Background: an optimization exercise with open tools, aiming at small area. Do not read the settings as production practice. Only simulation tests tie the RTL to the original design; equivalence was not proved. The series may have gaps, and a smaller design here may also do less where the tests do not look.

==> design/flow/flow/run.sh <==
#!/bin/bash
# Standard ORFS layout through standard.sh (standard synthesis
# unchanged) with two changes: port buffers are the smallest buffer (buf_1)
# instead of the delay cell buffer_ports picks by default, and CTS builds
# smaller leaf clusters of clkbuf cells without dummy clock loads.
# Each ORFS step logs to orfs/logs/...; make's own output goes to flow_make.log.
set -euo pipefail
bash standard.sh \
  'BUFFER_PORTS_ARGS=-buffer_cell sky130_fd_sc_hd__buf_1' \
  'CTS_ARGS=-sink_clustering_enable -repair_clock_nets -dont_use_dummy_load -buf_list sky130_fd_sc_hd__clkbuf_4 -sink_clustering_size 8 -sink_clustering_max_diameter 50' \
  finish > flow_make.log 2>&1
==> design/flow/standard.sh <==
#!/bin/bash
# synth_recipe.tcl (not shown) runs the flow's synth.tcl, then flattens the netlist and writes it again
# the make line also repeats each setting of config.mk as NAME=value (left out here)
make -C /OpenROAD-flow-scripts/flow DESIGN_CONFIG=/design/flow/config.mk WORK_HOME=/design/flow/orfs CLKGATE_MAP_FILE= SYNTH_SCRIPT=/design/flow/synth_recipe.tcl "${@:-finish}"
==> design/flow/config.mk <==
export PLATFORM = sky130hd
export DESIGN_NAME = rms_peak_axis
export DESIGN_NICKNAME = rms_peak_axis
export VERILOG_FILES = /design/flow/design.v
export SDC_FILE = /design/flow/constraint.sdc
export NUM_CORES = 4
export LEC_CHECK = 0
export ABC_AREA = 0
export CAP_MARGIN = 20
export CORE_MARGIN = 2
export CORE_UTILIZATION = 50
export SLEW_MARGIN = 20
export SYNTH_HIERARCHICAL = 1
==> design/flow/constraint.sdc <==
create_clock -name core_clock -period 12.0 [get_ports {aclk}]
set_input_delay 2.4000 -clock core_clock [delete_from_list [all_inputs] [get_ports {aclk}]]
set_output_delay 2.4000 -clock core_clock [all_outputs]
set_load 0.01 [all_outputs]
==> design/flow/design.v <==
`timescale 1 ns / 1 ps
module rms_peak_core (
    input  wire        clk,
    input  wire        rst_n,
    input  wire        en,
    input  wire        bypass,
    input  wire [7:0]  sel1,
    input  wire [7:0]  sel2,
    input  wire [7:0]  sel3,
    input  wire [15:0] din,
    output reg  [14:0] dout
);
    wire        sgn = din[15];
    wire [14:0] mag = (din[14:0] ^ {15{sgn}}) + {14'b0, sgn & (|din[14:0])};
    reg  [14:0] abs_val;
    reg  [30:0] env_acc;
    reg  [14:0] abs_val_d1;
    wire [14:0] env_hi = env_acc[30:16];
    wire s1, c2;
    rms_fa u_s1 (.a(env_acc[16]), .b(~abs_val[0]), .c(1'b1), .s(s1), .co(c2));
    wire s3, c4;
    rms_fa u_s3 (.a(env_acc[17]), .b(~abs_val[1]), .c(c2), .s(s3), .co(c4));
    wire s5, c6;
    rms_fa u_s5 (.a(env_acc[18]), .b(~abs_val[2]), .c(c4), .s(s5), .co(c6));
    wire s7, c8;
    rms_ha u_s7 (.a(env_acc[19]), .b(~abs_val[3]), .s(s7), .co(c8));
    wire s9, c10;
    rms_fa u_s9 (.a(env_acc[20]), .b(~abs_val[4]), .c(c8), .s(s9), .co(c10));
    wire s11, c12;
    rms_fa u_s11 (.a(env_acc[21]), .b(~abs_val[5]), .c(c10), .s(s11), .co(c12));
    wire ci13 = s7 ^ c6;
    wire ci14 = s9 ^ (c6 & s7);
    wire pp_15 = s7 & s9;
    wire ci16 = s11 ^ (c6 & pp_15);
    wire pp_17 = pp_15 & s11;
    wire cb18 = c12 | (c6 & pp_17);
    wire s19, c20;
    rms_ha u_s19 (.a(env_acc[22]), .b(~abs_val[6]), .s(s19), .co(c20));
    wire s21, c22;
    rms_fa u_s21 (.a(env_acc[23]), .b(~abs_val[7]), .c(c20), .s(s21), .co(c22));
    wire s23, c24;
    rms_fa u_s23 (.a(env_acc[24]), .b(~abs_val[8]), .c(c22), .s(s23), .co(c24));
    wire ci25 = s19 ^ cb18;
    wire ci26 = s21 ^ (cb18 & s19);
    wire pp_27 = s19 & s21;
    wire ci28 = s23 ^ (cb18 & pp_27);
    wire pp_29 = pp_27 & s23;
    wire cb30 = c24 | (cb18 & pp_29);
    wire s31, c32;
    rms_ha u_s31 (.a(env_acc[25]), .b(~abs_val[9]), .s(s31), .co(c32));
    wire s33, c34;
    rms_fa u_s33 (.a(env_acc[26]), .b(~abs_val[10]), .c(c32), .s(s33), .co(c34));
    wire s35, c36;
    rms_fa u_s35 (.a(env_acc[27]), .b(~abs_val[11]), .c(c34), .s(s35), .co(c36));
    wire ci37 = s31 ^ cb30;
    wire ci38 = s33 ^ (cb30 & s31);
    wire pp_39 = s31 & s33;
    wire ci40 = s35 ^ (cb30 & pp_39);
    wire pp_41 = pp_39 & s35;
    wire cb42 = c36 | (cb30 & pp_41);
    wire s43, c44;
    rms_ha u_s43 (.a(env_acc[28]), .b(~abs_val[12]), .s(s43), .co(c44));
    wire s45, c46;
    rms_fa u_s45 (.a(env_acc[29]), .b(~abs_val[13]), .c(c44), .s(s45), .co(c46));
    wire s47, c48;
    rms_fa u_s47 (.a(env_acc[30]), .b(~abs_val[14]), .c(c46), .s(s47), .co(c48));
    wire ci49 = s43 ^ cb42;
    wire ci50 = s45 ^ (cb42 & s43);
    wire pp_51 = s43 & s45;
    wire ci52 = s47 ^ (cb42 & pp_51);
    wire pp_53 = pp_51 & s47;
    wire cb54 = c48 | (cb42 & pp_53);
    wire n55 = ~cb54;
    wire [15:0] dn = {n55, ci52, ci50, ci49, ci40, ci38, ci37, ci28, ci26, ci25, ci16, ci14, ci13, s5, s3, s1};
    wire s56, c57;
    rms_ha u_s56 (.a(dn[1]), .b(dn[0]), .s(s56), .co(c57));
    wire s58, c59;
    rms_fa u_s58 (.a(dn[2]), .b(dn[1]), .c(c57), .s(s58), .co(c59));
    wire s60, c61;
    rms_fa u_s60 (.a(dn[3]), .b(dn[2]), .c(c59), .s(s60), .co(c61));
    wire s62, c63;
    rms_ha u_s62 (.a(dn[4]), .b(dn[3]), .s(s62), .co(c63));
    wire s64, c65;
    rms_fa u_s64 (.a(dn[5]), .b(dn[4]), .c(c63), .s(s64), .co(c65));
    wire s66, c67;
    rms_fa u_s66 (.a(dn[6]), .b(dn[5]), .c(c65), .s(s66), .co(c67));
    wire ci68 = s62 ^ c61;
    wire ci69 = s64 ^ (c61 & s62);
    wire pp_70 = s62 & s64;
    wire ci71 = s66 ^ (c61 & pp_70);
    wire pp_72 = pp_70 & s66;
    wire cb73 = c67 | (c61 & pp_72);
    wire s74, c75;
    rms_ha u_s74 (.a(dn[7]), .b(dn[6]), .s(s74), .co(c75));
    wire s76, c77;
    rms_fa u_s76 (.a(dn[8]), .b(dn[7]), .c(c75), .s(s76), .co(c77));
    wire s78, c79;
    rms_fa u_s78 (.a(dn[9]), .b(dn[8]), .c(c77), .s(s78), .co(c79));
    wire ci80 = s74 ^ cb73;
    wire ci81 = s76 ^ (cb73 & s74);
    wire pp_82 = s74 & s76;
    wire ci83 = s78 ^ (cb73 & pp_82);
    wire pp_84 = pp_82 & s78;
    wire cb85 = c79 | (cb73 & pp_84);
    wire s86, c87;
    rms_ha u_s86 (.a(dn[10]), .b(dn[9]), .s(s86), .co(c87));
    wire s88, c89;
    rms_fa u_s88 (.a(dn[11]), .b(dn[10]), .c(c87), .s(s88), .co(c89));
    wire s90, c91;
    rms_fa u_s90 (.a(dn[12]), .b(dn[11]), .c(c89), .s(s90), .co(c91));
    wire ci92 = s86 ^ cb85;
    wire ci93 = s88 ^ (cb85 & s86);
    wire pp_94 = s86 & s88;
    wire ci95 = s90 ^ (cb85 & pp_94);
    wire pp_96 = pp_94 & s90;
    wire cb97 = c91 | (cb85 & pp_96);
    wire s98, c99;
    rms_ha u_s98 (.a(dn[13]), .b(dn[12]), .s(s98), .co(c99));
    wire s100, c101;
    rms_fa u_s100 (.a(dn[14]), .b(dn[13]), .c(c99), .s(s100), .co(c101));
    wire s102, c103;
    rms_fa u_s102 (.a(dn[15]), .b(dn[14]), .c(c101), .s(s102), .co(c103));
    wire ci104 = s98 ^ cb97;
    wire ci105 = s100 ^ (cb97 & s98);
    wire pp_106 = s98 & s100;
    wire ci107 = s102 ^ (cb97 & pp_106);
    wire pp_108 = pp_106 & s102;
    wire cb109 = c103 | (cb97 & pp_108);
    wire s110, c111;
    rms_ha u_s110 (.a(dn[15]), .b(dn[15]), .s(s110), .co(c111));
    wire s112, c113;
    rms_fa u_s112 (.a(dn[15]), .b(dn[15]), .c(c111), .s(s112), .co(c113));
    wire ci114 = s110 ^ cb109;
    wire ci115 = s112 ^ (cb109 & s110);
    wire pp_116 = s110 & s112;
    wire cb117 = c113 | (cb109 & pp_116);
    wire [17:0] t3 = {ci115, ci114, ci107, ci105, ci104, ci95, ci93, ci92, ci83, ci81, ci80, ci71, ci69, ci68, s60, s58, s56, dn[0]};
    wire pp118 = ~((sel1[0] & dn[0]) | (sel2[0] & 1'b0) | (sel3[0] & t3[0]));
    wire pp119;
    rms_pp3 u_pp119 (.s1(sel1[0]), .s2(sel2[0]), .s3(sel3[0]), .a(dn[1]), .b(dn[0]), .c(t3[1]), .p(pp119));
    wire pp120;
    rms_pp3 u_pp120 (.s1(sel1[0]), .s2(sel2[0]), .s3(sel3[0]), .a(dn[2]), .b(dn[1]), .c(t3[2]), .p(pp120));
    wire pp121;
    rms_pp3 u_pp121 (.s1(sel1[0]), .s2(sel2[0]), .s3(sel3[0]), .a(dn[3]), .b(dn[2]), .c(t3[3]), .p(pp121));
    wire pp122;
    rms_pp3 u_pp122 (.s1(sel1[0]), .s2(sel2[0]), .s3(sel3[0]), .a(dn[4]), .b(dn[3]), .c(t3[4]), .p(pp122));
    wire pp123;
    rms_pp3 u_pp123 (.s1(sel1[0]), .s2(sel2[0]), .s3(sel3[0]), .a(dn[5]), .b(dn[4]), .c(t3[5]), .p(pp123));
    wire pp124;
    rms_pp3 u_pp124 (.s1(sel1[0]), .s2(sel2[0]), .s3(sel3[0]), .a(dn[6]), .b(dn[5]), .c(t3[6]), .p(pp124));
    wire pp125;
    rms_pp3 u_pp125 (.s1(sel1[0]), .s2(sel2[0]), .s3(sel3[0]), .a(dn[7]), .b(dn[6]), .c(t3[7]), .p(pp125));
    wire pp126;
    rms_pp3 u_pp126 (.s1(sel1[0]), .s2(sel2[0]), .s3(sel3[0]), .a(dn[8]), .b(dn[7]), .c(t3[8]), .p(pp126));
    wire pp127;
    rms_pp3 u_pp127 (.s1(sel1[0]), .s2(sel2[0]), .s3(sel3[0]), .a(dn[9]), .b(dn[8]), .c(t3[9]), .p(pp127));
    wire pp128;
    rms_pp3 u_pp128 (.s1(sel1[0]), .s2(sel2[0]), .s3(sel3[0]), .a(dn[10]), .b(dn[9]), .c(t3[10]), .p(pp128));
    wire pp129;
    rms_pp3 u_pp129 (.s1(sel1[0]), .s2(sel2[0]), .s3(sel3[0]), .a(dn[11]), .b(dn[10]), .c(t3[11]), .p(pp129));
    wire pp130;
    rms_pp3 u_pp130 (.s1(sel1[0]), .s2(sel2[0]), .s3(sel3[0]), .a(dn[12]), .b(dn[11]), .c(t3[12]), .p(pp130));
    wire pp131;
    rms_pp3 u_pp131 (.s1(sel1[0]), .s2(sel2[0]), .s3(sel3[0]), .a(dn[13]), .b(dn[12]), .c(t3[13]), .p(pp131));
    wire pp132;
    rms_pp3 u_pp132 (.s1(sel1[0]), .s2(sel2[0]), .s3(sel3[0]), .a(dn[14]), .b(dn[13]), .c(t3[14]), .p(pp132));
    wire pp133;
    rms_pp3 u_pp133 (.s1(sel1[0]), .s2(sel2[0]), .s3(sel3[0]), .a(dn[15]), .b(dn[14]), .c(t3[15]), .p(pp133));
    wire pp134;
    rms_pp3 u_pp134 (.s1(sel1[0]), .s2(sel2[0]), .s3(sel3[0]), .a(dn[15]), .b(dn[15]), .c(t3[16]), .p(pp134));
    wire ps135 = (sel1[0] & dn[15]) | (sel2[0] & dn[15]) | (sel3[0] & t3[17]);
    wire pp136 = ~((sel1[1] & dn[0]) | (sel2[1] & 1'b0) | (sel3[1] & t3[0]));
    wire pp137;
    rms_pp3 u_pp137 (.s1(sel1[1]), .s2(sel2[1]), .s3(sel3[1]), .a(dn[1]), .b(dn[0]), .c(t3[1]), .p(pp137));
    wire pp138;
    rms_pp3 u_pp138 (.s1(sel1[1]), .s2(sel2[1]), .s3(sel3[1]), .a(dn[2]), .b(dn[1]), .c(t3[2]), .p(pp138));
    wire pp139;
    rms_pp3 u_pp139 (.s1(sel1[1]), .s2(sel2[1]), .s3(sel3[1]), .a(dn[3]), .b(dn[2]), .c(t3[3]), .p(pp139));
    wire pp140;
    rms_pp3 u_pp140 (.s1(sel1[1]), .s2(sel2[1]), .s3(sel3[1]), .a(dn[4]), .b(dn[3]), .c(t3[4]), .p(pp140));
    wire pp141;
    rms_pp3 u_pp141 (.s1(sel1[1]), .s2(sel2[1]), .s3(sel3[1]), .a(dn[5]), .b(dn[4]), .c(t3[5]), .p(pp141));
    wire pp142;
    rms_pp3 u_pp142 (.s1(sel1[1]), .s2(sel2[1]), .s3(sel3[1]), .a(dn[6]), .b(dn[5]), .c(t3[6]), .p(pp142));
    wire pp143;
    rms_pp3 u_pp143 (.s1(sel1[1]), .s2(sel2[1]), .s3(sel3[1]), .a(dn[7]), .b(dn[6]), .c(t3[7]), .p(pp143));
    wire pp144;
    rms_pp3 u_pp144 (.s1(sel1[1]), .s2(sel2[1]), .s3(sel3[1]), .a(dn[8]), .b(dn[7]), .c(t3[8]), .p(pp144));
    wire pp145;
    rms_pp3 u_pp145 (.s1(sel1[1]), .s2(sel2[1]), .s3(sel3[1]), .a(dn[9]), .b(dn[8]), .c(t3[9]), .p(pp145));
    wire pp146;
    rms_pp3 u_pp146 (.s1(sel1[1]), .s2(sel2[1]), .s3(sel3[1]), .a(dn[10]), .b(dn[9]), .c(t3[10]), .p(pp146));
    wire pp147;
    rms_pp3 u_pp147 (.s1(sel1[1]), .s2(sel2[1]), .s3(sel3[1]), .a(dn[11]), .b(dn[10]), .c(t3[11]), .p(pp147));
    wire pp148;
    rms_pp3 u_pp148 (.s1(sel1[1]), .s2(sel2[1]), .s3(sel3[1]), .a(dn[12]), .b(dn[11]), .c(t3[12]), .p(pp148));
    wire pp149;
    rms_pp3 u_pp149 (.s1(sel1[1]), .s2(sel2[1]), .s3(sel3[1]), .a(dn[13]), .b(dn[12]), .c(t3[13]), .p(pp149));
    wire pp150;
    rms_pp3 u_pp150 (.s1(sel1[1]), .s2(sel2[1]), .s3(sel3[1]), .a(dn[14]), .b(dn[13]), .c(t3[14]), .p(pp150));
    wire pp151;
    rms_pp3 u_pp151 (.s1(sel1[1]), .s2(sel2[1]), .s3(sel3[1]), .a(dn[15]), .b(dn[14]), .c(t3[15]), .p(pp151));
    wire pp152;
    rms_pp3 u_pp152 (.s1(sel1[1]), .s2(sel2[1]), .s3(sel3[1]), .a(dn[15]), .b(dn[15]), .c(t3[16]), .p(pp152));
    wire ps153 = (sel1[1] & dn[15]) | (sel2[1] & dn[15]) | (sel3[1] & t3[17]);
    wire pp154 = ~((sel1[2] & dn[0]) | (sel2[2] & 1'b0) | (sel3[2] & t3[0]));
    wire pp155;
    rms_pp3 u_pp155 (.s1(sel1[2]), .s2(sel2[2]), .s3(sel3[2]), .a(dn[1]), .b(dn[0]), .c(t3[1]), .p(pp155));
    wire pp156;
    rms_pp3 u_pp156 (.s1(sel1[2]), .s2(sel2[2]), .s3(sel3[2]), .a(dn[2]), .b(dn[1]), .c(t3[2]), .p(pp156));
    wire pp157;
    rms_pp3 u_pp157 (.s1(sel1[2]), .s2(sel2[2]), .s3(sel3[2]), .a(dn[3]), .b(dn[2]), .c(t3[3]), .p(pp157));
    wire pp158;
    rms_pp3 u_pp158 (.s1(sel1[2]), .s2(sel2[2]), .s3(sel3[2]), .a(dn[4]), .b(dn[3]), .c(t3[4]), .p(pp158));
    wire pp159;
    rms_pp3 u_pp159 (.s1(sel1[2]), .s2(sel2[2]), .s3(sel3[2]), .a(dn[5]), .b(dn[4]), .c(t3[5]), .p(pp159));
    wire pp160;
    rms_pp3 u_pp160 (.s1(sel1[2]), .s2(sel2[2]), .s3(sel3[2]), .a(dn[6]), .b(dn[5]), .c(t3[6]), .p(pp160));
    wire pp161;
    rms_pp3 u_pp161 (.s1(sel1[2]), .s2(sel2[2]), .s3(sel3[2]), .a(dn[7]), .b(dn[6]), .c(t3[7]), .p(pp161));
    wire pp162;
    rms_pp3 u_pp162 (.s1(sel1[2]), .s2(sel2[2]), .s3(sel3[2]), .a(dn[8]), .b(dn[7]), .c(t3[8]), .p(pp162));
    wire pp163;
    rms_pp3 u_pp163 (.s1(sel1[2]), .s2(sel2[2]), .s3(sel3[2]), .a(dn[9]), .b(dn[8]), .c(t3[9]), .p(pp163));
    wire pp164;
    rms_pp3 u_pp164 (.s1(sel1[2]), .s2(sel2[2]), .s3(sel3[2]), .a(dn[10]), .b(dn[9]), .c(t3[10]), .p(pp164));
    wire pp165;
    rms_pp3 u_pp165 (.s1(sel1[2]), .s2(sel2[2]), .s3(sel3[2]), .a(dn[11]), .b(dn[10]), .c(t3[11]), .p(pp165));
    wire pp166;
    rms_pp3 u_pp166 (.s1(sel1[2]), .s2(sel2[2]), .s3(sel3[2]), .a(dn[12]), .b(dn[11]), .c(t3[12]), .p(pp166));
    wire pp167;
    rms_pp3 u_pp167 (.s1(sel1[2]), .s2(sel2[2]), .s3(sel3[2]), .a(dn[13]), .b(dn[12]), .c(t3[13]), .p(pp167));
    wire pp168;
    rms_pp3 u_pp168 (.s1(sel1[2]), .s2(sel2[2]), .s3(sel3[2]), .a(dn[14]), .b(dn[13]), .c(t3[14]), .p(pp168));
    wire pp169;
    rms_pp3 u_pp169 (.s1(sel1[2]), .s2(sel2[2]), .s3(sel3[2]), .a(dn[15]), .b(dn[14]), .c(t3[15]), .p(pp169));
    wire pp170;
    rms_pp3 u_pp170 (.s1(sel1[2]), .s2(sel2[2]), .s3(sel3[2]), .a(dn[15]), .b(dn[15]), .c(t3[16]), .p(pp170));
    wire ps171 = (sel1[2] & dn[15]) | (sel2[2] & dn[15]) | (sel3[2] & t3[17]);
    wire pp172 = ~((sel1[3] & dn[0]) | (sel2[3] & 1'b0) | (sel3[3] & t3[0]));
    wire pp173;
    rms_pp3 u_pp173 (.s1(sel1[3]), .s2(sel2[3]), .s3(sel3[3]), .a(dn[1]), .b(dn[0]), .c(t3[1]), .p(pp173));
    wire pp174;
    rms_pp3 u_pp174 (.s1(sel1[3]), .s2(sel2[3]), .s3(sel3[3]), .a(dn[2]), .b(dn[1]), .c(t3[2]), .p(pp174));
    wire pp175;
    rms_pp3 u_pp175 (.s1(sel1[3]), .s2(sel2[3]), .s3(sel3[3]), .a(dn[3]), .b(dn[2]), .c(t3[3]), .p(pp175));
    wire pp176;
    rms_pp3 u_pp176 (.s1(sel1[3]), .s2(sel2[3]), .s3(sel3[3]), .a(dn[4]), .b(dn[3]), .c(t3[4]), .p(pp176));
    wire pp177;
    rms_pp3 u_pp177 (.s1(sel1[3]), .s2(sel2[3]), .s3(sel3[3]), .a(dn[5]), .b(dn[4]), .c(t3[5]), .p(pp177));
    wire pp178;
    rms_pp3 u_pp178 (.s1(sel1[3]), .s2(sel2[3]), .s3(sel3[3]), .a(dn[6]), .b(dn[5]), .c(t3[6]), .p(pp178));
    wire pp179;
    rms_pp3 u_pp179 (.s1(sel1[3]), .s2(sel2[3]), .s3(sel3[3]), .a(dn[7]), .b(dn[6]), .c(t3[7]), .p(pp179));
    wire pp180;
    rms_pp3 u_pp180 (.s1(sel1[3]), .s2(sel2[3]), .s3(sel3[3]), .a(dn[8]), .b(dn[7]), .c(t3[8]), .p(pp180));
    wire pp181;
    rms_pp3 u_pp181 (.s1(sel1[3]), .s2(sel2[3]), .s3(sel3[3]), .a(dn[9]), .b(dn[8]), .c(t3[9]), .p(pp181));
    wire pp182;
    rms_pp3 u_pp182 (.s1(sel1[3]), .s2(sel2[3]), .s3(sel3[3]), .a(dn[10]), .b(dn[9]), .c(t3[10]), .p(pp182));
    wire pp183;
    rms_pp3 u_pp183 (.s1(sel1[3]), .s2(sel2[3]), .s3(sel3[3]), .a(dn[11]), .b(dn[10]), .c(t3[11]), .p(pp183));
    wire pp184;
    rms_pp3 u_pp184 (.s1(sel1[3]), .s2(sel2[3]), .s3(sel3[3]), .a(dn[12]), .b(dn[11]), .c(t3[12]), .p(pp184));
    wire pp185;
    rms_pp3 u_pp185 (.s1(sel1[3]), .s2(sel2[3]), .s3(sel3[3]), .a(dn[13]), .b(dn[12]), .c(t3[13]), .p(pp185));
    wire pp186;
    rms_pp3 u_pp186 (.s1(sel1[3]), .s2(sel2[3]), .s3(sel3[3]), .a(dn[14]), .b(dn[13]), .c(t3[14]), .p(pp186));
    wire pp187;
    rms_pp3 u_pp187 (.s1(sel1[3]), .s2(sel2[3]), .s3(sel3[3]), .a(dn[15]), .b(dn[14]), .c(t3[15]), .p(pp187));
    wire pp188;
    rms_pp3 u_pp188 (.s1(sel1[3]), .s2(sel2[3]), .s3(sel3[3]), .a(dn[15]), .b(dn[15]), .c(t3[16]), .p(pp188));
    wire ps189 = (sel1[3] & dn[15]) | (sel2[3] & dn[15]) | (sel3[3] & t3[17]);
    wire pp190 = ~((sel1[4] & dn[0]) | (sel2[4] & 1'b0) | (sel3[4] & t3[0]));
    wire pp191;
    rms_pp3 u_pp191 (.s1(sel1[4]), .s2(sel2[4]), .s3(sel3[4]), .a(dn[1]), .b(dn[0]), .c(t3[1]), .p(pp191));
    wire pp192;
    rms_pp3 u_pp192 (.s1(sel1[4]), .s2(sel2[4]), .s3(sel3[4]), .a(dn[2]), .b(dn[1]), .c(t3[2]), .p(pp192));
    wire pp193;
    rms_pp3 u_pp193 (.s1(sel1[4]), .s2(sel2[4]), .s3(sel3[4]), .a(dn[3]), .b(dn[2]), .c(t3[3]), .p(pp193));
    wire pp194;
    rms_pp3 u_pp194 (.s1(sel1[4]), .s2(sel2[4]), .s3(sel3[4]), .a(dn[4]), .b(dn[3]), .c(t3[4]), .p(pp194));
    wire pp195;
    rms_pp3 u_pp195 (.s1(sel1[4]), .s2(sel2[4]), .s3(sel3[4]), .a(dn[5]), .b(dn[4]), .c(t3[5]), .p(pp195));
    wire pp196;
    rms_pp3 u_pp196 (.s1(sel1[4]), .s2(sel2[4]), .s3(sel3[4]), .a(dn[6]), .b(dn[5]), .c(t3[6]), .p(pp196));
    wire pp197;
    rms_pp3 u_pp197 (.s1(sel1[4]), .s2(sel2[4]), .s3(sel3[4]), .a(dn[7]), .b(dn[6]), .c(t3[7]), .p(pp197));
    wire pp198;
    rms_pp3 u_pp198 (.s1(sel1[4]), .s2(sel2[4]), .s3(sel3[4]), .a(dn[8]), .b(dn[7]), .c(t3[8]), .p(pp198));
    wire pp199;
    rms_pp3 u_pp199 (.s1(sel1[4]), .s2(sel2[4]), .s3(sel3[4]), .a(dn[9]), .b(dn[8]), .c(t3[9]), .p(pp199));
    wire pp200;
    rms_pp3 u_pp200 (.s1(sel1[4]), .s2(sel2[4]), .s3(sel3[4]), .a(dn[10]), .b(dn[9]), .c(t3[10]), .p(pp200));
    wire pp201;
    rms_pp3 u_pp201 (.s1(sel1[4]), .s2(sel2[4]), .s3(sel3[4]), .a(dn[11]), .b(dn[10]), .c(t3[11]), .p(pp201));
    wire pp202;
    rms_pp3 u_pp202 (.s1(sel1[4]), .s2(sel2[4]), .s3(sel3[4]), .a(dn[12]), .b(dn[11]), .c(t3[12]), .p(pp202));
    wire pp203;
    rms_pp3 u_pp203 (.s1(sel1[4]), .s2(sel2[4]), .s3(sel3[4]), .a(dn[13]), .b(dn[12]), .c(t3[13]), .p(pp203));
    wire pp204;
    rms_pp3 u_pp204 (.s1(sel1[4]), .s2(sel2[4]), .s3(sel3[4]), .a(dn[14]), .b(dn[13]), .c(t3[14]), .p(pp204));
    wire pp205;
    rms_pp3 u_pp205 (.s1(sel1[4]), .s2(sel2[4]), .s3(sel3[4]), .a(dn[15]), .b(dn[14]), .c(t3[15]), .p(pp205));
    wire pp206;
    rms_pp3 u_pp206 (.s1(sel1[4]), .s2(sel2[4]), .s3(sel3[4]), .a(dn[15]), .b(dn[15]), .c(t3[16]), .p(pp206));
    wire ps207 = (sel1[4] & dn[15]) | (sel2[4] & dn[15]) | (sel3[4] & t3[17]);
    wire pp208 = ~((sel1[5] & dn[0]) | (sel2[5] & 1'b0) | (sel3[5] & t3[0]));
    wire pp209;
    rms_pp3 u_pp209 (.s1(sel1[5]), .s2(sel2[5]), .s3(sel3[5]), .a(dn[1]), .b(dn[0]), .c(t3[1]), .p(pp209));
    wire pp210;
    rms_pp3 u_pp210 (.s1(sel1[5]), .s2(sel2[5]), .s3(sel3[5]), .a(dn[2]), .b(dn[1]), .c(t3[2]), .p(pp210));
    wire pp211;
    rms_pp3 u_pp211 (.s1(sel1[5]), .s2(sel2[5]), .s3(sel3[5]), .a(dn[3]), .b(dn[2]), .c(t3[3]), .p(pp211));
    wire pp212;
    rms_pp3 u_pp212 (.s1(sel1[5]), .s2(sel2[5]), .s3(sel3[5]), .a(dn[4]), .b(dn[3]), .c(t3[4]), .p(pp212));
    wire pp213;
    rms_pp3 u_pp213 (.s1(sel1[5]), .s2(sel2[5]), .s3(sel3[5]), .a(dn[5]), .b(dn[4]), .c(t3[5]), .p(pp213));
    wire pp214;
    rms_pp3 u_pp214 (.s1(sel1[5]), .s2(sel2[5]), .s3(sel3[5]), .a(dn[6]), .b(dn[5]), .c(t3[6]), .p(pp214));
    wire pp215;
    rms_pp3 u_pp215 (.s1(sel1[5]), .s2(sel2[5]), .s3(sel3[5]), .a(dn[7]), .b(dn[6]), .c(t3[7]), .p(pp215));
    wire pp216;
    rms_pp3 u_pp216 (.s1(sel1[5]), .s2(sel2[5]), .s3(sel3[5]), .a(dn[8]), .b(dn[7]), .c(t3[8]), .p(pp216));
    wire pp217;
    rms_pp3 u_pp217 (.s1(sel1[5]), .s2(sel2[5]), .s3(sel3[5]), .a(dn[9]), .b(dn[8]), .c(t3[9]), .p(pp217));
    wire pp218;
    rms_pp3 u_pp218 (.s1(sel1[5]), .s2(sel2[5]), .s3(sel3[5]), .a(dn[10]), .b(dn[9]), .c(t3[10]), .p(pp218));
    wire pp219;
    rms_pp3 u_pp219 (.s1(sel1[5]), .s2(sel2[5]), .s3(sel3[5]), .a(dn[11]), .b(dn[10]), .c(t3[11]), .p(pp219));
    wire pp220;
    rms_pp3 u_pp220 (.s1(sel1[5]), .s2(sel2[5]), .s3(sel3[5]), .a(dn[12]), .b(dn[11]), .c(t3[12]), .p(pp220));
    wire pp221;
    rms_pp3 u_pp221 (.s1(sel1[5]), .s2(sel2[5]), .s3(sel3[5]), .a(dn[13]), .b(dn[12]), .c(t3[13]), .p(pp221));
    wire pp222;
    rms_pp3 u_pp222 (.s1(sel1[5]), .s2(sel2[5]), .s3(sel3[5]), .a(dn[14]), .b(dn[13]), .c(t3[14]), .p(pp222));
    wire pp223;
    rms_pp3 u_pp223 (.s1(sel1[5]), .s2(sel2[5]), .s3(sel3[5]), .a(dn[15]), .b(dn[14]), .c(t3[15]), .p(pp223));
    wire pp224;
    rms_pp3 u_pp224 (.s1(sel1[5]), .s2(sel2[5]), .s3(sel3[5]), .a(dn[15]), .b(dn[15]), .c(t3[16]), .p(pp224));
    wire ps225 = (sel1[5] & dn[15]) | (sel2[5] & dn[15]) | (sel3[5] & t3[17]);
    wire pp226 = ~((sel1[6] & dn[0]) | (sel2[6] & 1'b0) | (sel3[6] & t3[0]));
    wire pp227;
    rms_pp3 u_pp227 (.s1(sel1[6]), .s2(sel2[6]), .s3(sel3[6]), .a(dn[1]), .b(dn[0]), .c(t3[1]), .p(pp227));
    wire pp228;
    rms_pp3 u_pp228 (.s1(sel1[6]), .s2(sel2[6]), .s3(sel3[6]), .a(dn[2]), .b(dn[1]), .c(t3[2]), .p(pp228));
    wire pp229;
    rms_pp3 u_pp229 (.s1(sel1[6]), .s2(sel2[6]), .s3(sel3[6]), .a(dn[3]), .b(dn[2]), .c(t3[3]), .p(pp229));
    wire pp230;
    rms_pp3 u_pp230 (.s1(sel1[6]), .s2(sel2[6]), .s3(sel3[6]), .a(dn[4]), .b(dn[3]), .c(t3[4]), .p(pp230));
    wire pp231;
    rms_pp3 u_pp231 (.s1(sel1[6]), .s2(sel2[6]), .s3(sel3[6]), .a(dn[5]), .b(dn[4]), .c(t3[5]), .p(pp231));
    wire pp232;
    rms_pp3 u_pp232 (.s1(sel1[6]), .s2(sel2[6]), .s3(sel3[6]), .a(dn[6]), .b(dn[5]), .c(t3[6]), .p(pp232));
    wire pp233;
    rms_pp3 u_pp233 (.s1(sel1[6]), .s2(sel2[6]), .s3(sel3[6]), .a(dn[7]), .b(dn[6]), .c(t3[7]), .p(pp233));
    wire pp234;
    rms_pp3 u_pp234 (.s1(sel1[6]), .s2(sel2[6]), .s3(sel3[6]), .a(dn[8]), .b(dn[7]), .c(t3[8]), .p(pp234));
    wire pp235;
    rms_pp3 u_pp235 (.s1(sel1[6]), .s2(sel2[6]), .s3(sel3[6]), .a(dn[9]), .b(dn[8]), .c(t3[9]), .p(pp235));
    wire pp236;
    rms_pp3 u_pp236 (.s1(sel1[6]), .s2(sel2[6]), .s3(sel3[6]), .a(dn[10]), .b(dn[9]), .c(t3[10]), .p(pp236));
    wire pp237;
    rms_pp3 u_pp237 (.s1(sel1[6]), .s2(sel2[6]), .s3(sel3[6]), .a(dn[11]), .b(dn[10]), .c(t3[11]), .p(pp237));
    wire pp238;
    rms_pp3 u_pp238 (.s1(sel1[6]), .s2(sel2[6]), .s3(sel3[6]), .a(dn[12]), .b(dn[11]), .c(t3[12]), .p(pp238));
    wire pp239;
    rms_pp3 u_pp239 (.s1(sel1[6]), .s2(sel2[6]), .s3(sel3[6]), .a(dn[13]), .b(dn[12]), .c(t3[13]), .p(pp239));
    wire pp240;
    rms_pp3 u_pp240 (.s1(sel1[6]), .s2(sel2[6]), .s3(sel3[6]), .a(dn[14]), .b(dn[13]), .c(t3[14]), .p(pp240));
    wire pp241;
    rms_pp3 u_pp241 (.s1(sel1[6]), .s2(sel2[6]), .s3(sel3[6]), .a(dn[15]), .b(dn[14]), .c(t3[15]), .p(pp241));
    wire pp242;
    rms_pp3 u_pp242 (.s1(sel1[6]), .s2(sel2[6]), .s3(sel3[6]), .a(dn[15]), .b(dn[15]), .c(t3[16]), .p(pp242));
    wire ps243 = (sel1[6] & dn[15]) | (sel2[6] & dn[15]) | (sel3[6] & t3[17]);
    wire pp244 = ~((sel1[7] & dn[0]) | (sel2[7] & 1'b0) | (sel3[7] & t3[0]));
    wire pp245;
    rms_pp3 u_pp245 (.s1(sel1[7]), .s2(sel2[7]), .s3(sel3[7]), .a(dn[1]), .b(dn[0]), .c(t3[1]), .p(pp245));
    wire pp246;
    rms_pp3 u_pp246 (.s1(sel1[7]), .s2(sel2[7]), .s3(sel3[7]), .a(dn[2]), .b(dn[1]), .c(t3[2]), .p(pp246));
    wire pp247;
    rms_pp3 u_pp247 (.s1(sel1[7]), .s2(sel2[7]), .s3(sel3[7]), .a(dn[3]), .b(dn[2]), .c(t3[3]), .p(pp247));
    wire pp248;
    rms_pp3 u_pp248 (.s1(sel1[7]), .s2(sel2[7]), .s3(sel3[7]), .a(dn[4]), .b(dn[3]), .c(t3[4]), .p(pp248));
    wire pp249;
    rms_pp3 u_pp249 (.s1(sel1[7]), .s2(sel2[7]), .s3(sel3[7]), .a(dn[5]), .b(dn[4]), .c(t3[5]), .p(pp249));
    wire pp250;
    rms_pp3 u_pp250 (.s1(sel1[7]), .s2(sel2[7]), .s3(sel3[7]), .a(dn[6]), .b(dn[5]), .c(t3[6]), .p(pp250));
    wire pp251;
    rms_pp3 u_pp251 (.s1(sel1[7]), .s2(sel2[7]), .s3(sel3[7]), .a(dn[7]), .b(dn[6]), .c(t3[7]), .p(pp251));
    wire pp252;
    rms_pp3 u_pp252 (.s1(sel1[7]), .s2(sel2[7]), .s3(sel3[7]), .a(dn[8]), .b(dn[7]), .c(t3[8]), .p(pp252));
    wire pp253;
    rms_pp3 u_pp253 (.s1(sel1[7]), .s2(sel2[7]), .s3(sel3[7]), .a(dn[9]), .b(dn[8]), .c(t3[9]), .p(pp253));
    wire pp254;
    rms_pp3 u_pp254 (.s1(sel1[7]), .s2(sel2[7]), .s3(sel3[7]), .a(dn[10]), .b(dn[9]), .c(t3[10]), .p(pp254));
    wire pp255;
    rms_pp3 u_pp255 (.s1(sel1[7]), .s2(sel2[7]), .s3(sel3[7]), .a(dn[11]), .b(dn[10]), .c(t3[11]), .p(pp255));
    wire pp256;
    rms_pp3 u_pp256 (.s1(sel1[7]), .s2(sel2[7]), .s3(sel3[7]), .a(dn[12]), .b(dn[11]), .c(t3[12]), .p(pp256));
    wire pp257;
    rms_pp3 u_pp257 (.s1(sel1[7]), .s2(sel2[7]), .s3(sel3[7]), .a(dn[13]), .b(dn[12]), .c(t3[13]), .p(pp257));
    wire pp258;
    rms_pp3 u_pp258 (.s1(sel1[7]), .s2(sel2[7]), .s3(sel3[7]), .a(dn[14]), .b(dn[13]), .c(t3[14]), .p(pp258));
    wire pp259;
    rms_pp3 u_pp259 (.s1(sel1[7]), .s2(sel2[7]), .s3(sel3[7]), .a(dn[15]), .b(dn[14]), .c(t3[15]), .p(pp259));
    wire pp260;
    rms_pp3 u_pp260 (.s1(sel1[7]), .s2(sel2[7]), .s3(sel3[7]), .a(dn[15]), .b(dn[15]), .c(t3[16]), .p(pp260));
    wire s261, c262;
    rms_ha u_s261 (.a(pp132), .b(pp148), .s(s261), .co(c262));
    wire s263, c264;
    rms_ha u_s263 (.a(pp133), .b(pp149), .s(s263), .co(c264));
    wire s265, c266;
    rms_ha u_s265 (.a(pp134), .b(pp150), .s(s265), .co(c266));
    wire s267, c268;
    rms_fa u_s267 (.a(ps135), .b(pp151), .c(pp167), .s(s267), .co(c268));
    wire s269, c270;
    rms_ha u_s269 (.a(pp152), .b(pp168), .s(s269), .co(c270));
    wire s271, c272;
    rms_ha u_s271 (.a(pp126), .b(pp142), .s(s271), .co(c272));
    wire s273, c274;
    rms_ha u_s273 (.a(pp127), .b(pp143), .s(s273), .co(c274));
    wire s275, c276;
    rms_fa u_s275 (.a(pp128), .b(pp144), .c(pp160), .s(s275), .co(c276));
    wire s277, c278;
    rms_ha u_s277 (.a(pp176), .b(pp192), .s(s277), .co(c278));
    wire s279, c280;
    rms_fa u_s279 (.a(pp129), .b(pp145), .c(pp161), .s(s279), .co(c280));
    wire s281, c282;
    rms_ha u_s281 (.a(pp177), .b(pp193), .s(s281), .co(c282));
    wire s283, c284;
    rms_fa u_s283 (.a(pp130), .b(pp146), .c(pp162), .s(s283), .co(c284));
    wire s285, c286;
    rms_fa u_s285 (.a(pp178), .b(pp194), .c(pp210), .s(s285), .co(c286));
    wire s287 = ~pp226;
    wire s288, c289;
    rms_fa u_s288 (.a(pp131), .b(pp147), .c(pp163), .s(s288), .co(c289));
    wire s290, c291;
    rms_fa u_s290 (.a(pp179), .b(pp195), .c(pp211), .s(s290), .co(c291));
    wire s292, c293;
    rms_ha u_s292 (.a(pp227), .b(env_acc[13]), .s(s292), .co(c293));
    wire s294, c295;
    rms_fa u_s294 (.a(s261), .b(pp164), .c(pp180), .s(s294), .co(c295));
    wire s296, c297;
    rms_fa u_s296 (.a(pp196), .b(pp212), .c(pp228), .s(s296), .co(c297));
    wire s298, c299;
    rms_fa u_s298 (.a(pp244), .b(env_acc[14]), .c(1'b1), .s(s298), .co(c299));
    wire s300, c301;
    rms_fa u_s300 (.a(c262), .b(s263), .c(pp165), .s(s300), .co(c301));
    wire s302, c303;
    rms_fa u_s302 (.a(pp181), .b(pp197), .c(pp213), .s(s302), .co(c303));
    wire s304, c305;
    rms_fa u_s304 (.a(pp229), .b(pp245), .c(env_acc[15]), .s(s304), .co(c305));
    wire s306, c307;
    rms_fa u_s306 (.a(c264), .b(s265), .c(pp166), .s(s306), .co(c307));
    wire s308, c309;
    rms_fa u_s308 (.a(pp182), .b(pp198), .c(pp214), .s(s308), .co(c309));
    wire s310, c311;
    rms_fa u_s310 (.a(pp230), .b(pp246), .c(env_acc[16]), .s(s310), .co(c311));
    wire s312, c313;
    rms_fa u_s312 (.a(c266), .b(s267), .c(pp183), .s(s312), .co(c313));
    wire s314, c315;
    rms_fa u_s314 (.a(pp199), .b(pp215), .c(pp231), .s(s314), .co(c315));
    wire s316, c317;
    rms_fa u_s316 (.a(pp247), .b(env_acc[17]), .c(1'b1), .s(s316), .co(c317));
    wire s318, c319;
    rms_fa u_s318 (.a(c268), .b(s269), .c(pp184), .s(s318), .co(c319));
    wire s320, c321;
    rms_fa u_s320 (.a(pp200), .b(pp216), .c(pp232), .s(s320), .co(c321));
    wire s322, c323;
    rms_fa u_s322 (.a(pp248), .b(env_acc[18]), .c(1'b1), .s(s322), .co(c323));
    wire s324, c325;
    rms_fa u_s324 (.a(c270), .b(ps153), .c(pp169), .s(s324), .co(c325));
    wire s326, c327;
    rms_fa u_s326 (.a(pp185), .b(pp201), .c(pp217), .s(s326), .co(c327));
    wire s328, c329;
    rms_fa u_s328 (.a(pp233), .b(pp249), .c(env_acc[19]), .s(s328), .co(c329));
    wire s330, c331;
    rms_fa u_s330 (.a(pp170), .b(pp186), .c(pp202), .s(s330), .co(c331));
    wire s332, c333;
    rms_fa u_s332 (.a(pp218), .b(pp234), .c(pp250), .s(s332), .co(c333));
    wire s334 = ~env_acc[20];
    wire s335, c336;
    rms_fa u_s335 (.a(ps171), .b(pp187), .c(pp203), .s(s335), .co(c336));
    wire s337, c338;
    rms_fa u_s337 (.a(pp219), .b(pp235), .c(pp251), .s(s337), .co(c338));
    wire s339, c340;
    rms_fa u_s339 (.a(pp188), .b(pp204), .c(pp220), .s(s339), .co(c340));
    wire s341, c342;
    rms_ha u_s341 (.a(pp236), .b(pp252), .s(s341), .co(c342));
    wire s343, c344;
    rms_fa u_s343 (.a(ps189), .b(pp205), .c(pp221), .s(s343), .co(c344));
    wire s345, c346;
    rms_ha u_s345 (.a(pp206), .b(pp222), .s(s345), .co(c346));
    wire s347, c348;
    rms_ha u_s347 (.a(pp122), .b(pp138), .s(s347), .co(c348));
    wire s349, c350;
    rms_ha u_s349 (.a(pp123), .b(pp139), .s(s349), .co(c350));
    wire s351, c352;
    rms_fa u_s351 (.a(pp124), .b(pp140), .c(pp156), .s(s351), .co(c352));
    wire s353 = ~pp172;
    wire s354, c355;
    rms_fa u_s354 (.a(pp125), .b(pp141), .c(pp157), .s(s354), .co(c355));
    wire s356, c357;
    rms_ha u_s356 (.a(pp173), .b(env_acc[7]), .s(s356), .co(c357));
    wire s358, c359;
    rms_fa u_s358 (.a(s271), .b(pp158), .c(pp174), .s(s358), .co(c359));
    wire s360, c361;
    rms_fa u_s360 (.a(pp190), .b(env_acc[8]), .c(1'b1), .s(s360), .co(c361));
    wire s362, c363;
    rms_fa u_s362 (.a(c272), .b(s273), .c(pp159), .s(s362), .co(c363));
    wire s364, c365;
    rms_fa u_s364 (.a(pp175), .b(pp191), .c(env_acc[9]), .s(s364), .co(c365));
    wire s366, c367;
    rms_fa u_s366 (.a(c274), .b(s275), .c(s277), .s(s366), .co(c367));
    wire s368, c369;
    rms_fa u_s368 (.a(pp208), .b(env_acc[10]), .c(1'b1), .s(s368), .co(c369));
    wire s370, c371;
    rms_fa u_s370 (.a(c276), .b(c278), .c(s279), .s(s370), .co(c371));
    wire s372, c373;
    rms_fa u_s372 (.a(s281), .b(pp209), .c(env_acc[11]), .s(s372), .co(c373));
    wire s374, c375;
    rms_fa u_s374 (.a(c280), .b(c282), .c(s283), .s(s374), .co(c375));
    wire s376, c377;
    rms_fa u_s376 (.a(s285), .b(s287), .c(env_acc[12]), .s(s376), .co(c377));
    wire s378, c379;
    rms_fa u_s378 (.a(c284), .b(c286), .c(pp226), .s(s378), .co(c379));
    wire s380, c381;
    rms_fa u_s380 (.a(s288), .b(s290), .c(s292), .s(s380), .co(c381));
    wire s382, c383;
    rms_fa u_s382 (.a(c289), .b(c291), .c(c293), .s(s382), .co(c383));
    wire s384, c385;
    rms_fa u_s384 (.a(s294), .b(s296), .c(s298), .s(s384), .co(c385));
    wire s386, c387;
    rms_fa u_s386 (.a(c295), .b(c297), .c(c299), .s(s386), .co(c387));
    wire s388, c389;
    rms_fa u_s388 (.a(s300), .b(s302), .c(s304), .s(s388), .co(c389));
    wire s390, c391;
    rms_fa u_s390 (.a(c301), .b(c303), .c(c305), .s(s390), .co(c391));
    wire s392, c393;
    rms_fa u_s392 (.a(s306), .b(s308), .c(s310), .s(s392), .co(c393));
    wire s394, c395;
    rms_fa u_s394 (.a(c307), .b(c309), .c(c311), .s(s394), .co(c395));
    wire s396, c397;
    rms_fa u_s396 (.a(s312), .b(s314), .c(s316), .s(s396), .co(c397));
    wire s398, c399;
    rms_fa u_s398 (.a(c313), .b(c315), .c(c317), .s(s398), .co(c399));
    wire s400, c401;
    rms_fa u_s400 (.a(s318), .b(s320), .c(s322), .s(s400), .co(c401));
    wire s402, c403;
    rms_fa u_s402 (.a(c319), .b(c321), .c(c323), .s(s402), .co(c403));
    wire s404, c405;
    rms_fa u_s404 (.a(s324), .b(s326), .c(s328), .s(s404), .co(c405));
    wire s406, c407;
    rms_fa u_s406 (.a(c325), .b(c327), .c(c329), .s(s406), .co(c407));
    wire s408, c409;
    rms_fa u_s408 (.a(s330), .b(s332), .c(s334), .s(s408), .co(c409));
    wire s410, c411;
    rms_fa u_s410 (.a(c331), .b(c333), .c(env_acc[20]), .s(s410), .co(c411));
    wire s412, c413;
    rms_fa u_s412 (.a(s335), .b(s337), .c(env_acc[21]), .s(s412), .co(c413));
    wire s414, c415;
    rms_fa u_s414 (.a(c336), .b(c338), .c(s339), .s(s414), .co(c415));
    wire s416, c417;
    rms_fa u_s416 (.a(s341), .b(env_acc[22]), .c(1'b1), .s(s416), .co(c417));
    wire s418, c419;
    rms_fa u_s418 (.a(c340), .b(c342), .c(s343), .s(s418), .co(c419));
    wire s420, c421;
    rms_fa u_s420 (.a(pp237), .b(pp253), .c(env_acc[23]), .s(s420), .co(c421));
    wire s422, c423;
    rms_fa u_s422 (.a(c344), .b(s345), .c(pp238), .s(s422), .co(c423));
    wire s424, c425;
    rms_fa u_s424 (.a(pp254), .b(env_acc[24]), .c(1'b1), .s(s424), .co(c425));
    wire s426, c427;
    rms_fa u_s426 (.a(c346), .b(ps207), .c(pp223), .s(s426), .co(c427));
    wire s428, c429;
    rms_fa u_s428 (.a(pp239), .b(pp255), .c(env_acc[25]), .s(s428), .co(c429));
    wire s430, c431;
    rms_fa u_s430 (.a(pp224), .b(pp240), .c(pp256), .s(s430), .co(c431));
    wire s432 = ~env_acc[26];
    wire s433, c434;
    rms_fa u_s433 (.a(ps225), .b(pp241), .c(pp257), .s(s433), .co(c434));
    wire s435, c436;
    rms_ha u_s435 (.a(pp242), .b(pp258), .s(s435), .co(c436));
    wire s437, c438;
    rms_ha u_s437 (.a(pp120), .b(pp136), .s(s437), .co(c438));
    wire s439, c440;
    rms_ha u_s439 (.a(pp121), .b(pp137), .s(s439), .co(c440));
    wire s441, c442;
    rms_fa u_s441 (.a(s347), .b(pp154), .c(1'b1), .s(s441), .co(c442));
    wire s443, c444;
    rms_fa u_s443 (.a(c348), .b(s349), .c(pp155), .s(s443), .co(c444));
    wire s445, c446;
    rms_fa u_s445 (.a(c350), .b(s351), .c(s353), .s(s445), .co(c446));
    wire s447, c448;
    rms_fa u_s447 (.a(c352), .b(pp172), .c(s354), .s(s447), .co(c448));
    wire s449, c450;
    rms_fa u_s449 (.a(c355), .b(c357), .c(s358), .s(s449), .co(c450));
    wire s451, c452;
    rms_fa u_s451 (.a(c359), .b(c361), .c(s362), .s(s451), .co(c452));
    wire s453, c454;
    rms_fa u_s453 (.a(c363), .b(c365), .c(s366), .s(s453), .co(c454));
    wire s455, c456;
    rms_fa u_s455 (.a(c367), .b(c369), .c(s370), .s(s455), .co(c456));
    wire s457, c458;
    rms_fa u_s457 (.a(c371), .b(c373), .c(s374), .s(s457), .co(c458));
    wire s459, c460;
    rms_fa u_s459 (.a(c375), .b(c377), .c(s378), .s(s459), .co(c460));
    wire s461, c462;
    rms_fa u_s461 (.a(c379), .b(c381), .c(s382), .s(s461), .co(c462));
    wire s463, c464;
    rms_fa u_s463 (.a(c383), .b(c385), .c(s386), .s(s463), .co(c464));
    wire s465, c466;
    rms_fa u_s465 (.a(c387), .b(c389), .c(s390), .s(s465), .co(c466));
    wire s467, c468;
    rms_fa u_s467 (.a(c391), .b(c393), .c(s394), .s(s467), .co(c468));
    wire s469, c470;
    rms_fa u_s469 (.a(c395), .b(c397), .c(s398), .s(s469), .co(c470));
    wire s471, c472;
    rms_fa u_s471 (.a(c399), .b(c401), .c(s402), .s(s471), .co(c472));
    wire s473, c474;
    rms_fa u_s473 (.a(c403), .b(c405), .c(s406), .s(s473), .co(c474));
    wire s475, c476;
    rms_fa u_s475 (.a(c407), .b(c409), .c(s410), .s(s475), .co(c476));
    wire s477, c478;
    rms_fa u_s477 (.a(c411), .b(c413), .c(s414), .s(s477), .co(c478));
    wire s479, c480;
    rms_fa u_s479 (.a(c415), .b(c417), .c(s418), .s(s479), .co(c480));
    wire s481, c482;
    rms_fa u_s481 (.a(c419), .b(c421), .c(s422), .s(s481), .co(c482));
    wire s483, c484;
    rms_fa u_s483 (.a(c423), .b(c425), .c(s426), .s(s483), .co(c484));
    wire s485, c486;
    rms_fa u_s485 (.a(c427), .b(c429), .c(s430), .s(s485), .co(c486));
    wire s487, c488;
    rms_fa u_s487 (.a(c431), .b(env_acc[26]), .c(s433), .s(s487), .co(c488));
    wire s489, c490;
    rms_fa u_s489 (.a(c434), .b(s435), .c(1'b1), .s(s489), .co(c490));
    wire s491, c492;
    rms_fa u_s491 (.a(c436), .b(ps243), .c(pp259), .s(s491), .co(c492));
    wire s493 = ~pp260;
    wire s494 = ~pp118;
    wire s495, c496;
    rms_ha u_s495 (.a(pp119), .b(env_acc[1]), .s(s495), .co(c496));
    wire s497, c498;
    rms_fa u_s497 (.a(s437), .b(env_acc[2]), .c(1'b1), .s(s497), .co(c498));
    wire s499, c500;
    rms_fa u_s499 (.a(c438), .b(s439), .c(env_acc[3]), .s(s499), .co(c500));
    wire s501, c502;
    rms_fa u_s501 (.a(c440), .b(s441), .c(env_acc[4]), .s(s501), .co(c502));
    wire s503, c504;
    rms_fa u_s503 (.a(c442), .b(s443), .c(env_acc[5]), .s(s503), .co(c504));
    wire s505, c506;
    rms_fa u_s505 (.a(c444), .b(s445), .c(env_acc[6]), .s(s505), .co(c506));
    wire s507, c508;
    rms_fa u_s507 (.a(c446), .b(s447), .c(s356), .s(s507), .co(c508));
    wire s509, c510;
    rms_fa u_s509 (.a(c448), .b(s449), .c(s360), .s(s509), .co(c510));
    wire s511, c512;
    rms_fa u_s511 (.a(c450), .b(s451), .c(s364), .s(s511), .co(c512));
    wire s513, c514;
    rms_fa u_s513 (.a(c452), .b(s453), .c(s368), .s(s513), .co(c514));
    wire s515, c516;
    rms_fa u_s515 (.a(c454), .b(s455), .c(s372), .s(s515), .co(c516));
    wire s517, c518;
    rms_fa u_s517 (.a(c456), .b(s457), .c(s376), .s(s517), .co(c518));
    wire s519, c520;
    rms_fa u_s519 (.a(c458), .b(s459), .c(s380), .s(s519), .co(c520));
    wire s521, c522;
    rms_fa u_s521 (.a(c460), .b(s461), .c(s384), .s(s521), .co(c522));
    wire s523, c524;
    rms_fa u_s523 (.a(c462), .b(s463), .c(s388), .s(s523), .co(c524));
    wire s525, c526;
    rms_fa u_s525 (.a(c464), .b(s465), .c(s392), .s(s525), .co(c526));
    wire s527, c528;
    rms_fa u_s527 (.a(c466), .b(s467), .c(s396), .s(s527), .co(c528));
    wire s529, c530;
    rms_fa u_s529 (.a(c468), .b(s469), .c(s400), .s(s529), .co(c530));
    wire s531, c532;
    rms_fa u_s531 (.a(c470), .b(s471), .c(s404), .s(s531), .co(c532));
    wire s533, c534;
    rms_fa u_s533 (.a(c472), .b(s473), .c(s408), .s(s533), .co(c534));
    wire s535, c536;
    rms_fa u_s535 (.a(c474), .b(s475), .c(s412), .s(s535), .co(c536));
    wire s537, c538;
    rms_fa u_s537 (.a(c476), .b(s477), .c(s416), .s(s537), .co(c538));
    wire s539, c540;
    rms_fa u_s539 (.a(c478), .b(s479), .c(s420), .s(s539), .co(c540));
    wire s541, c542;
    rms_fa u_s541 (.a(c480), .b(s481), .c(s424), .s(s541), .co(c542));
    wire s543, c544;
    rms_fa u_s543 (.a(c482), .b(s483), .c(s428), .s(s543), .co(c544));
    wire s545, c546;
    rms_fa u_s545 (.a(c484), .b(s485), .c(s432), .s(s545), .co(c546));
    wire s547, c548;
    rms_fa u_s547 (.a(c486), .b(s487), .c(env_acc[27]), .s(s547), .co(c548));
    wire s549, c550;
    rms_fa u_s549 (.a(c488), .b(s489), .c(env_acc[28]), .s(s549), .co(c550));
    wire s551, c552;
    rms_fa u_s551 (.a(c490), .b(s491), .c(env_acc[29]), .s(s551), .co(c552));
    wire s553, c554;
    rms_fa u_s553 (.a(c492), .b(s493), .c(env_acc[30]), .s(s553), .co(c554));
    wire s555, c556;
    rms_ha u_s555 (.a(s494), .b(env_acc[0]), .s(s555), .co(c556));
    wire s557, c558;
    rms_fa u_s557 (.a(pp118), .b(s495), .c(c556), .s(s557), .co(c558));
    wire s559, c560;
    rms_fa u_s559 (.a(c496), .b(s497), .c(c558), .s(s559), .co(c560));
    wire s561, c562;
    rms_fa u_s561 (.a(c498), .b(s499), .c(c560), .s(s561), .co(c562));
    wire s563, c564;
    rms_fa u_s563 (.a(c500), .b(s501), .c(c562), .s(s563), .co(c564));
    wire s565, c566;
    rms_fa u_s565 (.a(c502), .b(s503), .c(c564), .s(s565), .co(c566));
    wire s567, c568;
    rms_fa u_s567 (.a(c504), .b(s505), .c(c566), .s(s567), .co(c568));
    wire s569, c570;
    rms_fa u_s569 (.a(c506), .b(s507), .c(c568), .s(s569), .co(c570));
    wire s571, c572;
    rms_fa u_s571 (.a(c508), .b(s509), .c(c570), .s(s571), .co(c572));
    wire s573, c574;
    rms_fa u_s573 (.a(c510), .b(s511), .c(c572), .s(s573), .co(c574));
    wire s575, c576;
    rms_ha u_s575 (.a(c512), .b(s513), .s(s575), .co(c576));
    wire s577, c578;
    rms_fa u_s577 (.a(c514), .b(s515), .c(c576), .s(s577), .co(c578));
    wire s579, c580;
    rms_fa u_s579 (.a(c516), .b(s517), .c(c578), .s(s579), .co(c580));
    wire s581, c582;
    rms_fa u_s581 (.a(c518), .b(s519), .c(c580), .s(s581), .co(c582));
    wire s583, c584;
    rms_fa u_s583 (.a(c520), .b(s521), .c(c582), .s(s583), .co(c584));
    wire s585, c586;
    rms_fa u_s585 (.a(c522), .b(s523), .c(c584), .s(s585), .co(c586));
    wire ci587 = s575 ^ c574;
    wire ci588 = s577 ^ (c574 & s575);
    wire pp_589 = s575 & s577;
    wire ci590 = s579 ^ (c574 & pp_589);
    wire pp_591 = pp_589 & s579;
    wire ci592 = s581 ^ (c574 & pp_591);
    wire pp_593 = pp_591 & s581;
    wire ci594 = s583 ^ (c574 & pp_593);
    wire pp_595 = pp_593 & s583;
    wire ci596 = s585 ^ (c574 & pp_595);
    wire pp_597 = pp_595 & s585;
    wire cb598 = c586 | (c574 & pp_597);
    wire s599, c600;
    rms_ha u_s599 (.a(c524), .b(s525), .s(s599), .co(c600));
    wire s601, c602;
    rms_fa u_s601 (.a(c526), .b(s527), .c(c600), .s(s601), .co(c602));
    wire s603, c604;
    rms_fa u_s603 (.a(c528), .b(s529), .c(c602), .s(s603), .co(c604));
    wire s605, c606;
    rms_fa u_s605 (.a(c530), .b(s531), .c(c604), .s(s605), .co(c606));
    wire s607, c608;
    rms_fa u_s607 (.a(c532), .b(s533), .c(c606), .s(s607), .co(c608));
    wire s609, c610;
    rms_fa u_s609 (.a(c534), .b(s535), .c(c608), .s(s609), .co(c610));
    wire ci611 = s599 ^ cb598;
    wire ci612 = s601 ^ (cb598 & s599);
    wire pp_613 = s599 & s601;
    wire ci614 = s603 ^ (cb598 & pp_613);
    wire pp_615 = pp_613 & s603;
    wire ci616 = s605 ^ (cb598 & pp_615);
    wire pp_617 = pp_615 & s605;
    wire ci618 = s607 ^ (cb598 & pp_617);
    wire pp_619 = pp_617 & s607;
    wire ci620 = s609 ^ (cb598 & pp_619);
    wire pp_621 = pp_619 & s609;
    wire cb622 = c610 | (cb598 & pp_621);
    wire s623, c624;
    rms_ha u_s623 (.a(c536), .b(s537), .s(s623), .co(c624));
    wire s625, c626;
    rms_fa u_s625 (.a(c538), .b(s539), .c(c624), .s(s625), .co(c626));
    wire s627, c628;
    rms_fa u_s627 (.a(c540), .b(s541), .c(c626), .s(s627), .co(c628));
    wire s629, c630;
    rms_fa u_s629 (.a(c542), .b(s543), .c(c628), .s(s629), .co(c630));
    wire s631, c632;
    rms_fa u_s631 (.a(c544), .b(s545), .c(c630), .s(s631), .co(c632));
    wire ci633 = s623 ^ cb622;
    wire ci634 = s625 ^ (cb622 & s623);
    wire pp_635 = s623 & s625;
    wire ci636 = s627 ^ (cb622 & pp_635);
    wire pp_637 = pp_635 & s627;
    wire ci638 = s629 ^ (cb622 & pp_637);
    wire pp_639 = pp_637 & s629;
    wire ci640 = s631 ^ (cb622 & pp_639);
    wire pp_641 = pp_639 & s631;
    wire cb642 = c632 | (cb622 & pp_641);
    wire s643, c644;
    rms_ha u_s643 (.a(c546), .b(s547), .s(s643), .co(c644));
    wire s645, c646;
    rms_fa u_s645 (.a(c548), .b(s549), .c(c644), .s(s645), .co(c646));
    wire s647, c648;
    rms_fa u_s647 (.a(c550), .b(s551), .c(c646), .s(s647), .co(c648));
    wire s649, c650;
    rms_fa u_s649 (.a(c552), .b(s553), .c(c648), .s(s649), .co(c650));
    wire ci651 = s643 ^ cb642;
    wire ci652 = s645 ^ (cb642 & s643);
    wire pp_653 = s643 & s645;
    wire ci654 = s647 ^ (cb642 & pp_653);
    wire pp_655 = pp_653 & s647;
    wire ci656 = s649 ^ (cb642 & pp_655);
    wire pp_657 = pp_655 & s649;
    wire cb658 = c650 | (cb642 & pp_657);
    wire [30:0] nxt = {ci656, ci654, ci652, ci651, ci640, ci638, ci636, ci634, ci633, ci620, ci618, ci616, ci614, ci612, ci611, ci596, ci594, ci592, ci590, ci588, ci587, s573, s571, s569, s567, s565, s563, s561, s559, s557, s555};
    always @(posedge clk) begin
        if (!rst_n)
            env_acc <= 31'd0;
        else if (1'b1)
            env_acc <= nxt;
    end
    wire        ld = rst_n & en;
    wire        hd = rst_n & ~en;
    wire [14:0] abs_nx, absd_nx;
    genvar q;
    generate
        for (q = 0; q < 15; q = q + 1) begin : g_pipe
            rms_ao22s u_a (.s1(ld), .s2(hd), .a(mag[q]), .b(abs_val[q]), .p(abs_nx[q]));
            rms_ao22s u_d (.s1(ld), .s2(hd), .a(abs_val[q]), .b(abs_val_d1[q]), .p(absd_nx[q]));
        end
    endgenerate
    always @(posedge clk) begin
        abs_val    <= abs_nx;
        abs_val_d1 <= absd_nx;
    end
    wire        bp  = bypass;
    wire        nbp = ~bypass;
    wire [14:0] dsel, dout_nx;
    generate
        for (q = 0; q < 15; q = q + 1) begin : g_dout
            rms_ao22s u_s (.s1(bp), .s2(nbp), .a(abs_val_d1[q]), .b(env_hi[q]), .p(dsel[q]));
            rms_ao22s u_o (.s1(ld), .s2(hd), .a(dsel[q]), .b(dout[q]), .p(dout_nx[q]));
        end
    endgenerate
    always @(posedge clk)
        dout <= dout_nx;
endmodule
module rms_fa (
    input  wire a,
    input  wire b,
    input  wire c,
    output wire s,
    output wire co
);
    assign s  = ~(~a ^ ~b ^ ~c);
    assign co = ~((~a & ~b) | (~a & ~c) | (~b & ~c));
endmodule
module rms_pp (
    input  wire one,
    input  wire two,
    input  wire neg,
    input  wire a,
    input  wire b,
    output wire p
);
    assign p = ((one & a) | (two & b)) ^ neg;
endmodule
module rms_pp3 (
    input  wire s1,
    input  wire s2,
    input  wire s3,
    input  wire a,
    input  wire b,
    input  wire c,
    output wire p
);
    assign p = ~((s1 & a) | (s2 & b) | (s3 & c));
endmodule
module rms_pp3b (
    input  wire s1,
    input  wire s2,
    input  wire s3,
    input  wire a,
    input  wire b,
    input  wire c,
    output wire p
);
    wire x;
    rms_ao22 u_x (.s1(s1), .s2(s2), .a(a), .b(b), .x(x));
    assign p = ~(x | (s3 & c));
endmodule
module rms_ao22 (
    input  wire s1,
    input  wire s2,
    input  wire a,
    input  wire b,
    output wire x
);
    assign x = (s1 & a) | (s2 & b);
endmodule
module rms_fa1 (
    input  wire a,
    input  wire b,
    output wire s,
    output wire co
);
    assign s  = ~(a ^ b);
    assign co = a | b;
endmodule
module rms_ao22s (
    input  wire s1,
    input  wire s2,
    input  wire a,
    input  wire b,
    output wire p
);
    assign p = (s1 & a) | (s2 & b);
endmodule
module rms_ha (
    input  wire a,
    input  wire b,
    output wire s,
    output wire co
);
    assign s  = a ^ b;
    assign co = a & b;
endmodule
`timescale 1 ns / 1 ps
module rms_peak_axis #(
    parameter integer C_S_AXI_DATA_WIDTH = 32,
    parameter integer C_S_AXI_ADDR_WIDTH = 4,
    parameter integer AUDIO_WIDTH        = 16,
    parameter integer ALPHA_WIDTH        = 16,
    parameter integer CORE_LATENCY       = 3
)(
    input  wire aclk,
    input  wire aresetn,
    input  wire [31:0] s_axis_tdata,
    input  wire        s_axis_tlast,
    input  wire        s_axis_tvalid,
    output wire        s_axis_tready,
    output wire [31:0] m_axis_tdata,
    output wire        m_axis_tlast,
    output wire        m_axis_tvalid,
    input  wire        m_axis_tready,
    input  wire [C_S_AXI_ADDR_WIDTH-1:0] s_axi_awaddr,
    input  wire                          s_axi_awvalid,
    output wire                          s_axi_awready,
    input  wire [C_S_AXI_DATA_WIDTH-1:0] s_axi_wdata,
    input  wire [3:0]                    s_axi_wstrb,
    input  wire                          s_axi_wvalid,
    output wire                          s_axi_wready,
    output wire [1:0]                    s_axi_bresp,
    output wire                          s_axi_bvalid,
    input  wire                          s_axi_bready,
    input  wire [C_S_AXI_ADDR_WIDTH-1:0] s_axi_araddr,
    input  wire                          s_axi_arvalid,
    output wire                          s_axi_arready,
    output wire [C_S_AXI_DATA_WIDTH-1:0] s_axi_rdata,
    output wire [1:0]                    s_axi_rresp,
    output wire                          s_axi_rvalid,
    input  wire                          s_axi_rready
);
    reg [31:0] reg_ctrl;
    reg [31:0] reg_alpha;
    reg        axi_awready, axi_bvalid;
    reg        axi_arready, axi_rvalid;
    reg [31:0] axi_rdata;
    assign s_axi_awready = axi_awready;
    assign s_axi_wready  = axi_awready;
    assign s_axi_bvalid  = axi_bvalid;
    assign s_axi_bresp   = 2'b00;
    assign s_axi_arready = axi_arready;
    assign s_axi_rvalid  = axi_rvalid;
    assign s_axi_rresp   = 2'b00;
    assign s_axi_rdata   = axi_rdata;
    wire        wr_c = aresetn && axi_awready && s_axi_awaddr[3:2] == 2'h0;
    wire        wr_a = aresetn && axi_awready && s_axi_awaddr[3:2] == 2'h1;
    wire        hd_c = aresetn && !wr_c;
    wire        hd_a = aresetn && !wr_a;
    wire [31:0] ctrl_d, alpha_d;
    genvar w;
    generate
        for (w = 0; w < 32; w = w + 1) begin : g_wr
            rms_ao22s u_c (.s1(wr_c), .s2(hd_c), .a(s_axi_wdata[w]), .b(reg_ctrl[w]),
                           .p(ctrl_d[w]));
            rms_ao22s u_a (.s1(wr_a), .s2(hd_a), .a(s_axi_wdata[w]), .b(reg_alpha[w]),
                           .p(alpha_d[w]));
        end
    endgenerate
    always @(posedge aclk) begin
        reg_ctrl  <= ctrl_d  | {31'b0, !aresetn};
        reg_alpha <= alpha_d | {20'b0, !aresetn, 11'b0};
    end
    always @(posedge aclk) begin
        if (!aresetn) begin
            axi_awready <= 1'b0;
            axi_bvalid  <= 1'b0;
        end else begin
            axi_awready <= !axi_awready && s_axi_awvalid && s_axi_wvalid;
            if (axi_awready)
                axi_bvalid <= 1'b1;
            else if (s_axi_bready)
                axi_bvalid <= 1'b0;
        end
    end
    always @(posedge aclk) begin
        if (!aresetn) begin
            axi_arready <= 1'b0;
            axi_rvalid  <= 1'b0;
        end else begin
            axi_arready <= !axi_arready && s_axi_arvalid;
            if (axi_arready && !axi_rvalid)
                axi_rvalid <= 1'b1;
            else if (s_axi_rready)
                axi_rvalid <= 1'b0;
        end
    end
    wire        rd_load = axi_arready && !axi_rvalid;
    wire        rd_c    = aresetn && rd_load && s_axi_araddr[3:2] == 2'h0;
    wire        rd_a    = aresetn && rd_load && s_axi_araddr[3:2] == 2'h1;
    wire        rd_h    = aresetn && !rd_load;
    wire [31:0] rd_n;
    genvar r;
    generate
        for (r = 0; r < 32; r = r + 1) begin : g_rd
            rms_pp3 u_rd (.s1(rd_c), .s2(rd_a), .s3(rd_h),
                          .a(reg_ctrl[r]), .b(reg_alpha[r]), .c(axi_rdata[r]),
                          .p(rd_n[r]));
        end
    endgenerate
    always @(posedge aclk)
        axi_rdata <= ~rd_n;
    wire global_en = reg_ctrl[0];
    wire core_ce   = s_axis_tvalid && m_axis_tready && global_en;
    reg [2:0] valid_pipe;
    reg [2:0] last_pipe;
    wire [14:0] out_l, out_r;
    wire [7:0] sel1, sel2, sel3;
    genvar k;
    generate
        for (k = 0; k < 8; k = k + 1) begin : g_dig
            wire [1:0] d = reg_alpha[2*k+1:2*k];
            assign sel1[k] = (d == 2'd1) & core_ce;
            assign sel2[k] = (d == 2'd2) & core_ce;
            assign sel3[k] = (d == 2'd3) & core_ce;
        end
    endgenerate
    rms_peak_core u_rms_l (
        .clk(aclk), .rst_n(aresetn), .en(core_ce), .bypass(reg_ctrl[1]),
        .sel1(sel1), .sel2(sel2), .sel3(sel3),
        .din(s_axis_tdata[15:0]), .dout(out_l)
    );
    rms_peak_core u_rms_r (
        .clk(aclk), .rst_n(aresetn), .en(core_ce), .bypass(reg_ctrl[1]),
        .sel1(sel1), .sel2(sel2), .sel3(sel3),
        .din(s_axis_tdata[31:16]), .dout(out_r)
    );
    always @(posedge aclk) begin
        if (!aresetn) begin
            valid_pipe <= 3'b0;
            last_pipe  <= 3'b0;
        end else if (m_axis_tready) begin
            valid_pipe <= {valid_pipe[1:0], s_axis_tvalid && global_en};
            last_pipe  <= {last_pipe[1:0], s_axis_tlast};
        end
    end
    assign s_axis_tready = m_axis_tready;
    assign m_axis_tdata  = {1'b0, out_r, 1'b0, out_l};
    assign m_axis_tvalid = valid_pipe[2];
    assign m_axis_tlast  = last_pipe[2];
endmodule
==> run_1/density.png <==
The bar under the picture is 50 µm long. 21 x 21 tiles, from dark blue (low) to red (high), 0 to 100% covered.
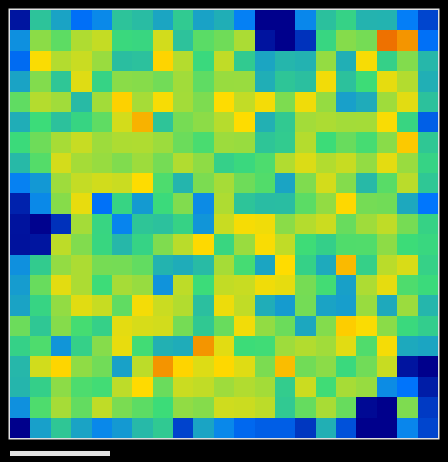
tiles over 75% full = 4.1%
nearly empty tiles = 2.3%
mean over tiles = 52%

==> run_1/clock_map.png <==
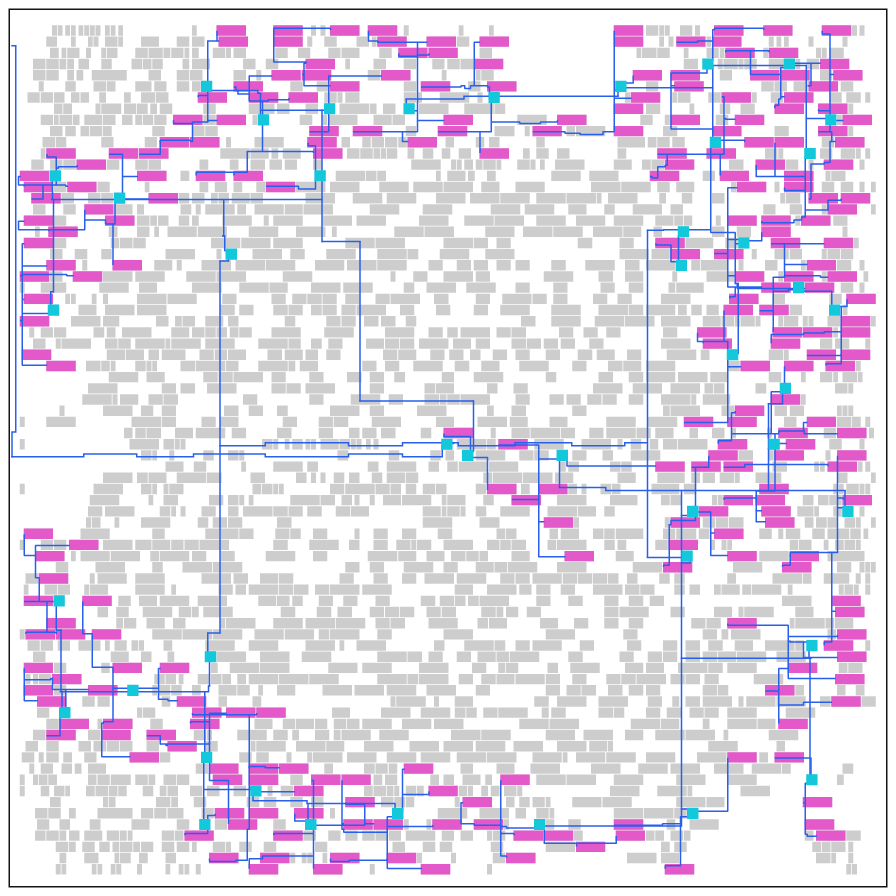
flip-flops -> magenta  # count 258
cells driving clock nets -> cyan  # count 43
clock wires -> blue  # length 3790 µm
routed clock nets = 44

==> run_1/final_congestion.png <==
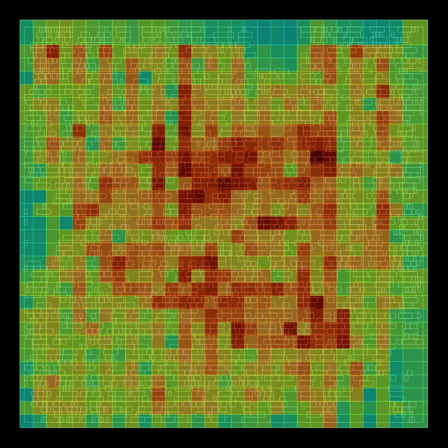
GRT Total Usage: 0.2758
met2 usage: 0.4229
met1 usage: 0.3852
met3 usage: 0.05501
most used routing layer: met2

==> results by group, run 1 <==
Status
  – Status: finished clean

Yosys
  – Main combinational cell family by area after synthesis: adder cells
  – Synth Instances: 1785
  – Top cells by area, synth: fa_1 32%, dfxtp_1 24%, a222oi_1 13%, a22o_1 7.5%, ha_1 5.5%
  – Leading area contributor after synthesis: fa_1
  – Mean Syn Cell Area: 12.24 µm²
  – Post-synth EDFFs: 0
  – Top cells by count, synth: 348 x fa_1, 288 x a222oi_1, 258 x dfxtp_1
  – Ys Warns: 8
  – Asr flop ratio synth: 0
  – Most frequent cell after synthesis: fa_1
  – #FFs+latches synth: 258
  – Post-synthesis mux area share: 0.004123

Clock tree
  – CTS Buf Count: 43
  – Hold_buf cts: 0
  – Clk Latency, worst-skew pair: 0.76 ns
  – Setup bufs post-CTS: 0
  – CTS tree: done
  – Clock slew at reported path FFs: 0.09 ns

Worst setup path
  – CP peak stage delay: 0.65 ns
  – Register-to-register setup slack: 0.50 ns
  – Slowest stage cell, crit path: xor2_1
  – CP delay by family, top: adder cells
  – Crit. End Element: flip-flop
  – Reg-to-Reg End: u_rms_r.env_acc[28]$_SDFF_PN0_
  – CP Data Required Time: 12.57 ns
  – Worst flop-to-flop path startpoint: u_rms_r.abs_val[0]$_DFF_P_
  – Critical-path maximum fanout: 8
  – CP endpoint: u_rms_r.env_acc[28]$_SDFF_PN0_

Worst hold path
  – Min-Delay Endpoint: axi_rdata[31]$_DFF_P_
  – HP Class: reg -> reg
  – Hold Crit Depth: 2

Layout
  – Multi-input gates: 1439
  – Non-Filler Instances: 2645
  – Top flop regs: axi_rdata (32), reg_alpha (32), reg_ctrl (32)
  – Clock buf count: 43
  – Multi-input gate area: 16450 µm²
  – Area delta synth->final: 10.79%
  – Antenna diode count: 1
  – Fin nets: 2591
  – Largest cell class: multi-input gates
  – Final Cell Area: 24210 µm²
  – Non-clock inverters: 82
  – Fraction of area in registers: 0.2133
  – Most frequent cells in the layout: 348 x fa_1, 288 x a222oi_1, 258 x dfxtp_1
  – Bufs w/o clock: 237
  – Multi-input logic portion of the cell area: 0.6795
  – Reg area: 5165 µm²

Die
  – Starting density of the core: 0.5073
  – I/O pin total: 162
  – Core ar.: 43080 µm²
  – Die H: 213.1 µm
  – Die Wd: 213.1 µm
  – Cell row count: 76

Timing
  – Slew at the pin closest to its max-slew limit: 1.170 ns
  – Fmax: 86.95 MHz
  – Setup_tns: 0 ns
  – Hold WS: 0.4681 ns
  – Worst slew margin: 0.2193
  – Fin. Hold Viols: 0

Drt
  – Vias/cell: 6.805
  – Antenna viol nets, final: 0
  – DR vias: 18000

Global routing
  – Vias in the first global route: 17980

Place
  – Pre-CTS setup slack: 0.6600 ns
  – Post-DP HPWL: 44700 µm
==> run_1/registers.png <==
The bar under the picture is 50 µm long.
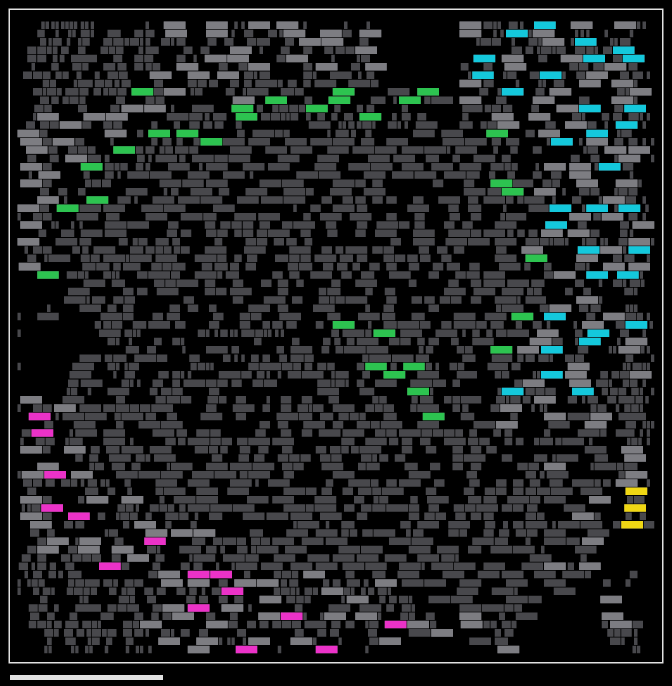

==> run 2: changes to the inputs <==
--- a/design/flow/design.v
+++ b/design/flow/design.v
@@ -18,4 +18,4 @@
     wire [14:0] env_hi = env_acc[30:16];
-    wire s1, c2;
-    rms_fa u_s1 (.a(env_acc[16]), .b(~abs_val[0]), .c(1'b1), .s(s1), .co(c2));
+    wire s1 = env_acc[16] ^ ~abs_val[0] ^ 1'b1;
+    wire c2 = (env_acc[16] & ~abs_val[0]) | (1'b1 & (env_acc[16] ^ ~abs_val[0]));
     wire s3, c4;
@@ -445,4 +445,4 @@
     rms_fa u_s296 (.a(pp196), .b(pp212), .c(pp228), .s(s296), .co(c297));
-    wire s298, c299;
-    rms_fa u_s298 (.a(pp244), .b(env_acc[14]), .c(1'b1), .s(s298), .co(c299));
+    wire s298 = pp244 ^ 1'b1 ^ env_acc[14];
+    wire c299 = (pp244 & 1'b1) | (env_acc[14] & (pp244 ^ 1'b1));
     wire s300, c301;
@@ -463,4 +463,4 @@
     rms_fa u_s314 (.a(pp199), .b(pp215), .c(pp231), .s(s314), .co(c315));
-    wire s316, c317;
-    rms_fa u_s316 (.a(pp247), .b(env_acc[17]), .c(1'b1), .s(s316), .co(c317));
+    wire s316 = pp247 ^ 1'b1 ^ env_acc[17];
+    wire c317 = (pp247 & 1'b1) | (env_acc[17] & (pp247 ^ 1'b1));
     wire s318, c319;
@@ -469,4 +469,4 @@
     rms_fa u_s320 (.a(pp200), .b(pp216), .c(pp232), .s(s320), .co(c321));
-    wire s322, c323;
-    rms_fa u_s322 (.a(pp248), .b(env_acc[18]), .c(1'b1), .s(s322), .co(c323));
+    wire s322 = pp248 ^ 1'b1 ^ env_acc[18];
+    wire c323 = (pp248 & 1'b1) | (env_acc[18] & (pp248 ^ 1'b1));
     wire s324, c325;
@@ -507,4 +507,4 @@
     rms_fa u_s358 (.a(s271), .b(pp158), .c(pp174), .s(s358), .co(c359));
-    wire s360, c361;
-    rms_fa u_s360 (.a(pp190), .b(env_acc[8]), .c(1'b1), .s(s360), .co(c361));
+    wire s360 = pp190 ^ 1'b1 ^ env_acc[8];
+    wire c361 = (pp190 & 1'b1) | (env_acc[8] & (pp190 ^ 1'b1));
     wire s362, c363;
@@ -515,4 +515,4 @@
     rms_fa u_s366 (.a(c274), .b(s275), .c(s277), .s(s366), .co(c367));
-    wire s368, c369;
-    rms_fa u_s368 (.a(pp208), .b(env_acc[10]), .c(1'b1), .s(s368), .co(c369));
+    wire s368 = pp208 ^ 1'b1 ^ env_acc[10];
+    wire c369 = (pp208 & 1'b1) | (env_acc[10] & (pp208 ^ 1'b1));
     wire s370, c371;
@@ -563,4 +563,4 @@
     rms_fa u_s414 (.a(c336), .b(c338), .c(s339), .s(s414), .co(c415));
-    wire s416, c417;
-    rms_fa u_s416 (.a(s341), .b(env_acc[22]), .c(1'b1), .s(s416), .co(c417));
+    wire s416 = s341 ^ 1'b1 ^ env_acc[22];
+    wire c417 = (s341 & 1'b1) | (env_acc[22] & (s341 ^ 1'b1));
     wire s418, c419;
@@ -571,4 +571,4 @@
     rms_fa u_s422 (.a(c344), .b(s345), .c(pp238), .s(s422), .co(c423));
-    wire s424, c425;
-    rms_fa u_s424 (.a(pp254), .b(env_acc[24]), .c(1'b1), .s(s424), .co(c425));
+    wire s424 = pp254 ^ 1'b1 ^ env_acc[24];
+    wire c425 = (pp254 & 1'b1) | (env_acc[24] & (pp254 ^ 1'b1));
     wire s426, c427;
@@ -588,4 +588,4 @@
     rms_ha u_s439 (.a(pp121), .b(pp137), .s(s439), .co(c440));
-    wire s441, c442;
-    rms_fa u_s441 (.a(s347), .b(pp154), .c(1'b1), .s(s441), .co(c442));
+    wire s441 = s347 ^ pp154 ^ 1'b1;
+    wire c442 = (s347 & pp154) | (1'b1 & (s347 ^ pp154));
     wire s443, c444;
@@ -636,4 +636,4 @@
     rms_fa u_s487 (.a(c431), .b(env_acc[26]), .c(s433), .s(s487), .co(c488));
-    wire s489, c490;
-    rms_fa u_s489 (.a(c434), .b(s435), .c(1'b1), .s(s489), .co(c490));
+    wire s489 = c434 ^ s435 ^ 1'b1;
+    wire c490 = (c434 & s435) | (1'b1 & (c434 ^ s435));
     wire s491, c492;
@@ -644,4 +644,4 @@
     rms_ha u_s495 (.a(pp119), .b(env_acc[1]), .s(s495), .co(c496));
-    wire s497, c498;
-    rms_fa u_s497 (.a(s437), .b(env_acc[2]), .c(1'b1), .s(s497), .co(c498));
+    wire s497 = s437 ^ 1'b1 ^ env_acc[2];
+    wire c498 = (s437 & 1'b1) | (env_acc[2] & (s437 ^ 1'b1));
     wire s499, c500;
==> run_2/registers.png <==
The bar under the picture is 50 µm long.
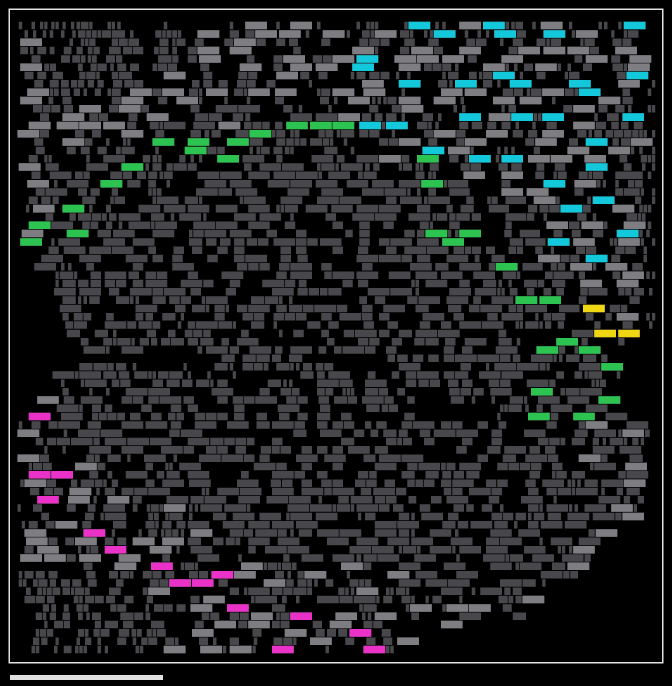
valid_pipe -> yellow  # sequential cells 3
axi_rdata -> cyan  # sequential cells 32, where north-east
u_rms_r.abs_val_d1 -> magenta  # sequential cells 15
u_rms_l.env_acc -> green  # sequential cells 31
not coloured = 177
fraction of area in registers: 0.2140
Reg area: 5165 µm²
Util after Layout: 0.5591

==> run_2/clock_map.png <==
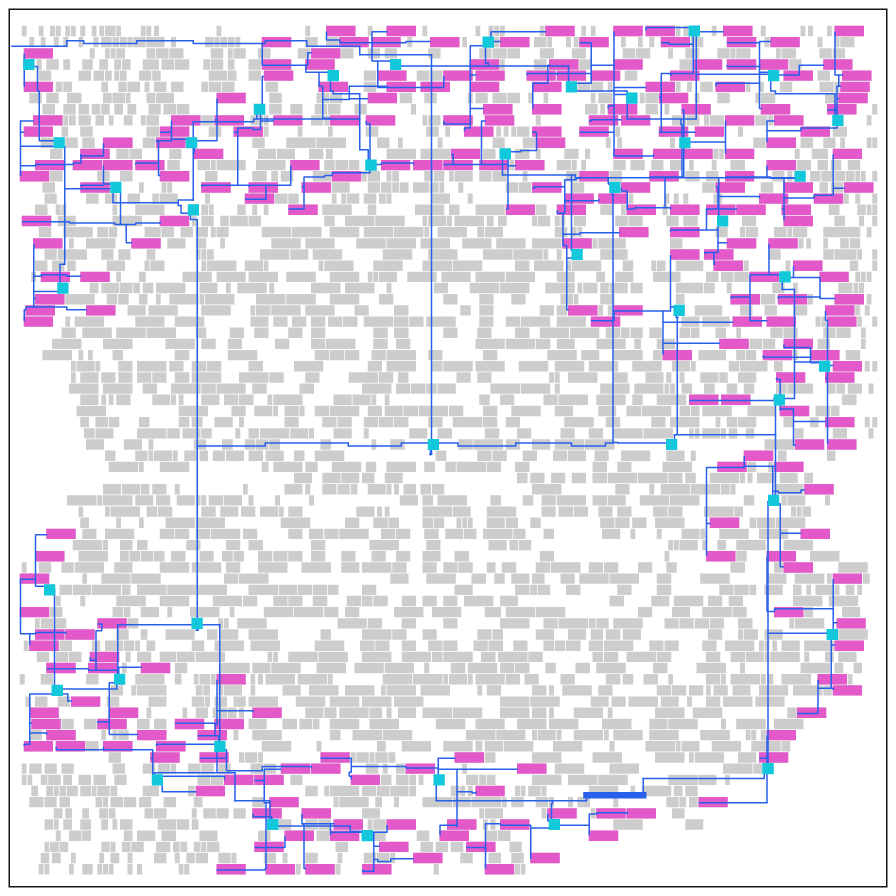
flip-flops -> magenta  # count 258
clock wires -> blue  # length 3680 µm
cells driving clock nets -> cyan  # count 41
flops lie = spread over the die
routed clock nets = 42
Clk Latency, worst-skew pair: 0.76 ns

==> run 2 against run 1 <==
Critical path type unchanged. Fmax up 0.22%. Sequential share of layout area up 0.064 points. Area after synthesis up 0.13%. Clock-buffer cell count down 2. Die area up 0.12%.
==> results by group, run 2 <==
Global routing
  – Remaining Overflow, GRT: 0
  – Met2 usage: 0.4259 (+0.003033)
  – Met1 usage: 0.4015 (+0.01628)
  – Met3 usage: 0.05207 (-0.002942)
  – Vias in the first global route: 18510 (+2.9%)
  – Most used routing layer: met2
  – GRT Total Usage: 0.2798 (+0.004020)
  – Initial antenna violation count: 3

Layout
  – Most frequent cells in the layout: 326 x fa_1, 288 x a222oi_1, 258 x dfxtp_1
  – Fillcell total: 3894
  – Clock-cell share of area: 0.01275
  – Bufs w/o clock: 233 (-1.7%)
  – Non-clock inverters: 168 (+100%)
  – Multi-input gates: 1427 (-0.83%)
  – Top flop regs: axi_rdata (32), reg_alpha (32), reg_ctrl (32)
  – Final Cell Area: 24140 µm² (-0.30%)
  – Multi-input gate area: 16090 µm² (-2.2%)
  – Clock buf count: 41 (-4.7%)
  – Layout non-clock buf frac: 0.05018
  – Largest cell class: multi-input gates
  – Layout cells sized above 1: 0.08510
  – Fin nets: 2659 (+2.6%)
  – Antenna diode count: 1 (unchanged)
  – Area delta synth->final: 10.32%
  – Multi-input logic portion of the cell area: 0.6665 (-0.01299)
  – Non-Filler Instances: 2713 (+2.6%)

Worst setup path
  – CP Class: reg -> reg
  – Register-to-register setup slack: 0.52 ns (+0.02 ns)
  – Reg-to-Reg End: u_rms_r.env_acc[27]$_SDFF_PN0_
  – CP endpoint: u_rms_r.env_acc[27]$_SDFF_PN0_
  – Crit. End Element: flip-flop
  – Reg2reg path depth: 33
  – CP delay by family, top: adder cells
  – Setup crit start: u_rms_r.env_acc[19]$_SDFF_PN0_
  – Critical-path maximum fanout: 10 (+2)
  – Arr. time, crit path: 12.05 ns
  – Worst flop-to-flop path startpoint: u_rms_r.env_acc[19]$_SDFF_PN0_
  – Slowest stage cell, crit path: xor2_1
  – CP peak stage delay: 0.70 ns (+0.05 ns)
  – CP Data Required Time: 12.58 ns (about the same)

Die
  – Cell row count: 76 (unchanged)
  – Die Wd: 213.2 µm (about the same)
  – Well Taps: 585
  – Core ar.: 43170 µm² (+0.22%)
  – Die H: 213.2 µm (about the same)
  – I/O pin total: 162 (unchanged)
  – Die area: 45450 µm²
  – Starting density of the core: 0.5068 (about the same)

Clock tree
  – Setup bufs post-CTS: 0 (unchanged)
  – Worst-case clock buffer depth: 3
  – Clk sinks: 258
  – Clock slew at reported path FFs: 0.10 ns (about the same)
  – CTS tree: done
  – CTS Buf Count: 41 (-4.7%)
  – Hold_buf cts: 0 (unchanged)

Yosys
  – Sequential element share of the synthesized area: 0.2361
  – Post-synth top area share: 0.2983
  – Asr flop ratio synth: 0 (unchanged)
  – Most frequent cell after synthesis: fa_1
  – Leading area contributor after synthesis: fa_1
  – Main combinational cell family by area after synthesis: adder cells
  – Post-synth EDFFs: 0 (unchanged)
  – Top cells by count, synth: 326 x fa_1, 288 x a222oi_1, 258 x dfxtp_1
  – Post-Synth XOR/XNOR Area: 0.04003
  – Synth Instances: 1875 (+5.0%)
  – Adder-cell share of the synthesized area: 0.3658
  – #FFs+latches synth: 258 (unchanged)
  – Top cells by area, synth: fa_1 30%, dfxtp_1 24%, a222oi_1 13%, a22o_1 7.4%, ha_1 6.7%
  – Post-synthesis mux area share: 0.004117 (-0.000005186)
  – Compound-Gate Fraction of Synth Area: 0.2436
  – Mean Syn Cell Area: 11.67 µm² (-4.7%)
  – Ys Warns: 8 (unchanged)

Timing
  – Post-layout min period: 11.48 ns
  – Hold WS: 0.4730 ns (+0.004869 ns)
  – Fin. Hold Viols: 0 (unchanged)
  – Worst slew margin: 0.2364 (+0.01704)
  – Setup Viol. Count Final: 0
  – Slew Limit Fails: 0
  – Setup WS post-layout: 0.5238 ns
  – Slew at the pin closest to its max-slew limit: 1.142 ns (-0.02818 ns)
  – Fmax: 87.14 MHz (+0.22%)
  – Fin crit share: 0.9563
  – Setup_tns: 0 ns (unchanged)

Place
  – Pre-CTS setup slack: 0.6901 ns (+0.03008 ns)
  – Placed cells: 2671
  – Post-DP HPWL: 44750 µm (+0.12%)

Status
  – Status: finished clean

Drt
  – Iter 0 DRT Violations: 3912
  – Final wirelength: 63300 µm
  – Vias/cell: 6.780 (-0.38%)
  – Antenna viol nets, final: 0 (unchanged)
  – Drt wl/cell: 23.33 µm
  – DR vias: 18390 (+2.2%)
  – DRT Pass-1 Iters: 19

Worst hold path
  – Min-Delay Endpoint: axi_arready$_SDFF_PN0_
  – HP Class: reg -> reg
  – Hold Crit Depth: 1 (-1)
==> run_2/final_congestion.png <==
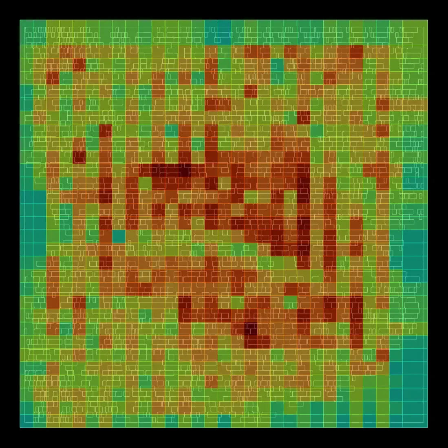

## Run 3: large edit since run 2, in outline
design/flow/design.v: 1064 -> 818 lines; modules unchanged: 0
  rms_peak_core: edited, 838 -> 694 lines
  rms_peak_axis: edited, 144 -> 122 lines
  removed: rms_fa, rms_pp, rms_pp3, rms_pp3b, rms_ao22, rms_fa1, rms_ao22s, rms_ha
==> module rms_peak_axis as of run 3 <==
module rms_peak_axis #(
    parameter integer C_S_AXI_DATA_WIDTH = 32,
    parameter integer C_S_AXI_ADDR_WIDTH = 4,
    parameter integer AUDIO_WIDTH        = 16,
    parameter integer ALPHA_WIDTH        = 16,
    parameter integer CORE_LATENCY       = 3
)(
    input  wire aclk,
    input  wire aresetn,
    input  wire [31:0] s_axis_tdata,
    input  wire        s_axis_tlast,
    input  wire        s_axis_tvalid,
    output wire        s_axis_tready,
    output wire [31:0] m_axis_tdata,
    output wire        m_axis_tlast,
    output wire        m_axis_tvalid,
    input  wire        m_axis_tready,
    input  wire [C_S_AXI_ADDR_WIDTH-1:0] s_axi_awaddr,
    input  wire                          s_axi_awvalid,
    output wire                          s_axi_awready,
    input  wire [C_S_AXI_DATA_WIDTH-1:0] s_axi_wdata,
    input  wire [3:0]                    s_axi_wstrb,
    input  wire                          s_axi_wvalid,
    output wire                          s_axi_wready,
    output wire [1:0]                    s_axi_bresp,
    output wire                          s_axi_bvalid,
    input  wire                          s_axi_bready,
    input  wire [C_S_AXI_ADDR_WIDTH-1:0] s_axi_araddr,
    input  wire                          s_axi_arvalid,
    output wire                          s_axi_arready,
    output wire [C_S_AXI_DATA_WIDTH-1:0] s_axi_rdata,
    output wire [1:0]                    s_axi_rresp,
    output wire                          s_axi_rvalid,
    input  wire                          s_axi_rready
);
    reg [31:0] reg_ctrl;
    reg [31:0] reg_alpha;
    reg        axi_awready, axi_bvalid;
    reg        axi_arready, axi_rvalid;
    reg [31:0] axi_rdata;
    assign s_axi_awready = axi_awready;
    assign s_axi_wready  = axi_awready;
    assign s_axi_bvalid  = axi_bvalid;
    assign s_axi_bresp   = 2'b00;
    assign s_axi_arready = axi_arready;
    assign s_axi_rvalid  = axi_rvalid;
    assign s_axi_rresp   = 2'b00;
    assign s_axi_rdata   = axi_rdata;
    always @(posedge aclk) begin
        if (!aresetn) begin
            axi_awready <= 1'b0;
            axi_bvalid  <= 1'b0;
            reg_ctrl    <= 32'h0000_0001;
            reg_alpha   <= 32'h0000_0800;
        end else begin
            axi_awready <= !axi_awready && s_axi_awvalid && s_axi_wvalid;
            if (axi_awready && s_axi_awaddr[3:2] == 2'h0) reg_ctrl  <= s_axi_wdata;
            if (axi_awready && s_axi_awaddr[3:2] == 2'h1) reg_alpha <= s_axi_wdata;
            if (axi_awready)
                axi_bvalid <= 1'b1;
            else if (s_axi_bready)
                axi_bvalid <= 1'b0;
        end
    end
    always @(posedge aclk) begin
        if (!aresetn) begin
            axi_arready <= 1'b0;
            axi_rvalid  <= 1'b0;
            axi_rdata   <= 32'b0;
        end else begin
            axi_arready <= !axi_arready && s_axi_arvalid;
            if (axi_arready && !axi_rvalid) begin
                axi_rvalid <= 1'b1;
                case (s_axi_araddr[3:2])
                    2'h0:    axi_rdata <= reg_ctrl;
                    2'h1:    axi_rdata <= reg_alpha;
                    default: axi_rdata <= 32'b0;
                endcase
            end else if (s_axi_rready) begin
                axi_rvalid <= 1'b0;
            end
        end
    end
    wire global_en = reg_ctrl[0];
    wire core_ce   = s_axis_tvalid && m_axis_tready && global_en;
    reg [2:0] valid_pipe;
    reg [2:0] last_pipe;
    wire [14:0] out_l, out_r;
    wire [7:0] sel1, sel2, sel3;
    genvar k;
    generate
        for (k = 0; k < 8; k = k + 1) begin : g_dig
            wire [1:0] d = reg_alpha[2*k+1:2*k];
            assign sel1[k] = (d == 2'd1) & core_ce;
            assign sel2[k] = (d == 2'd2) & core_ce;
            assign sel3[k] = (d == 2'd3) & core_ce;
        end
    endgenerate
    rms_peak_core u_rms_l (
        .clk(aclk), .rst_n(aresetn), .en(core_ce), .bypass(reg_ctrl[1]),
        .sel1(sel1), .sel2(sel2), .sel3(sel3),
        .din(s_axis_tdata[15:0]), .dout(out_l)
    );
    rms_peak_core u_rms_r (
        .clk(aclk), .rst_n(aresetn), .en(core_ce), .bypass(reg_ctrl[1]),
        .sel1(sel1), .sel2(sel2), .sel3(sel3),
        .din(s_axis_tdata[31:16]), .dout(out_r)
    );
    always @(posedge aclk) begin
        if (!aresetn) begin
            valid_pipe <= 3'b0;
            last_pipe  <= 3'b0;
        end else if (m_axis_tready) begin
            valid_pipe <= {valid_pipe[1:0], s_axis_tvalid && global_en};
            last_pipe  <= {last_pipe[1:0], s_axis_tlast};
        end
    end
    assign s_axis_tready = m_axis_tready;
    assign m_axis_tdata  = {1'b0, out_r, 1'b0, out_l};
    assign m_axis_tvalid = valid_pipe[2];
    assign m_axis_tlast  = last_pipe[2];
endmodule
--- a/design/flow/config.mk
+++ b/design/flow/config.mk
@@ -6,8 +6,7 @@
 export NUM_CORES = 4
 export LEC_CHECK = 0
-export ABC_AREA = 0
+export ABC_AREA = 1
 export CAP_MARGIN = 20
 export CORE_MARGIN = 2
-export CORE_UTILIZATION = 50
+export CORE_UTILIZATION = 60
 export SLEW_MARGIN = 20
-export SYNTH_HIERARCHICAL = 1
==> run_3/final_congestion.png <==
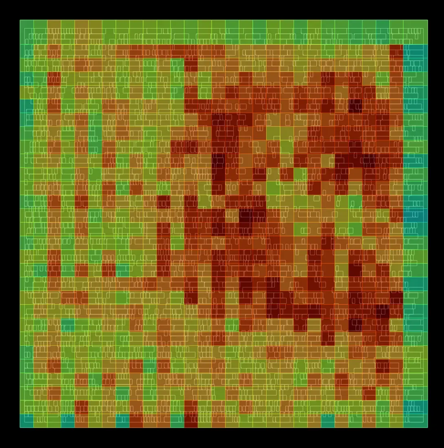
met3 usage: 0.09297
Util after Layout: 0.6405
GRT Total Usage: 0.3587

==> run 3 against run 2 <==
Largest cell class unchanged. First-iteration DRC count is 49% lower. Setup slack improved by 0.14 ns. Global-route usage rose by 7.9 points. Via count grew 17%. Core utilization rose by 8.1 points. Critical path depth grew 11. Clock skew down 0.021 ns. Hold slack got worse by 0.016 ns. Still clean on timing, DRC and antenna. Sequential cell count did not move.
==> results by group, run 3 <==
Status
  – Status: finished clean

Drt
  – DR vias: 21520 (+17%)
  – Antenna viol nets, final: 0 (unchanged)
  – DRT Pass-1 Iters: 12 (-7)
  – Vias/cell: 6.016 (-11%)
  – Iter 0 DRT Violations: 1989 (-49%)

Worst setup path
  – CP Data Required Time: 12.69 ns (+0.11 ns)
  – Setup crit start: u_rms_r.abs_val[4]$_SDFFE_PN0P_
  – CP endpoint: u_rms_r.env_acc[25]$_SDFF_PN0_
  – Register-to-register setup slack: 0.67 ns (+0.14 ns)
  – Worst flop-to-flop path startpoint: u_rms_r.abs_val[4]$_SDFFE_PN0P_
  – Arr. time, crit path: 12.03 ns (-0.02 ns)
  – CP delay by family, top: adder cells
  – CP Class: reg -> reg
  – Slowest stage cell, crit path: xnor2_1

Yosys
  – Sequential element share of the synthesized area: 0.2120 (-0.02404)
  – Ys Warns: 2 (-6)
  – Post-synth EDFFs: 0 (unchanged)
  – Top cells by area, synth: fa_1 27%, dfxtp_1 21%, inv_1 9.4%, nand2_1 6.4%, o221ai_1 6.0%
  – #FFs+latches synth: 258 (unchanged)
  – Mean Syn Cell Area: 8.156 µm² (-30%)
  – Leading area contributor after synthesis: fa_1
  – Most frequent cell after synthesis: inv_1
  – Top cells by count, synth: 613 x inv_1, 415 x nand2_1, 326 x fa_1
  – Adder-cell share of the synthesized area: 0.3203 (-0.04547)

Clock tree
  – Hold_buf cts: 0 (unchanged)
  – Clock slew at reported path FFs: 0.09 ns (about the same)
  – Setup bufs post-CTS: 0 (unchanged)
  – CTS tree: done
  – CTS Buf Count: 42 (+2.4%)
  – Worst-case clock buffer depth: 3 (unchanged)

Place
  – Post-DP HPWL: 54560 µm (+22%)
  – Pre-CTS setup slack: 0.6942 ns (+0.004182 ns)
  – Placed cells: 3535 (+32%)

Global routing
  – Initial antenna violation count: 1 (-2)
  – Vias in the first global route: 21540 (+16%)
  – Most used routing layer: met2
  – Remaining Overflow, GRT: 0 (unchanged)

Layout
  – Multi-input gate area: 16050 µm² (-0.25%)
  – Fillcell total: 3550 (-8.8%)
  – Top flop regs: axi_rdata (32), reg_alpha (32), reg_ctrl (32)
  – Fraction of area in registers: 0.2020 (-0.01194)
  – Final Cell Area: 25560 µm² (+5.9%)
  – Layout cells sized above 1: 0.05668 (-0.02841)
  – Reg area: 5165 µm² (unchanged)
  – Non-clock inverters: 627 (+270%)
  – Most frequent cells in the layout: 612 x inv_1, 413 x nand2_1, 326 x fa_1
  – Multi-input gates: 1916 (+34%)
  – Clock-cell share of area: 0.01233 (-0.0004179)

Timing
  – Slew at the pin closest to its max-slew limit: 1.073 ns (-0.06845 ns)
  – Post-layout min period: 11.33 ns (-0.1420 ns)
  – Slew Limit Fails: 0 (unchanged)
  – Fmax: 88.23 MHz (+1.3%)
  – Hold WS: 0.4574 ns (-0.01558 ns)
  – Setup Viol. Count Final: 0 (unchanged)
  – Fin crit share: 0.9445 (-0.01184)
  – Setup WS post-layout: 0.6659 ns (+0.1420 ns)
  – Fin. Hold Viols: 0 (unchanged)

Worst hold path
  – Hold Crit Depth: 2 (+1)
  – Min-Delay Endpoint: reg_ctrl[17]$_SDFFE_PN0P_
  – HP Class: reg -> reg

Die
  – Core ar.: 39910 µm² (-7.5%)
  – Die Wd: 205.5 µm (-3.6%)
  – Die area: 42230 µm² (-7.1%)
  – I/O pin total: 162 (unchanged)
  – Well Taps: 525 (-10%)
  – Cell row count: 73 (-3.9%)
==> run_3/final_routing.png <==
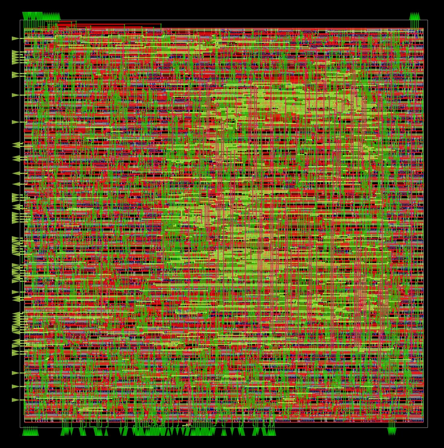
DR top layer: met4
drt wl/cell: 20.56 µm
WL met1: 30210 µm


## Gallery

M3 wires.
image #1
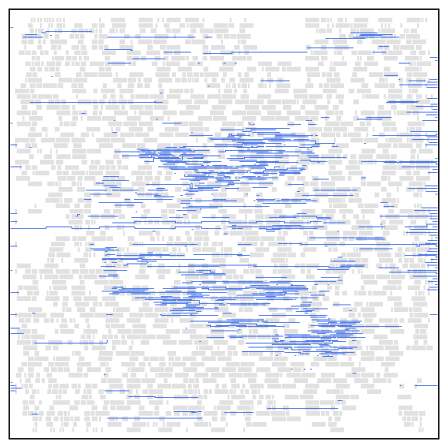
image #2
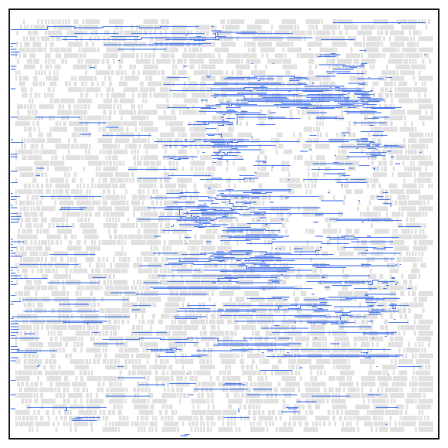
image #3
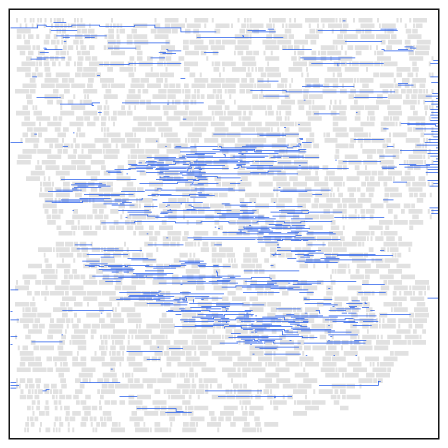
- run 3 = image #2
- run 1 = image #1
- run 2 = image #3

-- static timing again, ports no longer ideal --
The flow's constraints put no driver on any port. The routed layouts listed below were extracted and timed again, unchanged, in two steps. Step 1: set_driving_cell puts a clkbuf_16 on aclk and a buf_2 on each other input, an assumption about the parent block. Step 2 moves the port delays by t, midway between the first and last clock arrival at a register: inputs arrive t later, outputs are due t later. That takes back most of the time a late clock gives input paths. Slacks: no drivers / after step 1 / after step 2; pairs: no drivers / after step 1.
run | t (ns) | setup slack, ns | worst setup path after step 2
run 1 | 0.741 | 0.499 / 0.499 / 0.499 | register to register
run 2 | 0.760 | 0.524 / 0.524 / 0.524 | register to register
run 3 | 0.773 | 0.666 / 0.666 / 0.666 | register to register
After both steps every run listed still meets setup and hold.
